This is an optimization exercise on Yosys and OpenROAD, whose aim is small area and few clock cycles, not a production implementation.
The RTL was checked by simulation tests, not by an equivalence proof against the original design.
Not every run is shown, and edits may drop behaviour that the tests do not exercise.
Power figures rest on the tool's default switching activity, not on a simulated workload.

## flow/design.v

```verilog
module risc_v_core (
    input  logic        clk,
    input  logic        rst_n,
    output logic        imem_req,
    output logic [31:0] imem_addr,
    input  logic [31:0] imem_rdata,
    input  logic        imem_ready,
    input  logic        imem_err,
    output logic        dmem_req,
    output logic        dmem_we,
    output logic [3:0]  dmem_be,
    output logic [31:0] dmem_addr,
    output logic [31:0] dmem_wdata,
    input  logic [31:0] dmem_rdata,
    input  logic        dmem_ready,
    input  logic        dmem_err,
    input  logic        fetch_enable,
    input  logic [31:0] irq,
    input  logic        debug_req,
    output logic        core_sleep,
    input  logic        scan_mode,
    input  logic        scan_en,
    input  logic        scan_in,
    output logic        scan_out
);
    logic [31:0] pc_reg, pc_next;
    logic [31:0] regfile [31:0];
    logic [31:0] instruction;
    logic [6:0]  opcode;
    logic [4:0]  rd, rs1, rs2;
    logic [2:0]  funct3;
    logic [6:0]  funct7;
    logic [31:0] imm_i, imm_s, imm_b, imm_u, imm_j;
    logic [31:0] alu_op1, alu_op2, alu_result;
    logic [31:0] rs1_data, rs2_data;
    logic        reg_write_en;
    logic [31:0] reg_write_data;
    logic        branch_taken;
    logic [31:0] branch_target;
    logic        stall;
    logic        instr_valid;    
    logic        commit;         
    logic wfi_state;
    localparam WFI_IMM = 32'h105;   
    assign instruction = imem_rdata;
    assign opcode = instruction[6:0];
    assign rd     = instruction[11:7];
    assign rs1    = instruction[19:15];
    assign rs2    = instruction[24:20];
    assign funct3 = instruction[14:12];
    assign funct7 = instruction[31:25];
    assign imm_i = {{20{instruction[31]}}, instruction[31:20]};
    assign imm_s = {{20{instruction[31]}}, instruction[31:25], instruction[11:7]};
    assign imm_b = {{19{instruction[31]}}, instruction[31], instruction[7], 
                    instruction[30:25], instruction[11:8], 1'b0};
    assign imm_u = {instruction[31:12], 12'b0};
    assign imm_j = {{11{instruction[31]}}, instruction[31], instruction[19:12],
                    instruction[20], instruction[30:21], 1'b0};
    assign rs1_data = (rs1 == 5'd0) ? 32'd0 : regfile[rs1];
    assign rs2_data = (rs2 == 5'd0) ? 32'd0 : regfile[rs2];
    always_ff @(posedge clk or negedge rst_n) begin
        if (!rst_n) begin
            for (int i = 0; i < 32; i++) begin
                regfile[i] <= 32'd0;
            end
        end else if (reg_write_en && rd != 5'd0 && commit) begin
            regfile[rd] <= reg_write_data;
        end
    end
    always_ff @(posedge clk or negedge rst_n) begin
        if (!rst_n) begin
            pc_reg <= 32'h0000_0000;
        end else if (!scan_mode && fetch_enable && !stall && !wfi_state && imem_ready) begin
            pc_reg <= pc_next;
        end
    end
    always_comb begin
        alu_result = 32'd0;
        case (opcode)
            7'b0110011: begin  
                case (funct3)
                    3'b000: alu_result = (funct7[5]) ? (alu_op1 - alu_op2) : (alu_op1 + alu_op2);  
                    3'b001: alu_result = alu_op1 << alu_op2[4:0];                                  
                    3'b010: alu_result = ($signed(alu_op1) < $signed(alu_op2)) ? 32'd1 : 32'd0;   
                    3'b011: alu_result = (alu_op1 < alu_op2) ? 32'd1 : 32'd0;                      
                    3'b100: alu_result = alu_op1 ^ alu_op2;                                        
                    3'b101: alu_result = (funct7[5]) ? ($signed(alu_op1) >>> alu_op2[4:0]) :      
                                                        (alu_op1 >> alu_op2[4:0]);
                    3'b110: alu_result = alu_op1 | alu_op2;                                        
                    3'b111: alu_result = alu_op1 & alu_op2;                                        
                endcase
            end
            7'b0010011: begin  
                case (funct3)
                    3'b000: alu_result = alu_op1 + alu_op2;                                       
                    3'b001: alu_result = alu_op1 << alu_op2[4:0];                                 
                    3'b010: alu_result = ($signed(alu_op1) < $signed(alu_op2)) ? 32'd1 : 32'd0;  
                    3'b011: alu_result = (alu_op1 < alu_op2) ? 32'd1 : 32'd0;                     
                    3'b100: alu_result = alu_op1 ^ alu_op2;                                       
                    3'b101: alu_result = (funct7[5]) ? ($signed(alu_op1) >>> alu_op2[4:0]) :     
                                                        (alu_op1 >> alu_op2[4:0]);
                    3'b110: alu_result = alu_op1 | alu_op2;                                       
                    3'b111: alu_result = alu_op1 & alu_op2;                                       
                endcase
            end
            7'b0000011,  
            7'b0100011: alu_result = alu_op1 + alu_op2;  
            7'b1100011: alu_result = alu_op1 - alu_op2;  
            7'b0110111: alu_result = alu_op2;  
            7'b0010111: alu_result = pc_reg + alu_op2;  
            7'b1101111,  
            7'b1100111: alu_result = pc_reg + 32'd4;  
            default: alu_result = 32'd0;
        endcase
    end
    logic [31:0] mem_addr_temp;
    logic        dmem_stall;
    logic [31:0] load_word;
    logic [31:0] load_half;
    assign load_half = mem_addr_temp[1] ? {16'd0, dmem_rdata[31:16]} : dmem_rdata;
    always_comb begin
        alu_op1 = rs1_data;
        alu_op2 = rs2_data;
        reg_write_en = 1'b0;
        reg_write_data = alu_result;
        branch_taken = 1'b0;
        branch_target = pc_reg + 32'd4;
        pc_next = pc_reg + 32'd4;
        dmem_req = 1'b0;
        dmem_we = 1'b0;
        dmem_be = 4'b0000;
        dmem_addr = 32'd0;
        dmem_wdata = 32'd0;
        dmem_stall = 1'b0;
        load_word = dmem_rdata;
        mem_addr_temp = rs1_data + ((opcode == 7'b0100011) ? imm_s : imm_i);   
        case (opcode)
            7'b0110011: begin  
                alu_op2 = rs2_data;
                reg_write_en = 1'b1;
            end
            7'b0010011: begin  
                alu_op2 = imm_i;
                reg_write_en = 1'b1;
            end
            7'b0000011: begin  
                alu_op2 = imm_i;
                dmem_req = instr_valid;
                dmem_addr = mem_addr_temp;
                reg_write_en = 1'b1;
                load_word = dmem_rdata >> {mem_addr_temp[1:0], 3'b000};
                case (funct3)
                    3'b000: reg_write_data = {{24{load_word[7]}}, load_word[7:0]};      
                    3'b001: reg_write_data = {{16{load_half[15]}}, load_half[15:0]};    
                    3'b010: reg_write_data = dmem_rdata;                                 
                    3'b100: reg_write_data = {24'd0, load_word[7:0]};                    
                    3'b101: reg_write_data = {16'd0, load_half[15:0]};                   
                    default: reg_write_data = dmem_rdata;
                endcase
                if (!dmem_ready) dmem_stall = instr_valid;
            end
            7'b0100011: begin  
                alu_op2 = imm_s;
                dmem_req = instr_valid;
                dmem_we = instr_valid;
                dmem_addr = mem_addr_temp;
                case (funct3)
                    3'b000:  dmem_wdata = {4{rs2_data[7:0]}};
                    3'b001:  dmem_wdata = {2{rs2_data[15:0]}};
                    default: dmem_wdata = rs2_data;
                endcase
                case (funct3)
                    3'b000: dmem_be = 4'b0001 << (mem_addr_temp[1:0] & 2'b11);  
                    3'b001: dmem_be = 4'b0011 << (mem_addr_temp[1:0] & 2'b10);  
                    3'b010: dmem_be = 4'b1111;                                   
                    default: dmem_be = 4'b0000;
                endcase
                if (!dmem_ready) dmem_stall = instr_valid;
            end
            7'b1100011: begin  
                case (funct3)
                    3'b000: branch_taken = (rs1_data == rs2_data);                            
                    3'b001: branch_taken = (rs1_data != rs2_data);                            
                    3'b100: branch_taken = ($signed(rs1_data) < $signed(rs2_data));           
                    3'b101: branch_taken = ($signed(rs1_data) >= $signed(rs2_data));          
                    3'b110: branch_taken = (rs1_data < rs2_data);                             
                    3'b111: branch_taken = (rs1_data >= rs2_data);                            
                    default: branch_taken = 1'b0;
                endcase
                if (branch_taken) begin
                    branch_target = pc_reg + imm_b;
                    pc_next = branch_target;
                end
            end
            7'b1101111: begin  
                reg_write_en = 1'b1;
                branch_target = pc_reg + imm_j;
                pc_next = branch_target;
            end
            7'b1100111: begin  
                reg_write_en = 1'b1;
                branch_target = (rs1_data + imm_i) & ~32'd1;
                pc_next = branch_target;
            end
            7'b0110111: begin  
                alu_op2 = imm_u;
                reg_write_en = 1'b1;
            end
            7'b0010111: begin  
                alu_op2 = imm_u;
                reg_write_en = 1'b1;
            end
            7'b1110011: begin  
                if (funct3 == 3'b000 && imm_i == WFI_IMM) begin
                end
            end
            default: begin
            end
        endcase
    end
    assign imem_req = fetch_enable && !wfi_state && !scan_mode;
    assign imem_addr = pc_reg;
    assign stall = (!imem_ready && imem_req) || dmem_stall;
    assign instr_valid = fetch_enable && imem_ready && !wfi_state && !scan_mode;
    assign commit      = instr_valid && !dmem_stall;
    always_ff @(posedge clk or negedge rst_n) begin
        if (!rst_n) begin
            wfi_state <= 1'b0;
        end else if (!scan_mode) begin
            if (commit && opcode == 7'b1110011 && funct3 == 3'b000 && imm_i == WFI_IMM) begin
                wfi_state <= 1'b1;  
            end else if (|irq || debug_req) begin
                wfi_state <= 1'b0;  
            end
        end
    end
    assign core_sleep = wfi_state;
    logic [31:0] scan_chain;
    always_ff @(posedge clk or negedge rst_n) begin
        if (!rst_n) begin
            scan_chain <= 32'd0;
        end else if (scan_mode && scan_en) begin
            scan_chain <= {scan_in, scan_chain[31:1]};
        end
    end
    assign scan_out = scan_chain[0];
endmodule
```

## flow/run.sh

```bash
#!/bin/bash
# synth_recipe.tcl (not shown) runs the flow's synth.tcl, then flattens the netlist and writes it again
# the make line also repeats each setting of config.mk as NAME=value (left out here)
make -C /OpenROAD-flow-scripts/flow DESIGN_CONFIG=/design/flow/config.mk WORK_HOME=/design/flow/orfs CLKGATE_MAP_FILE= SYNTH_SCRIPT=/design/flow/synth_recipe.tcl finish
```

## flow/config.mk

```make
export PLATFORM = sky130hd
export DESIGN_NAME = risc_v_core
export DESIGN_NICKNAME = risc_v_core
export VERILOG_FILES = /design/flow/design.v
export SDC_FILE = /design/flow/constraint.sdc
export NUM_CORES = 4
export LEC_CHECK = 0
export CAP_MARGIN = 20
export CORE_MARGIN = 2
export CORE_UTILIZATION = 30
export PLACE_DENSITY = 0.45
export SLEW_MARGIN = 20
```

## flow/constraint.sdc

```tcl
create_clock -name core_clock -period 13.0 [get_ports {clk}]
set_input_delay 2.6000 -clock core_clock [delete_from_list [all_inputs] [get_ports {clk}]]
set_output_delay 2.6000 -clock core_clock [all_outputs]
set_load 0.01 [all_outputs]
```

==> run_1/met2.png <==
Bar = 200 um.
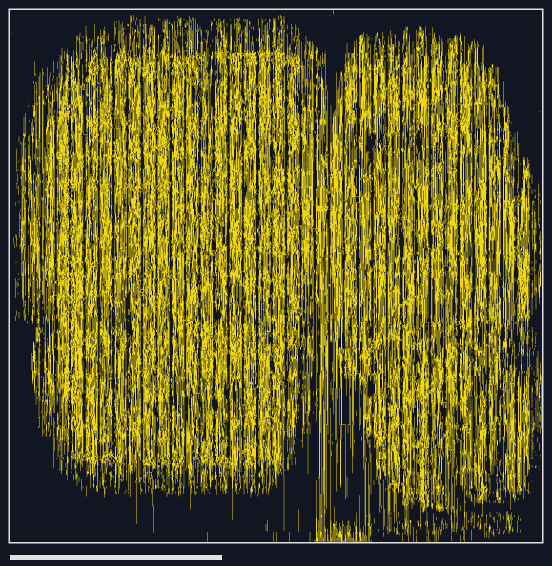
longest straight run: 232 um
nets with wire on the layer: 7,514
vias after detailed routing: 80,900
met2 Track Usage GR: 57.4%
final wirelength: 506,000 um

==> run_1/final_routing.png <==
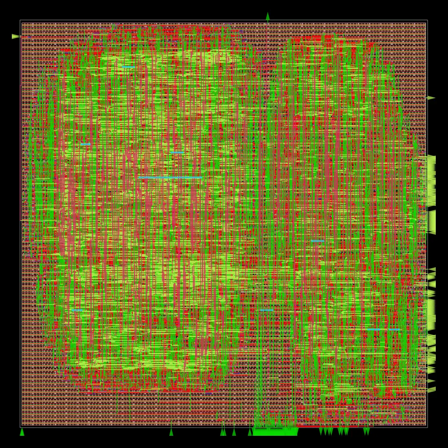
Max Used Layer: met5
Routed wire per std cell: 41.7 um

==> run_1/density.png <==
The die is cut into 25 by 25 equal tiles; dark blue is low, red is high, 0 to 100% covered.
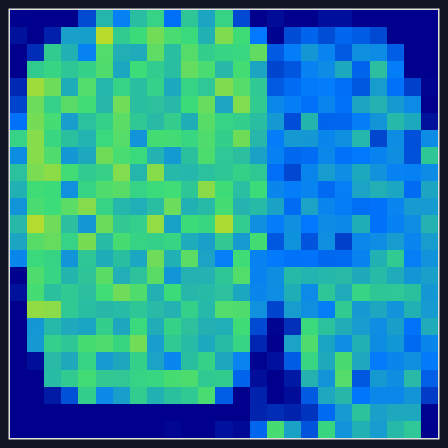
nearly empty tiles: 11%
fullest tile: 66%
mean over tiles: 33%
densest ninth of the die: middle left
standard cell core area: 246,000 um2
core utilization of the finished layout: 35.8%
starting utilization of the core area: 30.2%

==> summary.md, run 1 <==
| Metric | Value |
|---|---|
| Run status | `no timing/DRC/antenna violations` |
| Number of global-route vias before repair | `76,000` |
| P_clk | `3.89 mW` |
| Chip height | `501 um` |
| Number of routed nets with antenna violations | `0` |
| Portion of total power attributed to combinational logic | `20.2%` |
| Count of multi-input gates | `6,531` |
| Achievable frequency | `84.6 MHz` |
| Delay of the slowest cell on the worst path | `810 ps` |
| GR met3 Demand/Resource | `11.2%` |
| Synth Instances | `8,522` |
| Post-layout total power | `9.21 mW` |
| Most frequent cells in the layout | `dfrtp_1 (1,056), nand2_1 (859), buf_4 (616)` |
| Placed inst area | `83,300 um2` |
| Worst Setup End Kind | `output port` |
| Dominant cell type by area after synthesis | `dfrtp_1` |
| Sequential area share after synthesis | `35.6%` |
| CTS tree | `done` |
| Met1 layer usage reported by global route | `47.8%` |
| Worst path required time | `10,400 ps` |
| Crit Path Category | `input pin to output port` |
| DRC violations left | `0` |
| Total sequential power | `3.46 mW` |
| Number of buffers created by CTS | `135` |
| End point of the worst hold path | `scan_chain[11]` |
| Total Nets Final | `9,135` |
| Clk pin slew, worst setup/hold paths | `60 ps` |
| GRT Residual Overflow | `0` |
| Clock Sink Count | `1,056` |
| Group drawing the most power | `clock` |
| Total of buffers placed on input and output ports | `208` |
| Diodes inserted | `28` |
| Worst setup startpoint | `imem_rdata[17]` |
| Adder-Cell Fraction of Synth Area | `4.22%` |
| Synthesis-stage register bit count | `1,056` |
| Max FFs per register | `992` |
| Worst hold slack | `497 ps` |
| Startpoint of the worst register-to-register path | `regfile[2][4]` |
| Post-route cell area | `87,900 um2` |
| Most used cell, CP | `a21oi_1` |
| Count of warnings emitted by yosys | `2` |
| Root buf cell | `clkbuf_16` |
| Deepest level of the CTS H-tree | `4` |
Testbench counts for the RTL of run 1, summed over its fixed seeds: cycles 8,987.
## Run 2: files that changed since run 1, shown whole
==> flow/design.v <==
module risc_v_core (
    input  logic        clk,
    input  logic        rst_n,
    output logic        imem_req,
    output logic [31:0] imem_addr,
    input  logic [31:0] imem_rdata,
    input  logic        imem_ready,
    input  logic        imem_err,
    output logic        dmem_req,
    output logic        dmem_we,
    output logic [3:0]  dmem_be,
    output logic [31:0] dmem_addr,
    output logic [31:0] dmem_wdata,
    input  logic [31:0] dmem_rdata,
    input  logic        dmem_ready,
    input  logic        dmem_err,
    input  logic        fetch_enable,
    input  logic [31:0] irq,
    input  logic        debug_req,
    output logic        core_sleep,
    input  logic        scan_mode,
    input  logic        scan_en,
    input  logic        scan_in,
    output logic        scan_out
);
    logic [31:1] pc_q;               
    logic [31:1][31:0] rf_q;         
    logic [31:1] rf_valid_q;         
    logic        wfi_q;
    logic [31:0] scan_q;
    wire [31:0] pc = {pc_q, 1'b0};
    wire [31:0] ins = imem_rdata;
    wire [4:0]  rd  = ins[11:7];
    wire [4:0]  rs1 = ins[19:15];
    wire [4:0]  rs2 = ins[24:20];
    wire [2:0]  f3  = ins[14:12];
    wire b6 = ins[6], b5 = ins[5], b4 = ins[4], b3 = ins[3], b2 = ins[2];
    wire is_load   = ~b5 & ~b4 & ~b3;
    wire is_store  = ~b6 &  b5 & ~b4;
    wire is_branch =  b6 & ~b4 & ~b2;
    wire is_jalr   =  b6 & ~b3 &  b2;
    wire is_jal    =  b6 &  b3;
    wire is_lui    =  b5 &  b4 &  b2;
    wire is_auipc  = ~b5 &  b4 &  b2;
    wire is_alu    =  b4 & ~b2 & ~b6;         
    wire is_opimm  = ~b5;                     
    wire is_system =  b6 &  b4;
    wire is_fence  = ~b6 &  b3;
    wire is_wfi    = is_system & ins[22];
    wire writes_rd = ~(is_fence | is_store | is_branch | is_system);
    wire instr_valid = fetch_enable & imem_ready & ~wfi_q & ~scan_mode;
    wire is_mem      = is_load | is_store;
    wire commit      = instr_valid & ~(is_mem & ~dmem_ready);
    wire rs1_en = ~(is_lui | is_auipc | is_jal);
    logic [31:1] sel1, sel2;
    always_comb begin
        for (int i = 1; i < 32; i++) begin
            sel1[i] = rs1_en & rf_valid_q[i] & (rs1 == 5'(i));
            sel2[i] = rf_valid_q[i] & (rs2 == 5'(i));
        end
    end
    logic [31:0] rs1_data, rs2_data;
    rf_read_port u_rd1 (.sel(sel1), .rf(rf_q), .data(rs1_data));
    rf_read_port u_rd2 (.sel(sel2), .rf(rf_q), .data(rs2_data));
    wire use_pc = is_auipc | is_jal;
    wire [31:0] op_a = rs1_data | ({32{use_pc}} & pc);
    wire [31:0] imm_i = {{20{ins[31]}}, ins[31:20]};
    wire [31:0] imm_s = {{20{ins[31]}}, ins[31:25], ins[11:7]};
    wire [31:0] imm_u = {ins[31:12], 12'b0};
    wire [31:0] imm_b = {{19{ins[31]}}, ins[31], ins[7], ins[30:25], ins[11:8], 1'b0};
    wire [31:0] imm_j = {{11{ins[31]}}, ins[31], ins[19:12], ins[20], ins[30:21], 1'b0};
    logic [31:0] op_b;
    always_comb begin
        if (is_jal)                      op_b = 32'd4;
        else if (is_lui | is_auipc)      op_b = imm_u;
        else if (is_store)               op_b = imm_s;
        else if (is_branch | (is_alu & ~is_opimm)) op_b = rs2_data;
        else                             op_b = imm_i;
    end
    wire do_sub = is_branch | (is_alu & (f3[2:1] == 2'b01)) |
                  (is_alu & ~is_opimm & (f3 == 3'b000) & ins[30]);
    wire [31:0] op_bx = op_b ^ {32{do_sub}};
    wire [32:0] sum_c = {1'b0, op_a} + {1'b0, op_bx} + {32'd0, do_sub};
    wire [31:0] sum   = sum_c[31:0];
    wire        cout  = sum_c[32];
    wire ltu = ~cout;
    wire lt  = (op_a[31] ^ op_b[31]) ? op_a[31] : ltu;
    wire eq  = ((op_a ^ op_b) == 32'd0);
    wire        sh_left = ~f3[2];
    logic [31:0] sh_in, sh_rev_out;
    always_comb for (int i = 0; i < 32; i++) sh_in[i] = sh_left ? op_a[31 - i] : op_a[i];
    wire [31:0] sh_out  = sh_in >> op_b[4:0];
    always_comb for (int i = 0; i < 32; i++) sh_rev_out[i] = sh_out[31 - i];
    logic [31:0] alu_res;
    always_comb begin
        case (f3)
            3'b000:  alu_res = sum;
            3'b001:  alu_res = sh_rev_out;
            3'b010:  alu_res = {31'd0, lt};
            3'b011:  alu_res = {31'd0, ltu};
            3'b100:  alu_res = op_a ^ op_b;
            3'b101:  alu_res = sh_out;
            3'b110:  alu_res = op_a | op_b;
            default: alu_res = op_a & op_b;
        endcase
    end
    logic taken;
    always_comb begin
        case ({f3[2], f3[1]})
            2'b00:   taken = eq;
            2'b10:   taken = lt;
            default: taken = ltu;
        endcase
        taken = is_branch & (taken ^ f3[0]);
    end
    wire [31:0] pc_off = is_jal ? imm_j : (taken ? imm_b : 32'd4);
    wire [31:1] pc_add = pc_q + pc_off[31:1];
    wire [31:1] pc_next = is_jalr ? sum[31:1] : pc_add;
    wire [1:0] ea = sum[1:0];
    logic [7:0]  ld_b0;
    logic [7:0]  ld_b1;
    logic        ld_sign;
    logic [31:0] ld_data;
    always_comb begin
        if (f3[1])      ld_b0 = dmem_rdata[7:0];
        else if (f3[0]) ld_b0 = ea[1] ? dmem_rdata[23:16] : dmem_rdata[7:0];
        else case (ea)
            2'd0: ld_b0 = dmem_rdata[7:0];
            2'd1: ld_b0 = dmem_rdata[15:8];
            2'd2: ld_b0 = dmem_rdata[23:16];
            default: ld_b0 = dmem_rdata[31:24];
        endcase
        ld_b1 = (~f3[1] & ea[1]) ? dmem_rdata[31:24] : dmem_rdata[15:8];
        ld_sign = ~f3[2] & (f3[0] ? ld_b1[7] : ld_b0[7]);
        if (f3[1])      ld_data = dmem_rdata;
        else if (f3[0]) ld_data = {{16{ld_sign}}, ld_b1, ld_b0};
        else            ld_data = {{24{ld_sign}}, ld_b0};
    end
    logic [31:0] wb_data;
    always_comb begin
        if (is_load)      wb_data = ld_data;
        else if (is_jalr) wb_data = {pc_add, 1'b0};
        else if (is_alu)  wb_data = alu_res;
        else              wb_data = sum;
    end
    wire rf_we = commit & writes_rd;
    logic [31:1] we_row, hold_row;
    always_comb begin
        for (int i = 1; i < 32; i++) begin
            we_row[i]   = rf_we & (rd == 5'(i));
            hold_row[i] = ~we_row[i];
        end
    end
    logic [31:1][31:0] rf_d;
    for (genvar i = 1; i < 32; i++) begin : g_row
        for (genvar b = 0; b < 32; b++) begin : g_bit
            rf_wmux u_wm (.we(we_row[i]), .hold(hold_row[i]), .d(wb_data[b]),
                          .q(rf_q[i][b]), .y(rf_d[i][b]));
        end
    end
    always_ff @(posedge clk) rf_q <= rf_d;
    always_ff @(posedge clk or negedge rst_n) begin
        if (!rst_n) rf_valid_q <= '0;
        else for (int i = 1; i < 32; i++)
            if (we_row[i]) rf_valid_q[i] <= 1'b1;
    end
    always_ff @(posedge clk or negedge rst_n) begin
        if (!rst_n)      pc_q <= '0;
        else if (commit) pc_q <= pc_next;
    end
    assign imem_req  = fetch_enable & ~wfi_q & ~scan_mode;
    assign imem_addr = pc;
    assign dmem_req  = instr_valid & is_mem;
    assign dmem_we   = instr_valid & is_store;
    assign dmem_addr = sum;
    always_comb begin
        case (f3[1:0])
            2'b00:   dmem_be = 4'b0001 << ea;
            2'b01:   dmem_be = ea[1] ? 4'b1100 : 4'b0011;
            default: dmem_be = 4'b1111;
        endcase
        case (f3[1:0])
            2'b00:   dmem_wdata = {4{rs2_data[7:0]}};
            2'b01:   dmem_wdata = {2{rs2_data[15:0]}};
            default: dmem_wdata = rs2_data;
        endcase
    end
    always_ff @(posedge clk or negedge rst_n) begin
        if (!rst_n) begin
            wfi_q <= 1'b0;
        end else if (!scan_mode) begin
            if (commit && is_wfi)         wfi_q <= 1'b1;
            else if (|irq || debug_req)   wfi_q <= 1'b0;
        end
    end
    assign core_sleep = wfi_q;
    always_ff @(posedge clk or negedge rst_n) begin
        if (!rst_n)                    scan_q <= 32'd0;
        else if (scan_mode && scan_en) scan_q <= {scan_in, scan_q[31:1]};
    end
    assign scan_out = scan_q[0];
endmodule
module rf_wmux (
    input  logic we,
    input  logic hold,
    input  logic d,
    input  logic q,
    output logic y
);
    assign y = (we & d) | (hold & q);
endmodule
module rf_aoi3 (
    input  logic s0, d0,
    input  logic s1, d1,
    input  logic s2, d2,
    output logic y
);
    assign y = ~((s0 & d0) | (s1 & d1) | (s2 & d2));
endmodule
module rf_read_port (
    input  logic [31:1]       sel,
    input  logic [31:1][31:0] rf,
    output logic [31:0]       data
);
    for (genvar b = 0; b < 32; b++) begin : g_bit
        logic [10:0] g;
        for (genvar k = 0; k < 10; k++) begin : g_aoi
            rf_aoi3 u_aoi (.s0(sel[3*k+1]), .d0(rf[3*k+1][b]),
                           .s1(sel[3*k+2]), .d1(rf[3*k+2][b]),
                           .s2(sel[3*k+3]), .d2(rf[3*k+3][b]),
                           .y(g[k]));
        end
        assign g[10] = ~(sel[31] & rf[31][b]);
        assign data[b] = ~&g;
    end
endmodule
==> flow/config.mk <==
export PLATFORM = sky130hd
export DESIGN_NAME = risc_v_core
export DESIGN_NICKNAME = risc_v_core
export VERILOG_FILES = /design/flow/design.v
export SDC_FILE = /design/flow/constraint.sdc
export NUM_CORES = 4
export LEC_CHECK = 0
export CAP_MARGIN = 5
export CORE_MARGIN = 2
export CORE_UTILIZATION = 60
export CTS_BUF_LIST = sky130_fd_sc_hd__clkbuf_4 sky130_fd_sc_hd__clkbuf_8
export GPL_TIMING_DRIVEN = 0
export PLACE_DENSITY = 0.75
export SLEW_MARGIN = 5
export SYNTH_HIERARCHICAL = 1
export SYNTH_MINIMUM_KEEP_SIZE = 0
==> summary.md, run 2 <==
| Metric | Value |
|---|---|
| Run status | `stopped before the end` |
| Last stage the flow got to | `global routing (5_1_grt)` |
| Stop err | `[ERROR GRT-0232] Routing congestion too high. Check the congestion heatmap in the GUI.` |
| GR peak layer | `met2` |
| Met1 layer usage reported by global route | `79.5%` |
| Post-synth cell types | `89` |
| Gp weighted congestion | `1.11` |
| Number of core rows | `108` |
| Main flop type after synthesis | `dfxtp_1` |
| Die Span X | `301 um` |
| Count of warnings emitted by yosys | `7 (+5)` |
| Most numerous cell in the Yosys netlist | `a22o_1` |
| Post-Synth Simple-Gate Area | `8.81%` |
| Xor/xnor cell area share of the yosys netlist | `1.49%` |
| Placed inst area | `58,400 um2 (-30%)` |
| Met2 Track Usage GR | `92.2%` |
| Pre-CTS setup slack | `-2650 ps` |
| GRT Residual Overflow | `148` |
| Chip height | `301 um (-40%)` |
| Compound-gate portion of the synthesized area | `39.0%` |
| Dominant cell type by area after synthesis | `dfxtp_1` |
| Ports placed on the boundary | `212` |
| Largest family of logic cells by synthesized area | `compound AO/OA/AOI/OAI gates` |
| Synth Instances | `5,097 (-40%)` |
| Cell count after placement | `6,547` |
| Starting utilization of the core area | `60.7% (+30 points)` |
| Synthesis-stage register bit count | `1,087 (+2.9%)` |
| Fraction of synthesis flops using an asynchronous set or reset pin | `8.74%` |
| Leading post-synthesis cells by cell area | `dfxtp_1 (38%), a22o_1 (17%), a222oi_1 (12%), dfrtp_1 (4.5%), ha_1 (3.0%)` |
| DPL Wire Length | `197,000 um` |
| Root buf cell | `clkbuf_8` |
| Post-cts resize count | `58` |
| Deepest level of the CTS H-tree | `4 (unchanged)` |
| Maximum number of pins on one net before global-route repair | `66` |
| Yosys top cell area share | `37.6%` |
| Clock Sink Count | `1,087 (+2.9%)` |
| Sequential area share after synthesis | `42.1% (+6.5 points)` |
| Maximum buffer depth of the clock tree | `3` |
| Global router's overall resource usage | `77.2%` |
| Count of hold-fix buffers inserted at cts | `0` |
| Average footprint of a synthesized cell | `10.4 um2` |
| Adder-Cell Fraction of Synth Area | `3.06% (-1.2 points)` |
| Most frequent cells after synthesis | `a22o_1 (999), dfxtp_1 (992), a222oi_1 (649)` |
| EDFF count, synth | `0` |
| GR met3 Demand/Resource | `62.6%` |
| Total of buffers placed on input and output ports | `201 (-3.4%)` |
| Combined area of all synthesized cells | `52,800 um2` |
| Post CTS Setup Buffer Count | `7` |
| Number of buffers created by CTS | `166 (+23%)` |
| Share of synthesized area spent on multiplexers | `3.21%` |
Testbench counts for the RTL of run 2, summed over its fixed seeds: cycles 8,987.
==> inputs of run 3 (changes only) <==
==> flow/config.mk (replaced) <==
export PLATFORM = sky130hd
export DESIGN_NAME = risc_v_core
export DESIGN_NICKNAME = risc_v_core
export VERILOG_FILES = /design/flow/design.v
export SDC_FILE = /design/flow/constraint.sdc
export NUM_CORES = 4
export LEC_CHECK = 0
export CAP_MARGIN = 20
export CORE_MARGIN = 2
export CORE_UTILIZATION = 30
export PLACE_DENSITY = 0.45
export SLEW_MARGIN = 20
export SYNTH_HIERARCHICAL = 1
export SYNTH_MINIMUM_KEEP_SIZE = 0
==> summary.md, run 3 <==
| Metric | Value |
|---|---|
| Run status | `no timing/DRC/antenna violations` |
| Yosys top cell area share | `37.6% (unchanged)` |
| Met1 layer usage reported by global route | `40.4%` |
| Met2 Track Usage GR | `50.2%` |
| Total of buffers placed on input and output ports | `206 (+2.5%)` |
| Net switching power | `4.01 mW` |
| Leading post-synthesis cells by cell area | `dfxtp_1 (38%), a22o_1 (17%), a222oi_1 (12%), dfrtp_1 (4.5%), ha_1 (3.0%)` |
| Post-Synth Simple-Gate Area | `8.81% (unchanged)` |
| Compound-gate portion of the synthesized area | `39.0% (unchanged)` |
| Cell count after placement | `8,033 (+23%)` |
| Sequential area share after synthesis | `42.1% (unchanged)` |
| Post CTS Setup Buffer Count | `0 (-7)` |
| Most numerous cell in the Yosys netlist | `a22o_1` |
| Combined area of all synthesized cells | `52,800 um2 (unchanged)` |
| Adder-Cell Fraction of Synth Area | `3.06% (unchanged)` |
| Maximum buffer depth of the clock tree | `3 (unchanged)` |
| GR peak layer | `met2` |
| Pre-CTS setup slack | `124 ps (+2780 ps)` |
| EDFF count, synth | `0 (unchanged)` |
| Maximum number of pins on one net before global-route repair | `59` |
| Ports placed on the boundary | `212 (unchanged)` |
| DPL Wire Length | `219,000 um (+11%)` |
| Count of warnings emitted by yosys | `7 (unchanged)` |
| Largest family of logic cells by synthesized area | `compound AO/OA/AOI/OAI gates` |
| Most frequent cells after synthesis | `a22o_1 (999), dfxtp_1 (992), a222oi_1 (649)` |
| Placed inst area | `62,500 um2 (+7.0%)` |
| Number of buffers created by CTS | `121 (-27%)` |
| Dominant cell type by area after synthesis | `dfxtp_1` |
| Starting utilization of the core area | `30.3% (-30 points)` |
| Average footprint of a synthesized cell | `10.4 um2 (unchanged)` |
| GR met3 Demand/Resource | `4.93%` |
| Gp weighted congestion | `1.02 (-7.9%)` |
| Share of synthesized area spent on multiplexers | `3.21% (unchanged)` |
| Post-synth cell types | `89 (unchanged)` |
| Filler cells | `17,200` |
| Die Span X | `424 um (+41%)` |
| Chip height | `424 um (+41%)` |
| Clock Sink Count | `1,087 (unchanged)` |
| Root buf cell | `clkbuf_16` |
| Fraction of synthesis flops using an asynchronous set or reset pin | `8.74% (unchanged)` |
| Maximum vdd ir drop | `0.128 mV` |
| Deepest level of the CTS H-tree | `3 (-1)` |
==> run_3/final_routing.png <==
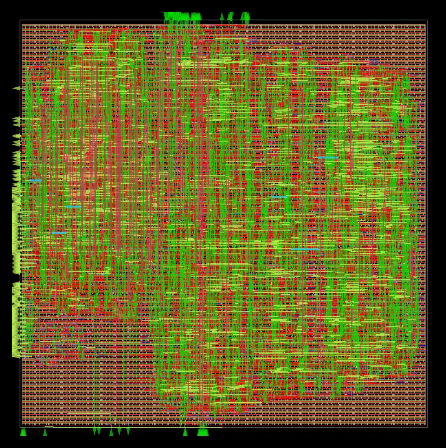
routed metal-1 wirelength: 120,000 um
Routed wire per std cell: 35.8 um
vias after detailed routing: 55,300
global router's overall resource usage: 31.4%

==> run_3/density.png <==
The die is cut into 21 by 21 equal tiles; dark blue is low, red is high, 0 to 100% covered.
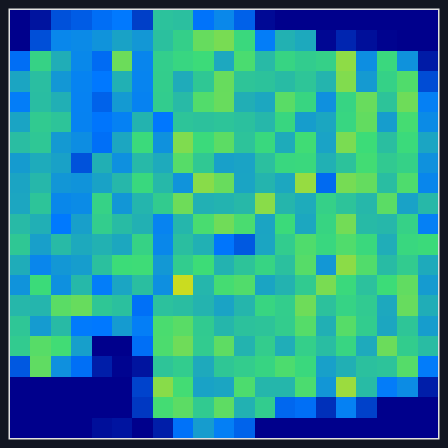
fullest tile: 68%
emptiest ninth of the die: lower left
nearly empty tiles: 11%
mean over tiles: 36%
standard cell core area: 174,000 um2
core utilization of the finished layout: 38.3%

==> run_3/cell_classes.png <==
Bar = 100 um. Fill, decap, tap and diode cells in gray.
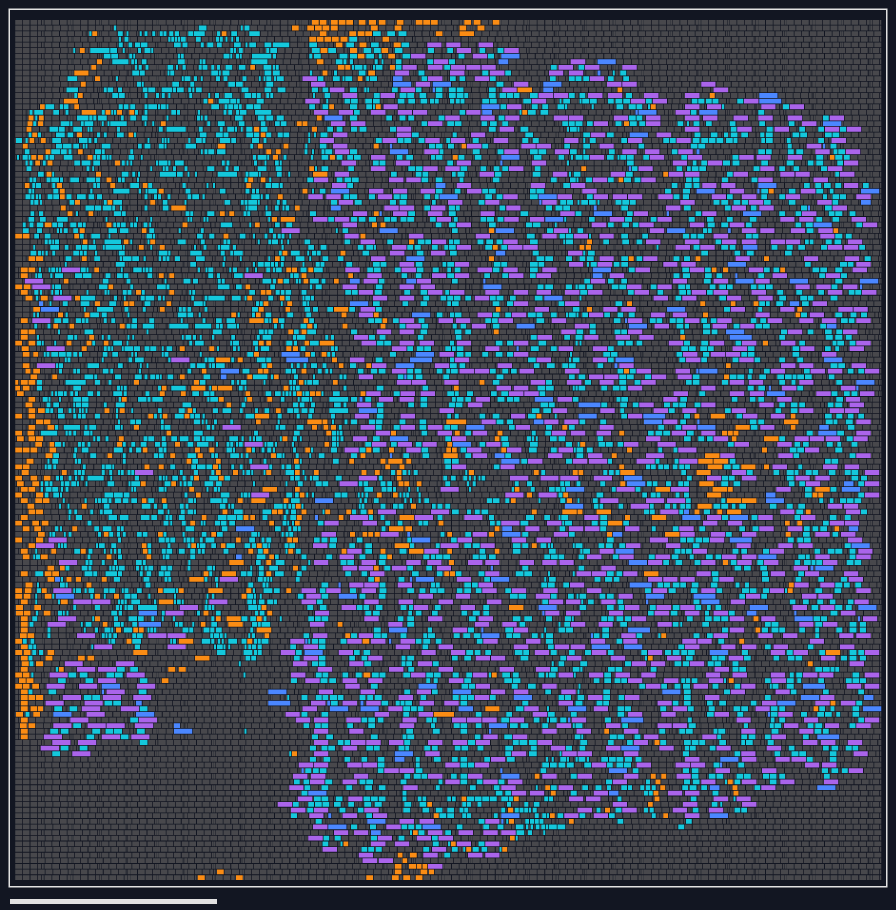
| color | class | cells | share of their area |
|---|---|---|---|
| cyan | all other logic | 3,853 | 47% |
| orange | other buffers and delay cells | 771 | 11% |
| purple | flip-flops | 1,087 | 35% |
| blue | clock drivers and dummy loads | 227 | 6.6% |
sequential share of cell area: 33.3%
post-route cell area: 66,800 um2
number of core rows: 153

==> run 4: a larger rewrite; changed files in full <==
removed: flow/run.sh
==> flow/design.v <==
module risc_v_core (
    input  logic        clk,
    input  logic        rst_n,
    output logic        imem_req,
    output logic [31:0] imem_addr,
    input  logic [31:0] imem_rdata,
    input  logic        imem_ready,
    input  logic        imem_err,
    output logic        dmem_req,
    output logic        dmem_we,
    output logic [3:0]  dmem_be,
    output logic [31:0] dmem_addr,
    output logic [31:0] dmem_wdata,
    input  logic [31:0] dmem_rdata,
    input  logic        dmem_ready,
    input  logic        dmem_err,
    input  logic        fetch_enable,
    input  logic [31:0] irq,
    input  logic        debug_req,
    output logic        core_sleep,
    input  logic        scan_mode,
    input  logic        scan_en,
    input  logic        scan_in,
    output logic        scan_out
);
    logic [31:1] pc_q;               
    logic [31:1][31:0] rf_q;         
    logic [31:1] rf_valid_q;         
    logic        wfi_q;
    logic [31:0] scan_q;
    wire [31:0] pc = {pc_q, 1'b0};
    wire [31:0] ins = imem_rdata;
    wire [4:0]  rd  = ins[11:7];
    wire [4:0]  rs1 = ins[19:15];
    wire [4:0]  rs2 = ins[24:20];
    wire [2:0]  f3  = ins[14:12];
    wire b6 = ins[6], b5 = ins[5], b4 = ins[4], b3 = ins[3], b2 = ins[2];
    wire is_load   = ~b5 & ~b4 & ~b3;
    wire is_store  = ~b6 &  b5 & ~b4;
    wire is_branch =  b6 & ~b4 & ~b2;
    wire is_jalr   =  b6 & ~b3 &  b2;
    wire is_jal    =  b6 &  b3;
    wire is_lui    =  b5 &  b4 &  b2;
    wire is_auipc  = ~b5 &  b4 &  b2;
    wire is_alu    =  b4 & ~b2 & ~b6;         
    wire is_opimm  = ~b5;                     
    wire is_system =  b6 &  b4;
    wire is_fence  = ~b6 &  b3;
    wire is_wfi    = is_system & ins[22];
    wire writes_rd = ~(is_fence | is_store | is_branch | is_system);
    wire instr_valid = fetch_enable & imem_ready & ~wfi_q & ~scan_mode;
    wire is_mem      = is_load | is_store;
    wire commit      = instr_valid & ~(is_mem & ~dmem_ready);
    wire rs1_en = ~(is_lui | is_auipc | is_jal);
    logic [31:1] sel1, sel2;
    always_comb begin
        for (int i = 1; i < 32; i++) begin
            sel1[i] = rs1_en & rf_valid_q[i] & (rs1 == 5'(i));
            sel2[i] = rf_valid_q[i] & (rs2 == 5'(i));
        end
    end
    logic [31:0] rs1_data, rs2_data;
    rf_read_port u_rd1 (.sel(sel1), .rf(rf_q), .data(rs1_data));
    rf_read_port u_rd2 (.sel(sel2), .rf(rf_q), .data(rs2_data));
    wire use_pc = is_auipc | is_jal;
    wire [31:0] op_a = rs1_data | ({32{use_pc}} & pc);
    wire [31:0] imm_i = {{20{ins[31]}}, ins[31:20]};
    wire [31:0] imm_s = {{20{ins[31]}}, ins[31:25], ins[11:7]};
    wire [31:0] imm_u = {ins[31:12], 12'b0};
    wire [31:0] imm_b = {{19{ins[31]}}, ins[31], ins[7], ins[30:25], ins[11:8], 1'b0};
    wire [31:0] imm_j = {{11{ins[31]}}, ins[31], ins[19:12], ins[20], ins[30:21], 1'b0};
    logic [31:0] op_b;
    always_comb begin
        if (is_jal)                      op_b = 32'd4;
        else if (is_lui | is_auipc)      op_b = imm_u;
        else if (is_store)               op_b = imm_s;
        else if (is_branch | (is_alu & ~is_opimm)) op_b = rs2_data;
        else                             op_b = imm_i;
    end
    wire do_sub = is_branch | (is_alu & (f3[2:1] == 2'b01)) |
                  (is_alu & ~is_opimm & (f3 == 3'b000) & ins[30]);
    wire [31:0] op_bx = op_b ^ {32{do_sub}};
    logic [31:0] sum, add_p, add_g;
    logic        cout;
    rv_bk_add #(.W(32)) u_add (.a(op_a), .b(op_bx), .cin(do_sub), .s(sum), .cout(cout),
                               .p(add_p), .g(add_g));
    wire ltu = ~cout;
    wire lt  = (op_a[31] ^ op_b[31]) ? op_a[31] : ltu;
    wire eq  = &add_p;    
    wire        sh_left = ~f3[2];
    logic [31:0] sh_in;
    wire sh_right = ~sh_left;
    for (genvar i = 0; i < 32; i++) begin : g_shin
        rf_wmux u_rev (.we(sh_left), .hold(sh_right), .d(op_a[31 - i]), .q(op_a[i]),
                       .y(sh_in[i]));
    end
    logic [31:0] sh_out;
    rv_shr u_shr (.x(sh_in), .sh(op_b[4:0]), .y(sh_out));
    logic taken;
    always_comb begin
        case ({f3[2], f3[1]})
            2'b00:   taken = eq;
            2'b10:   taken = lt;
            default: taken = ltu;
        endcase
        taken = is_branch & (taken ^ f3[0]);
    end
    wire [31:0] pc_off = is_jal ? imm_j : (taken ? imm_b : 32'd4);
    logic [31:1] pc_add;
    logic [30:0] pc_add_p, pc_add_g;
    logic        pc_add_c;
    rv_bk_add #(.W(31)) u_pcadd (.a(pc_q), .b(pc_off[31:1]), .cin(1'b0), .s(pc_add),
                                 .cout(pc_add_c), .p(pc_add_p), .g(pc_add_g));
    wire pc_j = commit & is_jalr;
    wire pc_a = commit & ~is_jalr;
    wire pc_h = ~commit;
    logic [31:1] pc_d;
    for (genvar i = 1; i < 32; i++) begin : g_pcd
        rv_ao3 u_pcd (.s0(pc_j), .d0(sum[i]), .s1(pc_a), .d1(pc_add[i]),
                      .s2(pc_h), .d2(pc_q[i]), .y(pc_d[i]));
    end
    wire [1:0] ea = sum[1:0];
    logic [7:0]  ld_b0;
    logic [7:0]  ld_b1;
    logic        ld_sign;
    logic [31:0] ld_data;
    always_comb begin
        if (f3[1])      ld_b0 = dmem_rdata[7:0];
        else if (f3[0]) ld_b0 = ea[1] ? dmem_rdata[23:16] : dmem_rdata[7:0];
        else case (ea)
            2'd0: ld_b0 = dmem_rdata[7:0];
            2'd1: ld_b0 = dmem_rdata[15:8];
            2'd2: ld_b0 = dmem_rdata[23:16];
            default: ld_b0 = dmem_rdata[31:24];
        endcase
        ld_b1 = (~f3[1] & ea[1]) ? dmem_rdata[31:24] : dmem_rdata[15:8];
        ld_sign = ~f3[2] & (f3[0] ? ld_b1[7] : ld_b0[7]);
        if (f3[1])      ld_data = dmem_rdata;
        else if (f3[0]) ld_data = {{16{ld_sign}}, ld_b1, ld_b0};
        else            ld_data = {{24{ld_sign}}, ld_b0};
    end
    wire f3_0 = (f3 == 3'b000), f3_1 = (f3 == 3'b001), f3_2 = (f3 == 3'b010);
    wire f3_3 = (f3 == 3'b011), f3_4 = (f3 == 3'b100), f3_5 = (f3 == 3'b101);
    wire f3_6 = (f3 == 3'b110), f3_7 = (f3 == 3'b111);
    wire r_sum  = ~is_load & ~is_jalr & (~is_alu | f3_0);
    wire r_shl  = is_alu & f3_1;
    wire r_shr  = is_alu & f3_5;
    wire r_p    = is_alu & (f3_4 | f3_6);
    wire r_g    = is_alu & (f3_7 | f3_6);
    wire r_ld   = is_load;
    wire r_link = is_jalr;
    wire set_bit = is_alu & ((f3_2 & lt) | (f3_3 & ltu));
    wire [31:0] link = {pc_add, 1'b0};
    logic [31:0] wb_data;
    always_comb begin
        for (int i = 0; i < 32; i++)
            wb_data[i] = (r_sum & sum[i]) | (r_shl & sh_out[31 - i]) | (r_shr & sh_out[i]) |
                         (r_p & add_p[i]) | (r_g & add_g[i]) | (r_ld & ld_data[i]) |
                         (r_link & link[i]);
        wb_data[0] = wb_data[0] | set_bit;
    end
    wire rf_we = commit & writes_rd;
    logic [31:1] we_row, hold_row;
    always_comb begin
        for (int i = 1; i < 32; i++) begin
            we_row[i]   = rf_we & (rd == 5'(i));
            hold_row[i] = ~we_row[i];
        end
    end
    logic [31:1][31:0] rf_d;
    for (genvar i = 1; i < 32; i++) begin : g_row
        for (genvar b = 0; b < 32; b++) begin : g_bit
            rf_wmux u_wm (.we(we_row[i]), .hold(hold_row[i]), .d(wb_data[b]),
                          .q(rf_q[i][b]), .y(rf_d[i][b]));
        end
    end
    always_ff @(posedge clk) rf_q <= rf_d;
    always_ff @(posedge clk or negedge rst_n) begin
        if (!rst_n) rf_valid_q <= '0;
        else for (int i = 1; i < 32; i++)
            if (we_row[i]) rf_valid_q[i] <= 1'b1;
    end
    always_ff @(posedge clk or negedge rst_n) begin
        if (!rst_n) pc_q <= '0;
        else        pc_q <= pc_d;
    end
    assign imem_req  = fetch_enable & ~wfi_q & ~scan_mode;
    assign imem_addr = pc;
    assign dmem_req  = instr_valid & is_mem;
    assign dmem_we   = instr_valid & is_store;
    assign dmem_addr = sum;
    always_comb begin
        case (f3[1:0])
            2'b00:   dmem_be = 4'b0001 << ea;
            2'b01:   dmem_be = ea[1] ? 4'b1100 : 4'b0011;
            default: dmem_be = 4'b1111;
        endcase
        case (f3[1:0])
            2'b00:   dmem_wdata = {4{rs2_data[7:0]}};
            2'b01:   dmem_wdata = {2{rs2_data[15:0]}};
            default: dmem_wdata = rs2_data;
        endcase
    end
    always_ff @(posedge clk or negedge rst_n) begin
        if (!rst_n) begin
            wfi_q <= 1'b0;
        end else if (!scan_mode) begin
            if (commit && is_wfi)         wfi_q <= 1'b1;
            else if (|irq || debug_req)   wfi_q <= 1'b0;
        end
    end
    assign core_sleep = wfi_q;
    wire scan_sh = scan_mode & scan_en;
    wire scan_hold = ~scan_sh;
    wire [31:0] scan_nx = {scan_in, scan_q[31:1]};
    logic [31:0] scan_d;
    for (genvar i = 0; i < 32; i++) begin : g_scan
        rf_wmux u_sm (.we(scan_sh), .hold(scan_hold), .d(scan_nx[i]), .q(scan_q[i]),
                      .y(scan_d[i]));
    end
    always_ff @(posedge clk or negedge rst_n) begin
        if (!rst_n) scan_q <= 32'd0;
        else        scan_q <= scan_d;
    end
    assign scan_out = scan_q[0];
endmodule
module rf_wmux (
    input  logic we,
    input  logic hold,
    input  logic d,
    input  logic q,
    output logic y
);
    assign y = (we & d) | (hold & q);
endmodule
module rf_aoi3 (
    input  logic s0, d0,
    input  logic s1, d1,
    input  logic s2, d2,
    output logic y
);
    assign y = ~((s0 & d0) | (s1 & d1) | (s2 & d2));
endmodule
module rf_read_port (
    input  logic [31:1]       sel,
    input  logic [31:1][31:0] rf,
    output logic [31:0]       data
);
    for (genvar b = 0; b < 32; b++) begin : g_bit
        logic [10:0] g;
        for (genvar k = 0; k < 10; k++) begin : g_aoi
            rf_aoi3 u_aoi (.s0(sel[3*k+1]), .d0(rf[3*k+1][b]),
                           .s1(sel[3*k+2]), .d1(rf[3*k+2][b]),
                           .s2(sel[3*k+3]), .d2(rf[3*k+3][b]),
                           .y(g[k]));
        end
        assign g[10] = ~(sel[31] & rf[31][b]);
        assign data[b] = ~&g;
    end
endmodule
module rv_bk_add #(parameter int W = 32) (
    input  logic [W-1:0] a,
    input  logic [W-1:0] b,
    input  logic         cin,
    output logic [W-1:0] s,
    output logic         cout,
    output logic [W-1:0] p,
    output logic [W-1:0] g
);
    localparam int N = W + 1;
    logic [N-1:0] gg [0:10];
    logic [N-1:0] pp [0:10];
    assign gg[0] = {g, cin};
    assign pp[0] = {p, 1'b0};
    for (genvar i = 0; i < W; i++) begin : g_pg
        rv_pg u_pg (.a(a[i]), .b(b[i]), .p(p[i]), .g(g[i]));
    end
    for (genvar l = 1; l <= 5; l++) begin : g_up
        for (genvar i = 0; i < N; i++) begin : g_b
            if ((i % (1 << l)) == ((1 << l) - 1)) begin : g_c
                if (i + 1 == (1 << l)) begin : g_go
                    rv_gc u_g (.gh(gg[l-1][i]), .ph(pp[l-1][i]), .gl(gg[l-1][i - (1 << (l-1))]),
                               .g(gg[l][i]));
                    assign pp[l][i] = 1'b0;
                end else begin : g_gp
                    rv_gpc u_gp (.gh(gg[l-1][i]), .ph(pp[l-1][i]), .gl(gg[l-1][i - (1 << (l-1))]),
                                 .pl(pp[l-1][i - (1 << (l-1))]), .g(gg[l][i]), .p(pp[l][i]));
                end
            end else begin : g_pass
                assign gg[l][i] = gg[l-1][i];
                assign pp[l][i] = pp[l-1][i];
            end
        end
    end
    for (genvar l = 6; l <= 10; l++) begin : g_dn
        localparam int SP = 1 << (10 - l);
        for (genvar i = 0; i < N; i++) begin : g_b
            if (i >= 2 * SP && ((i + 1) % (2 * SP)) == SP) begin : g_c
                rv_gc u_g (.gh(gg[l-1][i]), .ph(pp[l-1][i]), .gl(gg[l-1][i - SP]), .g(gg[l][i]));
                assign pp[l][i] = 1'b0;
            end else begin : g_pass
                assign gg[l][i] = gg[l-1][i];
                assign pp[l][i] = pp[l-1][i];
            end
        end
    end
    for (genvar i = 0; i < W; i++) begin : g_s
        assign s[i] = p[i] ^ gg[10][i];
    end
    assign cout = gg[10][W];
endmodule
module rv_pg (input logic a, b, output logic p, g);
    assign p = a ^ b;
    assign g = a & b;
endmodule
module rv_gc (input logic gh, ph, gl, output logic g);
    assign g = gh | (ph & gl);
endmodule
module rv_gpc (input logic gh, ph, gl, pl, output logic g, p);
    assign g = gh | (ph & gl);
    assign p = ph & pl;
endmodule
module rv_ao3 (
    input  logic s0, d0,
    input  logic s1, d1,
    input  logic s2, d2,
    output logic y
);
    assign y = (s0 & d0) | (s1 & d1) | (s2 & d2);
endmodule
module rv_shr (
    input  logic [31:0] x,
    input  logic [4:0]  sh,
    output logic [31:0] y
);
    logic [5:0][31:0] st;
    assign st[0] = x;
    for (genvar k = 0; k < 5; k++) begin : g_stage
        wire on = sh[k];
        wire off = ~sh[k];
        for (genvar i = 0; i < 32; i++) begin : g_bit
            if (i + (1 << k) < 32) begin : g_mux
                rf_wmux u_m (.we(on), .hold(off), .d(st[k][i + (1 << k)]), .q(st[k][i]),
                             .y(st[k+1][i]));
            end else begin : g_zero
                assign st[k+1][i] = off & st[k][i];
            end
        end
    end
    assign y = st[5];
endmodule
==> flow/flow/run.sh <==
#!/bin/bash
# Standard layout, with every port buffered by a small buffer cell instead of the
# default pick. Each tool's output goes to its own log file here.
set -euo pipefail
export BUFFER_PORTS_ARGS="-buffer_cell sky130_fd_sc_hd__buf_2"
bash standard.sh > standard_flow.log 2>&1
==> flow/standard.sh <==
#!/bin/bash
# synth_recipe.tcl (not shown) runs the flow's synth.tcl, then flattens the netlist and writes it again
# the make line also repeats each setting of config.mk as NAME=value (left out here)
make -C /OpenROAD-flow-scripts/flow DESIGN_CONFIG=/design/flow/config.mk WORK_HOME=/design/flow/orfs CLKGATE_MAP_FILE= SYNTH_SCRIPT=/design/flow/synth_recipe.tcl "${@:-finish}"
==> flow/config.mk <==
export PLATFORM = sky130hd
export DESIGN_NAME = risc_v_core
export DESIGN_NICKNAME = risc_v_core
export VERILOG_FILES = /design/flow/design.v
export SDC_FILE = /design/flow/constraint.sdc
export NUM_CORES = 4
export LEC_CHECK = 0
export CAP_MARGIN = 20
export CORE_MARGIN = 2
export CORE_UTILIZATION = 50
export CTS_BUF_LIST = sky130_fd_sc_hd__clkbuf_8 sky130_fd_sc_hd__clkbuf_16
export CTS_CLUSTER_DIAMETER = 80
export CTS_CLUSTER_SIZE = 30
export PLACE_DENSITY = 0.65
export SLEW_MARGIN = 20
export SYNTH_HIERARCHICAL = 1
export SYNTH_MINIMUM_KEEP_SIZE = 0
==> run_4/final_routing.png <==
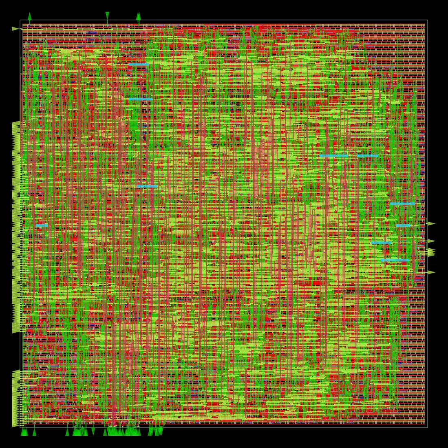
vias after detailed routing: 50,500
final wirelength: 245,000 um
routed length on met2: 97,300 um
met3 WL: 37,400 um

==> run_4/density.png <==
The die is cut into 32 by 32 equal tiles; dark blue is low, red is high, 0 to 100% covered.
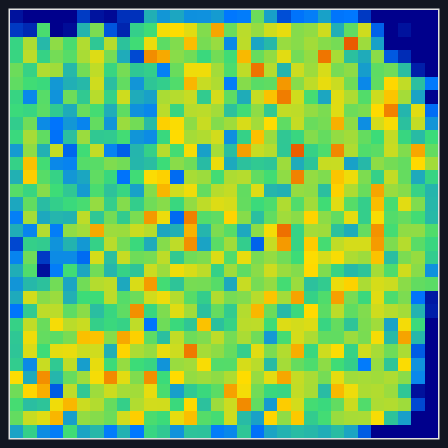
tiles over 75% full: 8.1%
fullest tile: 90%
mean over tiles: 53%
starting utilization of the core area: 50.4%
core utilization of the finished layout: 56.2%

==> run_4/cell_classes.png <==
Bar = 100 um. Fill, decap, tap and diode cells in gray.
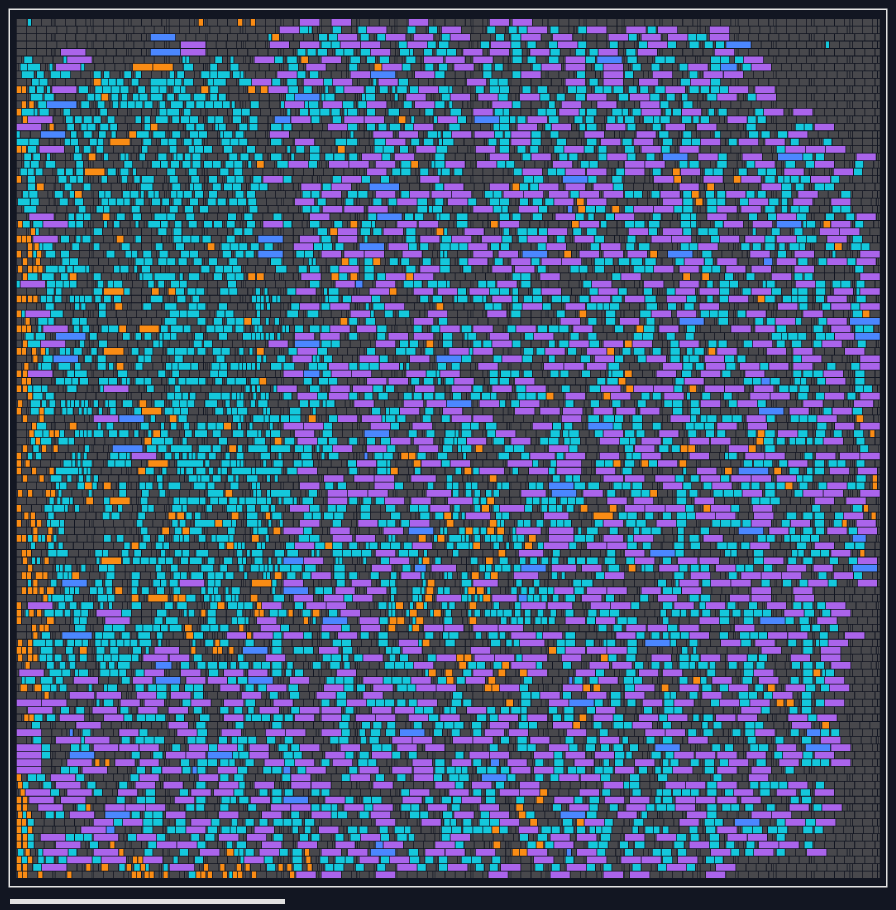
| color | class | cells | share of their area |
|---|---|---|---|
| orange | other buffers and delay cells | 433 | 5.4% |
| cyan | all other logic | 3,226 | 50% |
| purple | flip-flops | 1,087 | 42% |
| blue | clock drivers and dummy loads | 84 | 3.4% |
standard cell core area: 98,300 um2
post-route cell area: 55,200 um2
sequential share of cell area: 40.3%
number of core rows: 115

==> summary.md, run 4 <==
| Metric | Value |
|---|---|
| Routed metal-1 wirelength | `88,000 um (-27%)` |
| Multi-input gate share of the layout cell area | `47.7%` |
| Leakage | `23.8 nW` |
| Non-clock inverter count in the final layout | `80` |
| Total of buffers placed on input and output ports | `206 (unchanged)` |
| Global router's overall resource usage | `45.6% (+14 points)` |
| Worst slew margin relative to its limit | `12.9%` |
| Top cell category | `multi-input combinational cells` |
| Pre-CTS setup slack | `850 ps (+725 ps)` |
| Register ranked first by flip-flop count | `rf_q` |
| Crit Path Category | `input pin to flip-flop` |
| Delay of the slowest cell on the worst path | `1100 ps` |
| Placed inst area | `53,400 um2 (-15%)` |
| Die Span X | `319 um (-25%)` |
| Maximum vdd ir drop | `0.141 mV (+10%)` |
| Maximum buffer depth of the clock tree | `3 (unchanged)` |
| DPL Wire Length | `163,000 um (-26%)` |
| Worst reg-to-reg setup slack | `3260 ps` |
| Power drawn by the combinational cells | `2.18 mW` |
| Top cell family by delay on the critical path | `compound AO/OA/AOI/OAI gates` |
| Period minus WS final | `12,070 ps` |
| Maximum number of pins on one net before global-route repair | `72 (+22%)` |
| Max FFs per register | `992` |
| Total sequential power | `3.73 mW` |
| Net switching power | `2.95 mW (-26%)` |
| GR met3 Demand/Resource | `15.6% (+11 points)` |
| First-pass GRT wire length | `341,000 um` |
| P_clk | `2.12 mW` |
| Worst clock skew on the final layout | `48.7 ps` |
| Run status | `no timing/DRC/antenna violations` |
| Count of warnings emitted by yosys | `17 (+10)` |
| Arrival time at the worst endpoint | `12,670 ps` |
| Combined area of all synthesized cells | `49,500 um2 (-6.2%)` |
| Portion of total power attributed to combinational logic | `27.1%` |
| Critical-path top delay cell | `and3_1` |
| Capture point of the worst path | `rf_q[255]` |
| DRC violations left | `0` |
| Root buf cell | `clkbuf_16` |
| Cell count after placement | `6,033 (-25%)` |
| Met2 Track Usage GR | `64.8% (+15 points)` |
| Number of buffers created by CTS | `51 (-58%)` |
| Post CTS Setup Buffer Count | `0 (unchanged)` |
| Starting DRT DRC Count | `12,100` |
| GR peak layer | `met2` |
| Filler cells | `8,635 (-50%)` |
| Ports placed on the boundary | `212 (unchanged)` |
| Clock Sink Count | `1,087 (unchanged)` |
| Total power divided by cell area | `145 nW/um2` |
| Hold Violations, Final | `0` |
| DIE AREA | `102,000 um2` |
| Non-clock buffer count | `433` |
| Average footprint of a synthesized cell | `11.1 um2 (+7.3%)` |
| Final setup viols | `0` |
| Routed wire per std cell | `39.9 um (+11%)` |
| Final-layout setup total negative slack | `0 ps` |
| Chip height | `319 um (-25%)` |
| Count of hold-fix buffers inserted at cts | `0` |
| Total Nets Final | `4,969` |
| Deepest level of the CTS H-tree | `2 (-1)` |
| Gp weighted congestion | `1.02 (-0.66%)` |
| Clock network fraction of design power | `26.4%` |
| Met1 layer usage reported by global route | `58.0% (+18 points)` |
Testbench counts for the RTL of run 4, summed over its fixed seeds: cycles 8,987.
==> run_4/port_nets.png <==
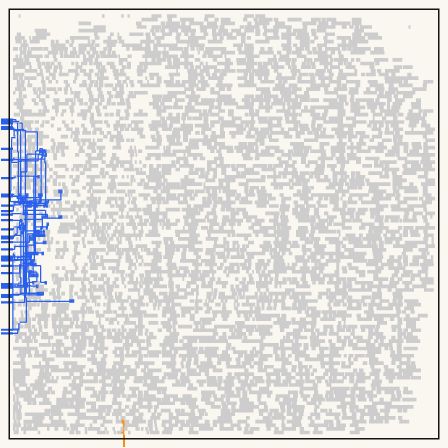

==> inputs of run 5 (changes only) <==
==> flow/flow/run.sh (replaced) <==
#!/bin/bash
# Standard layout, with every port buffered by a small buffer cell instead of the
# default pick. Each tool's output goes to its own log file here.
set -euo pipefail
export BUFFER_PORTS_ARGS="-buffer_cell sky130_fd_sc_hd__buf_1"
bash standard.sh > standard_flow.log 2>&1
--- a/flow/config.mk
+++ b/flow/config.mk
@@ -11,5 +11,5 @@
 export CTS_BUF_LIST = sky130_fd_sc_hd__clkbuf_8 sky130_fd_sc_hd__clkbuf_16
 export CTS_CLUSTER_DIAMETER = 80
-export CTS_CLUSTER_SIZE = 30
+export CTS_CLUSTER_SIZE = 25
 export PLACE_DENSITY = 0.65
 export SLEW_MARGIN = 20
==> run_5/port_nets.png <==
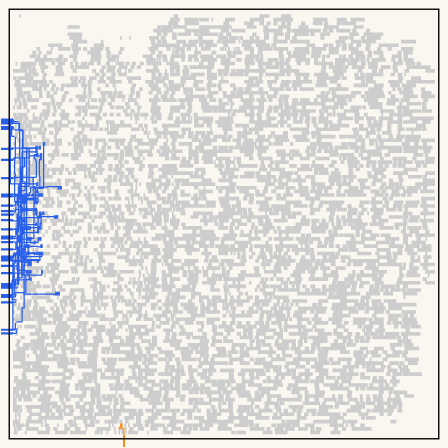
| color | port | direction | edge | end cells | wire |
|---|---|---|---|---|---|
| orange | dmem_ready | input | bottom | 1 | 12.3 um |
| blue | dmem_rdata | input | left | 59 | 1,960 um |
total of buffers placed on input and output ports: 206
ports placed on the boundary: 212

==> run_5/final_routing.png <==
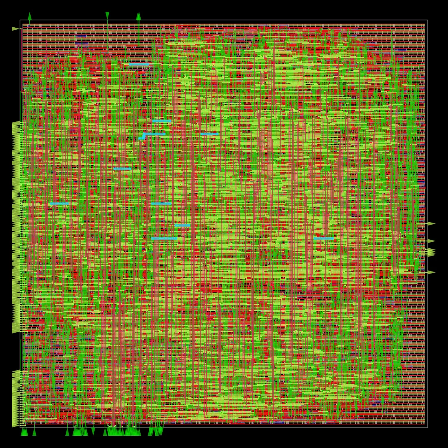
routed length on met2: 98,900 um
global router's overall resource usage: 45.5%
met3 WL: 38,200 um
Routed wire per std cell: 39.9 um

==> run_5/met2.png <==
Bar = 100 um.
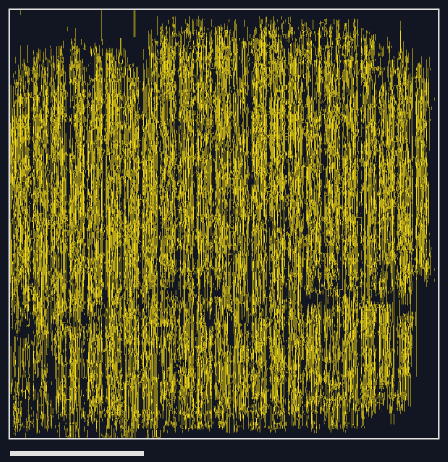
nets with wire on the layer: 4,392
share of all routed wire: 40%
met2 Track Usage GR: 65.0%
vias after detailed routing: 51,000
final wirelength: 245,000 um

==> summary.md, run 5 <==
| Metric | Value |
|---|---|
| Root buf cell | `clkbuf_16` |
| Arrival time at the worst endpoint | `12,940 ps (+270 ps)` |
| Final-layout setup total negative slack | `0 ps (unchanged)` |
| Net switching power | `2.91 mW (-1.4%)` |
| Total Nets Final | `4,972 (+0.060%)` |
| Post CTS Setup Buffer Count | `0 (unchanged)` |
| DRC violations left | `0 (unchanged)` |
| Run status | `no timing/DRC/antenna violations` |
| Average footprint of a synthesized cell | `11.1 um2 (unchanged)` |
| First-pass GRT wire length | `341,000 um (about the same)` |
| Starting utilization of the core area | `50.4% (unchanged)` |
| GR met3 Demand/Resource | `14.6% (-1.0 points)` |
| Portion of total power attributed to combinational logic | `27.2% (about the same)` |
| Period minus WS final | `12,320 ps (+252 ps)` |
| Max FFs per register | `992 (unchanged)` |
| Power drawn by the combinational cells | `2.15 mW (about the same)` |
| Routed metal-1 wirelength | `86,600 um (-1.6%)` |
| Die Span X | `319 um (unchanged)` |
| Count of warnings emitted by yosys | `17 (unchanged)` |
| Multi-input gate share of the layout cell area | `47.9% (+0.28 points)` |
| Non-clock inverter count in the final layout | `80 (unchanged)` |
| P_clk | `2.04 mW (-4%)` |
| Hold Violations, Final | `0 (unchanged)` |
| Critical-path top delay cell | `and3_1` |
| Final setup viols | `0 (unchanged)` |
| Top cell category | `multi-input combinational cells` |
| Maximum number of pins on one net before global-route repair | `59 (-18%)` |
| Gp weighted congestion | `1.05 (+3.4%)` |
| Clock Sink Count | `1,087 (unchanged)` |
| Register ranked first by flip-flop count | `rf_q` |
| Filler cells | `8,690 (+0.64%)` |
| Met1 layer usage reported by global route | `58.3% (+0.33 points)` |
| Non-clock buffer count | `433 (unchanged)` |
| Worst clock skew on the final layout | `62.4 ps (+13.7 ps)` |
| Chip height | `319 um (unchanged)` |
| Pre-CTS setup slack | `465 ps (-385 ps)` |
| Core utilization of the finished layout | `55.9% (-0.33 points)` |
| Worst slew margin relative to its limit | `15.0% (+2.1 points)` |
| Worst reg-to-reg setup slack | `3350 ps (+90 ps)` |
| Maximum vdd ir drop | `0.153 mV (+8.5%)` |
| Number of core rows | `115 (unchanged)` |
| Count of hold-fix buffers inserted at cts | `0 (unchanged)` |
==> run_5/cell_classes.png <==
Bar = 100 um. Fill, decap, tap and diode cells in gray.
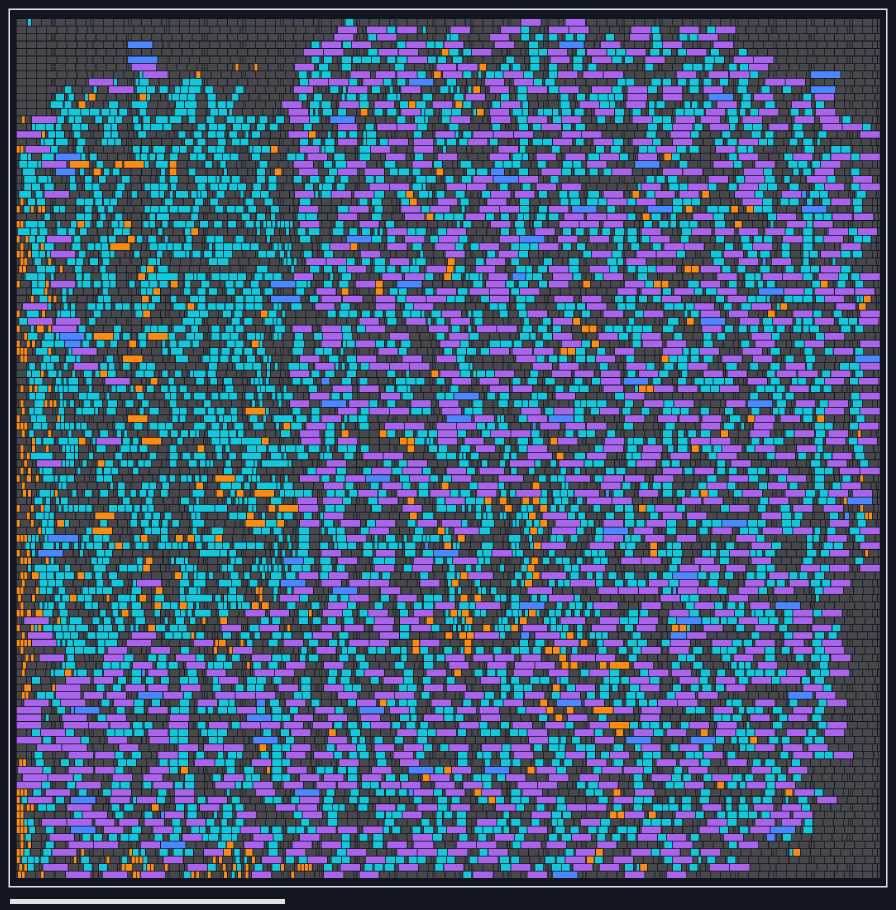

==> inputs of run 6 (changes only) <==
--- a/flow/config.mk
+++ b/flow/config.mk
@@ -6,12 +6,12 @@
 export NUM_CORES = 4
 export LEC_CHECK = 0
-export CAP_MARGIN = 20
+export CAP_MARGIN = 10
 export CORE_MARGIN = 2
-export CORE_UTILIZATION = 50
+export CORE_UTILIZATION = 55
 export CTS_BUF_LIST = sky130_fd_sc_hd__clkbuf_8 sky130_fd_sc_hd__clkbuf_16
 export CTS_CLUSTER_DIAMETER = 80
 export CTS_CLUSTER_SIZE = 25
-export PLACE_DENSITY = 0.65
-export SLEW_MARGIN = 20
+export PLACE_DENSITY = 0.7
+export SLEW_MARGIN = 10
 export SYNTH_HIERARCHICAL = 1
 export SYNTH_MINIMUM_KEEP_SIZE = 0
==> run_6/cell_classes.png <==
Bar = 100 um. Fill, decap, tap and diode cells in gray.
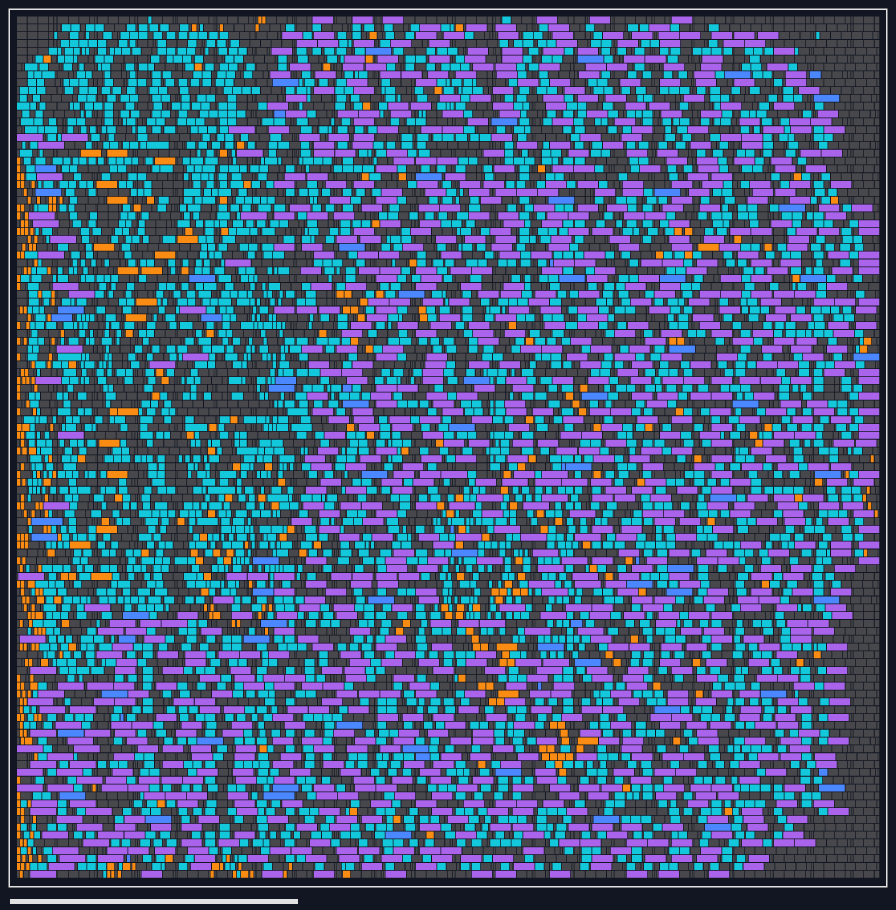
| color | class | cells | share of their area |
|---|---|---|---|
| orange | other buffers and delay cells | 432 | 5.2% |
| blue | clock drivers and dummy loads | 79 | 3.2% |
| cyan | all other logic | 3,226 | 50% |
| purple | flip-flops | 1,087 | 42% |
sequential share of cell area: 40.6%
standard cell core area: 89,600 um2
number of core rows: 110
post-route cell area: 54,800 um2
core utilization of the finished layout: 61.2%

==> run_6/met2.png <==
Bar = 100 um.
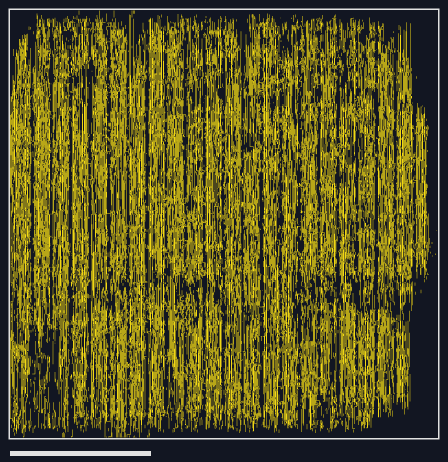
longest straight run: 162 um
nets with wire on the layer: 4,399
final wirelength: 237,000 um
met2 Track Usage GR: 67.3%
vias after detailed routing: 50,900

==> summary.md, run 6 <==
| Metric | Value |
|---|---|
| Period minus WS final | `11,920 ps (-401 ps)` |
| P_clk | `2.06 mW (about the same)` |
| GR met3 Demand/Resource | `16.8% (+2.2 points)` |
| Count of hold-fix buffers inserted at cts | `0 (unchanged)` |
| Routed metal-1 wirelength | `81,700 um (-5.6%)` |
| Top cell category | `multi-input combinational cells` |
| Maximum vdd ir drop | `0.169 mV (+11%)` |
| Met3 WL | `39,100 um (+2.2%)` |
| Run status | `no timing/DRC/antenna violations` |
| Routed length on met2 | `93,700 um (-5.2%)` |
| Root buf cell | `clkbuf_16` |
| Non-clock inverter count in the final layout | `80 (unchanged)` |
| Global router's overall resource usage | `48.4% (+2.9 points)` |
| Die Span X | `304 um (-4.6%)` |
| Ports placed on the boundary | `212 (unchanged)` |
| Maximum number of pins on one net before global-route repair | `56 (-5.1%)` |
| DRC violations left | `0 (unchanged)` |
| Hold Violations, Final | `0 (unchanged)` |
| Count of warnings emitted by yosys | `17 (unchanged)` |
| Multi-input gate share of the layout cell area | `48.0% (about the same)` |
| Share of the clock period used by the worst path after layout | `91.7%` |
| Worst slew margin relative to its limit | `4.71% (-10 points)` |
| Max FFs per register | `992 (unchanged)` |
| Post CTS Setup Buffer Count | `0 (unchanged)` |
| Routed wire per std cell | `39.4 um (-1.2%)` |
| Power drawn by the combinational cells | `2.17 mW (about the same)` |
| Arrival time at the worst endpoint | `9320 ps (-3620 ps)` |
| Net switching power | `2.92 mW (+0.16%)` |
| Average footprint of a synthesized cell | `11.1 um2 (unchanged)` |
| Register ranked first by flip-flop count | `rf_q` |
| Clock Sink Count | `1,087 (unchanged)` |
| Total of buffers placed on input and output ports | `206 (unchanged)` |
| Total Nets Final | `4,972 (unchanged)` |
| Filler cells | `7,508 (-14%)` |
| Final setup viols | `0 (unchanged)` |
| Final-layout setup total negative slack | `0 ps (unchanged)` |
| Worst reg-to-reg setup slack | `3530 ps (+180 ps)` |
| Chip height | `304 um (-4.6%)` |
| First-pass GRT wire length | `332,000 um (-2.6%)` |
| Starting utilization of the core area | `55.2% (+4.9 points)` |
| Non-clock buffer count | `432 (-0.23%)` |
==> run_6/port_nets.png <==
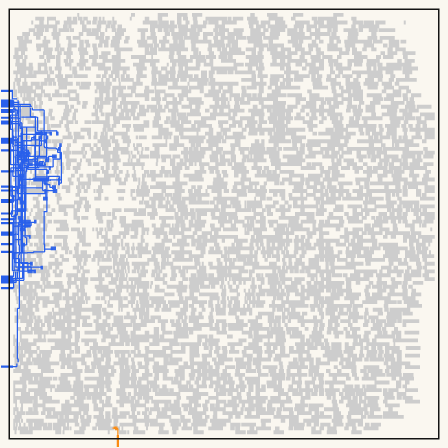
| color | port | direction | edge | end cells | wire |
|---|---|---|---|---|---|
| orange | dmem_ready | input | bottom | 1 | 11.9 um |
| blue | dmem_rdata | input | left | 59 | 2,320 um |

==> run_6/final_routing.png <==
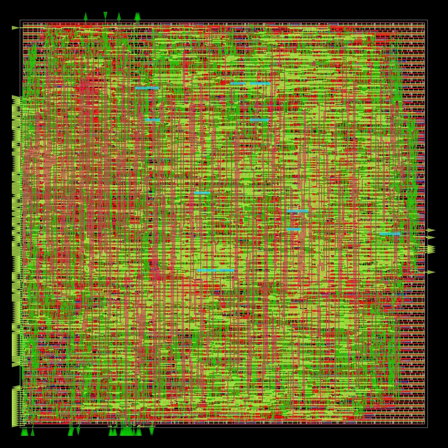

==> inputs of run 7 (changes only) <==
==> flow/flow/run.sh (replaced) <==
#!/bin/bash
# Standard layout with two changes: every port is buffered by a small buffer
# cell (instead of the default pick), and clock tree synthesis inserts no dummy
# loads. Each tool's output goes to its own log file here.
set -euo pipefail
export BUFFER_PORTS_ARGS="-buffer_cell sky130_fd_sc_hd__buf_1"
export CTS_ARGS="-sink_clustering_enable -repair_clock_nets -dont_use_dummy_load -sink_clustering_size 25 -sink_clustering_max_diameter 80 -buf_list {sky130_fd_sc_hd__clkbuf_8 sky130_fd_sc_hd__clkbuf_16}"
bash standard.sh > standard_flow.log 2>&1
==> run_7/final_routing.png <==
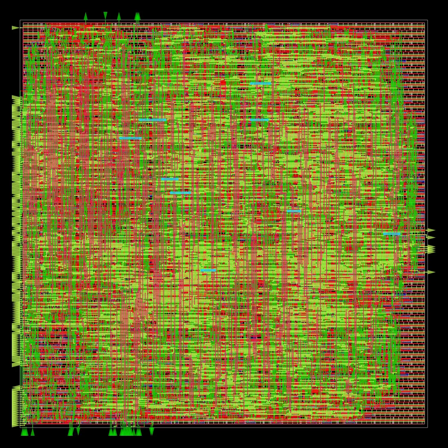
final wirelength: 237,000 um
vias after detailed routing: 50,700
routed length on met2: 93,300 um

==> run_7/cell_classes.png <==
Bar = 100 um. Fill, decap, tap and diode cells in gray.
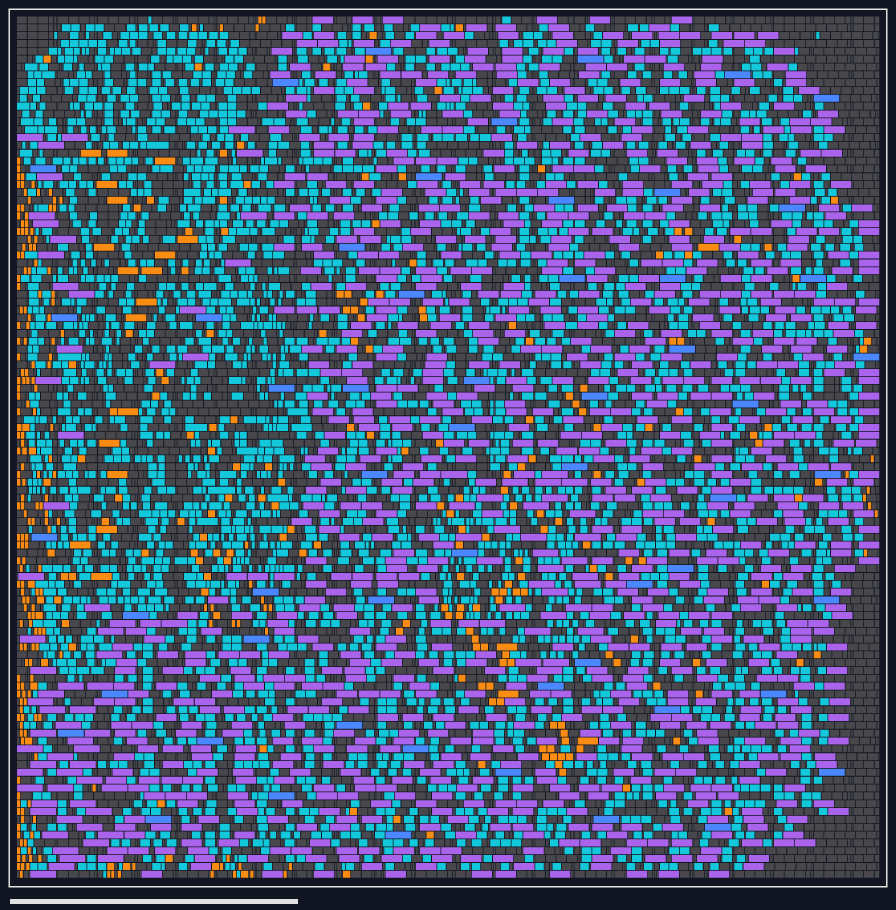
| color | class | cells | share of their area |
|---|---|---|---|
| orange | other buffers and delay cells | 432 | 5.2% |
| purple | flip-flops | 1,087 | 42% |
| cyan | all other logic | 3,226 | 50% |
| blue | cells driving clock nets | 55 | 2.6% |
post-route cell area: 54,500 um2
sequential share of cell area: 40.8%

==> summary.md, run 7 <==
| Metric | Value |
|---|---|
| Core utilization of the finished layout | `60.8% (-0.39 points)` |
| Number of vias per cell | `8.46` |
| Crit Path Category | `input pin to flip-flop` |
| Worst path required time | `13,530 ps` |
| Tap cells | `1,176` |
| GRT Residual Overflow | `0` |
| Multi-input gate share of the layout cell area | `48.3% (+0.31 points)` |
| Run status | `no timing/DRC/antenna violations` |
| Root buf cell | `clkbuf_16` |
| Chip height | `304 um (unchanged)` |
| Share of the clock period used by the worst path after layout | `92.2% (+0.57 points)` |
| Standard cell core area | `89,600 um2 (unchanged)` |
| Ports placed on the boundary | `212 (unchanged)` |
| Maximum vdd ir drop | `0.130 mV (-23%)` |
| Net switching power | `2.82 mW (-3.2%)` |
| GR peak layer | `met2` |
| Combined area of all synthesized cells | `49,500 um2` |
| Average footprint of a synthesized cell | `11.1 um2 (unchanged)` |
| Startpoint of the worst register-to-register path | `rf_valid_q[8]` |
| Hold Violations, Final | `0 (unchanged)` |
| Delay of the slowest cell on the worst path | `780 ps` |
| Final setup viols | `0 (unchanged)` |
| Count of warnings emitted by yosys | `17 (unchanged)` |
| Maximum buffer depth of the clock tree | `3` |
| First-pass GRT wire length | `332,000 um (-0.10%)` |
| DRC violations left | `0 (unchanged)` |
| Clock Sink Count | `1,087 (unchanged)` |
| DIE AREA | `92,400 um2` |
| Power drawn by the combinational cells | `2.17 mW (about the same)` |
| Met3 WL | `39,300 um (+0.67%)` |
| Number of core rows | `110 (unchanged)` |
| Most used cell, CP | `a21o_1` |
| Worst reg-to-reg setup slack | `3510 ps (-20 ps)` |
| Arrival time at the worst endpoint | `12,520 ps (+3200 ps)` |
| Pre-CTS setup slack | `1110 ps` |
| Maximum number of pins on one net before global-route repair | `56 (unchanged)` |
| Diodes inserted | `15` |
| Worst clock skew on the final layout | `105 ps` |
| Most common cell after layout, fill and taps aside | `a22o_1` |
| Total Nets Final | `4,972 (unchanged)` |
| Sw Ratio | `36.3%` |
| Unrepaired setup endpoints after global routing | `no` |
| Period minus WS final | `11,990 ps (+74.3 ps)` |
| Group drawing the most power | `sequential cells` |
| Count of hold-fix buffers inserted at cts | `0 (unchanged)` |
| Register ranked first by flip-flop count | `rf_q` |
| Max FFs per register | `992 (unchanged)` |
| Total power divided by cell area | `143 nW/um2` |
| Worst setup startpoint | `imem_rdata[24]` |
| Number of antenna violations at the first check in global routing | `24` |
| Capture point of the worst path | `rf_q[831]` |
| GR met3 Demand/Resource | `17.6% (+0.79 points)` |
| Clk pin slew, worst setup/hold paths | `110 ps` |
| Die Span X | `304 um (unchanged)` |
| Number of buffers created by CTS | `55` |
| Worst Setup End Kind | `flip-flop` |
| Final-layout setup total negative slack | `0 ps (unchanged)` |
| Post CTS Setup Buffer Count | `0 (unchanged)` |
| Top cell category | `multi-input combinational cells` |
| Starting utilization of the core area | `55.2% (unchanged)` |
| Non-clock inverter count in the final layout | `80 (unchanged)` |
| Achievable frequency | `83.4 MHz` |
| Non-clock buffer count | `432 (unchanged)` |
| P_clk | `1.86 mW (-9.7%)` |
| Routed metal-1 wirelength | `82,100 um (+0.40%)` |
| Global router's overall resource usage | `48.4% (about the same)` |
| Filler cells | `7,546 (+0.51%)` |
| Number of global-route vias before repair | `46,000` |
| Worst slew margin relative to its limit | `7.19% (+2.5 points)` |
| Routed wire per std cell | `39.6 um (+0.39%)` |
| Total of buffers placed on input and output ports | `206 (unchanged)` |
| Cell count after placement | `5,921` |
| Critical-path top delay cell | `nand4_1` |
==> run_7/met2.png <==
Bar = 100 um.
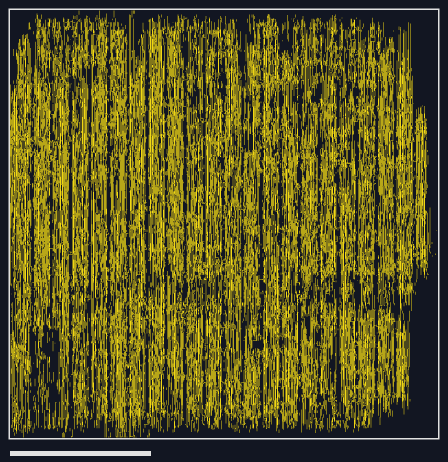
share of all routed wire: 39%
main direction: vertical
met2 Track Usage GR: 67.7%

==> run_7/port_nets.png <==
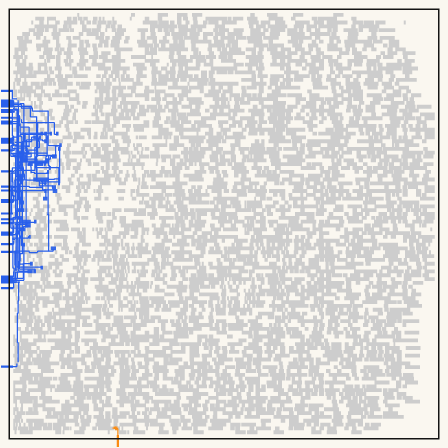

==> inputs of run 8 (changes only) <==
--- a/flow/config.mk
+++ b/flow/config.mk
@@ -12,5 +12,5 @@
 export CTS_CLUSTER_DIAMETER = 80
 export CTS_CLUSTER_SIZE = 25
-export PLACE_DENSITY = 0.7
+export PLACE_DENSITY = 0.8
 export SLEW_MARGIN = 10
 export SYNTH_HIERARCHICAL = 1
==> run_8/port_nets.png <==
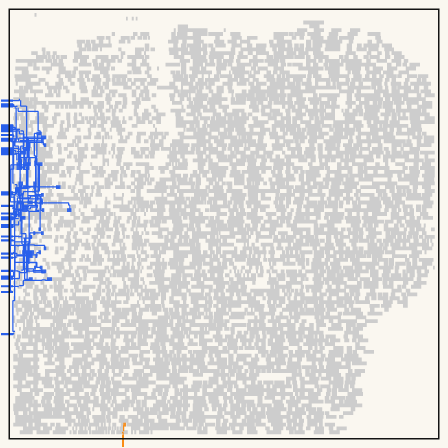
| color | port | direction | edge | end cells | wire |
|---|---|---|---|---|---|
| orange | dmem_ready | input | bottom | 1 | 8.10 um |
| blue | dmem_rdata | input | left | 59 | 1,870 um |

==> run_8/met2.png <==
Bar = 100 um.
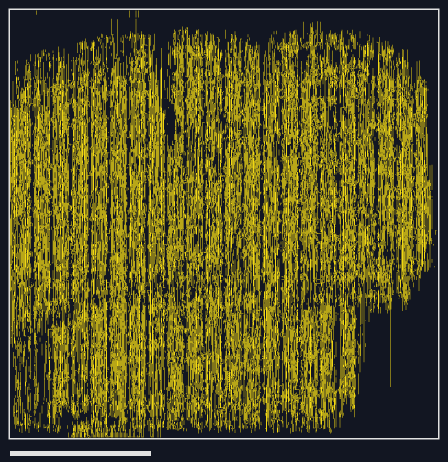
main direction: vertical
longest straight run: 131 um
nets with wire on the layer: 4,486
wire length on this layer: 89.2 mm
met2 Track Usage GR: 65.5%
final wirelength: 233,000 um
vias after detailed routing: 51,700

==> run_8/cell_classes.png <==
Bar = 100 um. Fill, decap, tap and diode cells in gray.
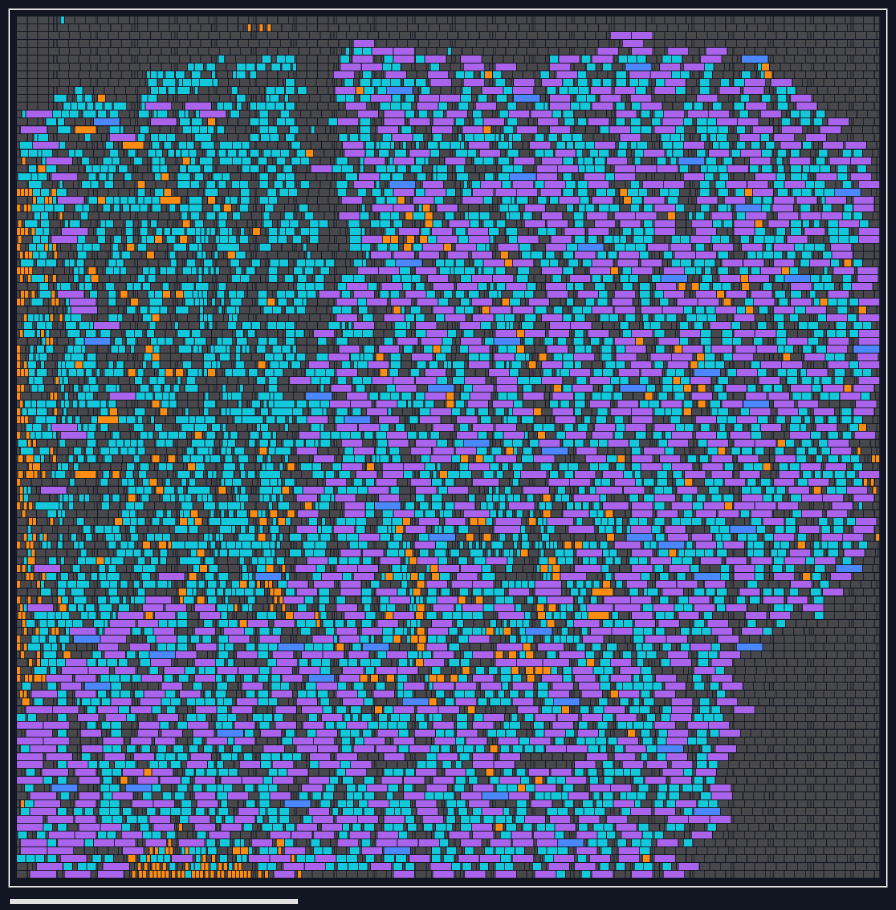
| color | class | cells | share of their area |
|---|---|---|---|
| blue | cells driving clock nets | 52 | 2.5% |
| cyan | all other logic | 3,226 | 50% |
| purple | flip-flops | 1,087 | 42% |
| orange | other buffers and delay cells | 452 | 5.1% |
post-route cell area: 54,300 um2
core utilization of the finished layout: 60.6%
sequential share of cell area: 40.9%

==> summary.md, run 8 <==
| Metric | Value |
|---|---|
| Max-capacitance violation count | `0` |
| Total of buffers placed on input and output ports | `206 (unchanged)` |
| Most frequent cells in the layout | `a22o_1 (1,196), dfxtp_1 (992), a222oi_1 (676)` |
| Top cell category | `multi-input combinational cells` |
| Clock latency of the later-clocked register in the worst-skew pair | `720 ps` |
| Hold Violations, Final | `0 (unchanged)` |
| Number of global-route vias before repair | `46,800 (+1.7%)` |
| First-pass GRT wire length | `330,000 um (-0.57%)` |
| Combined area of all synthesized cells | `49,500 um2 (unchanged)` |
| Cell count after placement | `5,941 (+0.34%)` |
| Clock Sink Count | `1,087 (unchanged)` |
| Net switching power | `2.80 mW (-0.66%)` |
| Placed inst area | `53,000 um2` |
| Non-clock buffer count | `452 (+4.6%)` |
| Multi-input gate share of the layout cell area | `48.3% (+0.065 points)` |
| Maximum number of pins on one net before global-route repair | `63 (+13%)` |
| Global router's overall resource usage | `47.6% (-0.81 points)` |
| DRC violations left | `0 (unchanged)` |
| Maximum buffer depth of the clock tree | `3 (unchanged)` |
| Starting utilization of the core area | `55.2% (unchanged)` |
| Diodes inserted | `13 (-2)` |
| Power drawn by the combinational cells | `2.12 mW (-2%)` |
| Total number of cells along the worst setup path | `35` |
| DPL Wire Length | `155,000 um` |
| Number of flip-flops and latches | `1,087` |
| Deepest level of the CTS H-tree | `2` |
| Worst Setup End Kind | `flip-flop` |
| Sort of element at the start of the critical path | `input pin` |
| Sw Ratio | `36.6% (+0.22 points)` |
| Total Nets Final | `4,989 (+0.34%)` |
| Layout area overhead | `9.71%` |
| Worst slew margin relative to its limit | `4.61% (-2.6 points)` |
| Worst setup startpoint | `imem_rdata[21]` |
| Maximum vdd ir drop | `0.133 mV (+2.4%)` |
| Worst clock skew on the final layout | `84.2 ps (-21.2 ps)` |
| Tap cells | `1,176 (unchanged)` |
| Average footprint of a synthesized cell | `11.1 um2 (unchanged)` |
| Final-layout setup total negative slack | `0 ps (unchanged)` |
| Number of antenna violations at the first check in global routing | `25 (+4.2%)` |
| Startpoint of the most critical hold path | `rf_valid_q[3]` |
| Worst reg-to-reg setup slack | `3260 ps (-250 ps)` |
| Group drawing the most power | `sequential cells` |
| Routed length on met2 | `89,200 um (-4.4%)` |
| Routed metal-1 wirelength | `77,600 um (-5.4%)` |
| Internal portion of total power | `4.87 mW` |
| Non-clock inverter count in the final layout | `80 (unchanged)` |
| Clk pin slew, worst setup/hold paths | `100 ps (about the same)` |
| Most common cell after layout, fill and taps aside | `a22o_1` |
| Count of warnings emitted by yosys | `17 (unchanged)` |
| Max FFs per register | `992 (unchanged)` |
| Routed wire per std cell | `38.9 um (-1.8%)` |
| Post CTS Setup Buffer Count | `0 (unchanged)` |
| Post-layout worst setup margin | `766 ps` |
| Number of core rows | `110 (unchanged)` |
| GRT Residual Overflow | `0 (unchanged)` |
| Starting DRT DRC Count | `13,400` |
| Run status | `no timing/DRC/antenna violations` |
| Number of buffers created by CTS | `52 (-5.5%)` |
| Critical-path top delay cell | `nand4_1` |
| Period minus WS final | `12,230 ps (+242 ps)` |
| P_clk | `1.81 mW (-3%)` |
| GR peak layer | `met2` |
| Root buf cell | `clkbuf_16` |
| GR met3 Demand/Resource | `21.5% (+3.9 points)` |
| Standard cell core area | `89,600 um2 (unchanged)` |
| Number of vias per cell | `8.61 (+1.7%)` |
| Arrival time at the worst endpoint | `12,850 ps (+330 ps)` |
| Count of hold-fix buffers inserted at cts | `0 (unchanged)` |
| Achievable frequency | `81.7 MHz (-2.0%)` |
| Unrepaired setup endpoints after global routing | `no` |
| Startpoint of the worst register-to-register path | `rf_valid_q[18]` |
| Register ranked first by flip-flop count | `rf_q` |
| Filler cells | `7,426 (-1.6%)` |
| Capture point of the worst path | `rf_q[215]` |
| Total power divided by cell area | `141 nW/um2 (-0.97%)` |
| Non-clock buffer contribution to total cell area | `5.00%` |
| Die Span X | `304 um (unchanged)` |
| Final setup viols | `0 (unchanged)` |
| DIE AREA | `92,400 um2 (unchanged)` |
| Pre-CTS setup slack | `862 ps (-248 ps)` |
| Worst path required time | `13,610 ps (+80 ps)` |
| Chip height | `304 um (unchanged)` |
| Most used cell, CP | `a21o_1` |
| Share of the clock period used by the worst path after layout | `94.1% (+1.9 points)` |
| Crit Path Category | `input pin to flip-flop` |
| Met3 WL | `43,200 um (+9.8%)` |
| Ports placed on the boundary | `212 (unchanged)` |
| Delay of the slowest cell on the worst path | `700 ps (-80 ps)` |
==> run_8/final_routing.png <==
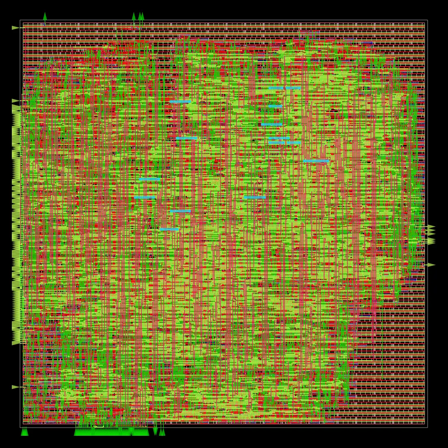

==> inputs of run 9 (changes only) <==
==> flow/flow/run.sh (replaced) <==
#!/bin/bash
# Standard layout with two changes: every port is buffered by a small buffer
# cell (instead of the default pick), and clock tree synthesis inserts no dummy
# loads; after global routing, gates on paths with positive slack are
# downsized (ORFS RECOVER_POWER). Each tool's output goes to its own log file here.
set -euo pipefail
export BUFFER_PORTS_ARGS="-buffer_cell sky130_fd_sc_hd__buf_1"
export CTS_ARGS="-sink_clustering_enable -repair_clock_nets -dont_use_dummy_load -sink_clustering_size 25 -sink_clustering_max_diameter 80 -buf_list {sky130_fd_sc_hd__clkbuf_8 sky130_fd_sc_hd__clkbuf_16}"
export RECOVER_POWER=100
bash standard.sh > standard_flow.log 2>&1
--- a/flow/config.mk
+++ b/flow/config.mk
@@ -12,5 +12,5 @@
 export CTS_CLUSTER_DIAMETER = 80
 export CTS_CLUSTER_SIZE = 25
-export PLACE_DENSITY = 0.8
+export PLACE_DENSITY = 0.7
 export SLEW_MARGIN = 10
 export SYNTH_HIERARCHICAL = 1
==> run_9/final_routing.png <==
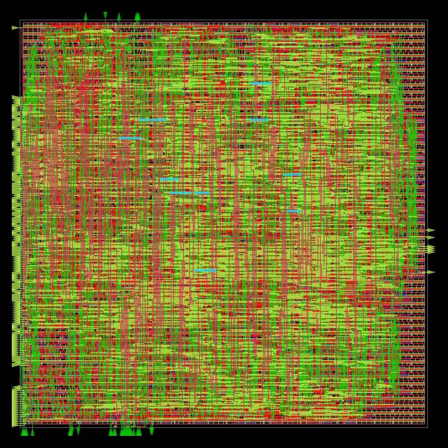
Routed wire per std cell: 39.6 um
final wirelength: 237,000 um
vias after detailed routing: 50,800
met3 WL: 39,700 um

==> run_9/met2.png <==
Bar = 100 um.
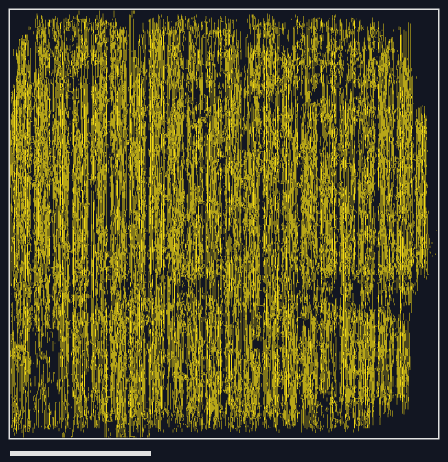
nets with wire on the layer: 4,402
longest straight run: 106 um
wire length on this layer: 93.4 mm
share of all routed wire: 39%
main direction: vertical
met2 Track Usage GR: 67.7%

==> summary.md, run 9 <==
| Metric | Value |
|---|---|
| Run status | `complete, but fails checks` |
| Layout check fault list | `capacitance limit, slew limit` |
| Arrival time at the worst endpoint | `10,050 ps (-2800 ps)` |
| Core utilization of the finished layout | `60.5% (-0.14 points)` |
| Total Nets Final | `4,972 (-0.34%)` |
| Starting utilization of the core area | `55.2% (unchanged)` |
| Top cell category | `multi-input combinational cells` |
| Worst setup startpoint | `imem_rdata[21]` |
| Crit Path Category | `input pin to output port` |
| Clock latency of the later-clocked register in the worst-skew pair | `720 ps (about the same)` |
| Most common cell after layout, fill and taps aside | `a22o_1` |
| Period minus WS final | `12,650 ps (+411 ps)` |
| DRC violations left | `0 (unchanged)` |
| GR peak layer | `met2` |
| Capture point of the worst path | `dmem_addr[30]` |
| Post-layout worst setup margin | `355 ps (-411 ps)` |
| Sort of element at the start of the critical path | `input pin` |
| Maximum buffer depth of the clock tree | `3 (unchanged)` |
| Relative contribution of sequential cells to total power | `48.3%` |
| Group drawing the most power | `sequential cells` |
| Routed metal-1 wirelength | `81,500 um (+5.1%)` |
| Total number of cells along the worst setup path | `22 (-37%)` |
| Worst slew margin relative to its limit | `-122% (-130 points)` |
| Register ranked first by flip-flop count | `rf_q` |
| Number of buffers created by CTS | `55 (+5.8%)` |
| Filler cells | `7,616 (+2.6%)` |
| Chip height | `304 um (unchanged)` |
| Average footprint of a synthesized cell | `11.1 um2 (unchanged)` |
| Max Transition Viols Final | `1,217` |
| Unrepaired setup endpoints after global routing | `no` |
| Worst path required time | `10,400 ps (-3210 ps)` |
| Tap cells | `1,176 (unchanged)` |
| Total of buffers placed on input and output ports | `206 (unchanged)` |
| Layout area overhead | `9.46%` |
| Placed inst area | `53,100 um2 (+0.15%)` |
| CTS tree | `done` |
| Most frequent cells in the layout | `a22o_1 (1,196), dfxtp_1 (992), a222oi_1 (676)` |
| Number of flip-flops and latches | `1,087 (unchanged)` |
| Worst reg-to-reg setup slack | `3190 ps (-70 ps)` |
| Worst clock skew on the final layout | `115 ps (+30.3 ps)` |
| Maximum vdd ir drop | `0.132 mV (-1.1%)` |
| Most used cell, CP | `a21o_1` |
| Slew @ Worst Pin | `3330 ps` |
| Total power divided by cell area | `143 nW/um2 (+1.1%)` |
| Clk pin slew, worst setup/hold paths | `110 ps (about the same)` |
| Number of antenna violations at the first check in global routing | `23 (-8.0%)` |
| Post-route cell area | `54,200 um2 (-0.23%)` |
| Final setup viols | `0 (unchanged)` |
| Hold Violations, Final | `0 (unchanged)` |
| P_clk | `1.87 mW (+3%)` |
| DIE AREA | `92,400 um2 (unchanged)` |
| Startpoint of the most critical hold path | `rf_valid_q[7]` |
| Die Span X | `304 um (unchanged)` |
| Maximum number of pins on one net before global-route repair | `56 (-11%)` |
| Pre-CTS setup slack | `1110 ps (+248 ps)` |
| Sequential share of cell area | `41.0% (+0.096 points)` |
| Starting DRT DRC Count | `11,800 (-12%)` |
| GRT Residual Overflow | `0 (unchanged)` |
| GR met3 Demand/Resource | `17.6% (-3.9 points)` |
| Non-clock inverter count in the final layout | `80 (unchanged)` |
| Critical-path top delay cell | `and3_1` |
| Number of vias per cell | `8.48 (-1.5%)` |
| Diodes inserted | `15 (+2)` |
| Root buf cell | `clkbuf_16` |
| DPL Wire Length | `155,000 um (-0.23%)` |
| Routed length on met2 | `93,400 um (+4.7%)` |
| Max FFs per register | `992 (unchanged)` |
| Internal portion of total power | `4.91 mW (+0.92%)` |
| Cell count after placement | `5,921 (-0.34%)` |
| Multi-input gate share of the layout cell area | `48.5% (+0.11 points)` |
| Number of core rows | `110 (unchanged)` |
| Startpoint of the worst register-to-register path | `rf_valid_q[19]` |
| Max-capacitance violation count | `35 (+35)` |
| Worst Setup End Kind | `output port` |
| Achievable frequency | `79.1 MHz (-3.3%)` |
| Cell count of the worst reg-to-reg path | `30` |
| Non-clock buffer count | `432 (-4.4%)` |
| Share of the clock period used by the worst path after layout | `97.3% (+3.2 points)` |
| First-pass GRT wire length | `332,000 um (+0.58%)` |
| Clock Sink Count | `1,087 (unchanged)` |
| Count of warnings emitted by yosys | `17 (unchanged)` |
| Top cell family by delay on the critical path | `compound AO/OA/AOI/OAI gates` |
| Non-clock buffer contribution to total cell area | `4.63% (-0.37 points)` |
| Deepest level of the CTS H-tree | `2 (unchanged)` |
| Clock network share of area | `2.54%` |
| Combined area of all synthesized cells | `49,500 um2 (unchanged)` |
| Count of hold-fix buffers inserted at cts | `0 (unchanged)` |
| Net switching power | `2.82 mW (+0.66%)` |
| Sw Ratio | `36.5% (-0.060 points)` |
| Global router's overall resource usage | `48.4% (+0.81 points)` |
| Number of global-route vias before repair | `46,000 (-1.7%)` |
| Standard cell core area | `89,600 um2 (unchanged)` |
| Delay of the slowest cell on the worst path | `1280 ps (+580 ps)` |
| Post CTS Setup Buffer Count | `0 (unchanged)` |
| Final-layout setup total negative slack | `0 ps (unchanged)` |
| Ports placed on the boundary | `212 (unchanged)` |
| Power drawn by the combinational cells | `2.13 mW (about the same)` |
==> run_9/port_nets.png <==
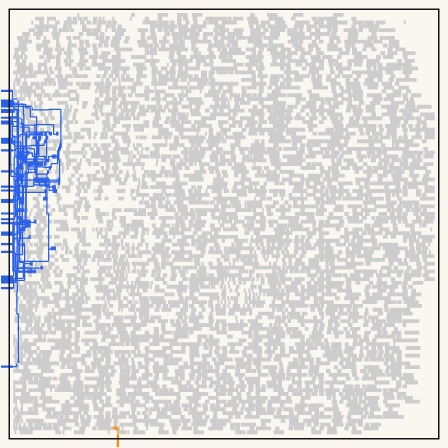
| color | port | direction | edge | end cells | wire |
|---|---|---|---|---|---|
| blue | dmem_rdata | input | left | 59 | 2,310 um |
| orange | dmem_ready | input | bottom | 1 | 11.6 um |

## what the ideal ports hide
No port has a modelled driver above. Below, the same layouts with a new extraction and two added sets of constraints.
Step 1 (the two cells are an assumption about what drives the block):
set clk [get_ports {clk}]
set_driving_cell -lib_cell sky130_fd_sc_hd__clkbuf_16 $clk
set_driving_cell -lib_cell sky130_fd_sc_hd__buf_2 [delete_from_list [all_inputs] $clk]
Step 2, shift: input delay + t, output delay - t, t = (earliest + latest rising clock arrival at the registers) / 2. This alone moves slack from input paths to output paths.
Slacks: no drivers / after step 1 / after step 2; pairs: no drivers / after step 1.
run	shift t [ns]	slack for setup (ns)	worst setup path after step 2	clock arrival spread, ns	cell pins on the clock port's net
run 1	0.914	1.175 / 1.147 / 1.013	input to register	0.046 / 0.046	1
run 3	0.839	0.296 / 0.255 / -0.111	input to register	0.083 / 0.083	1
run 4	0.782	0.933 / 0.960 / 0.178	input to register	0.049 / 0.049	1
run 5	0.800	0.681 / 0.625 / -0.175	input to register	0.063 / 0.062	1
run 6	0.762	1.082 / 1.047 / 0.372	input to register	0.047 / 0.047	1
run 7	0.736	1.008 / 1.016 / 0.281	input to register	0.105 / 0.105	1
run 8	0.764	0.766 / 0.814 / 0.050	input to register	0.084 / 0.084	1
run 9	0.738	0.355 / 0.230 / -0.336	input to register	0.115 / 0.114	1
The setup slack of run 5, which loses most, moves by -0.056 ns with the drivers and by -0.856 ns with both steps.
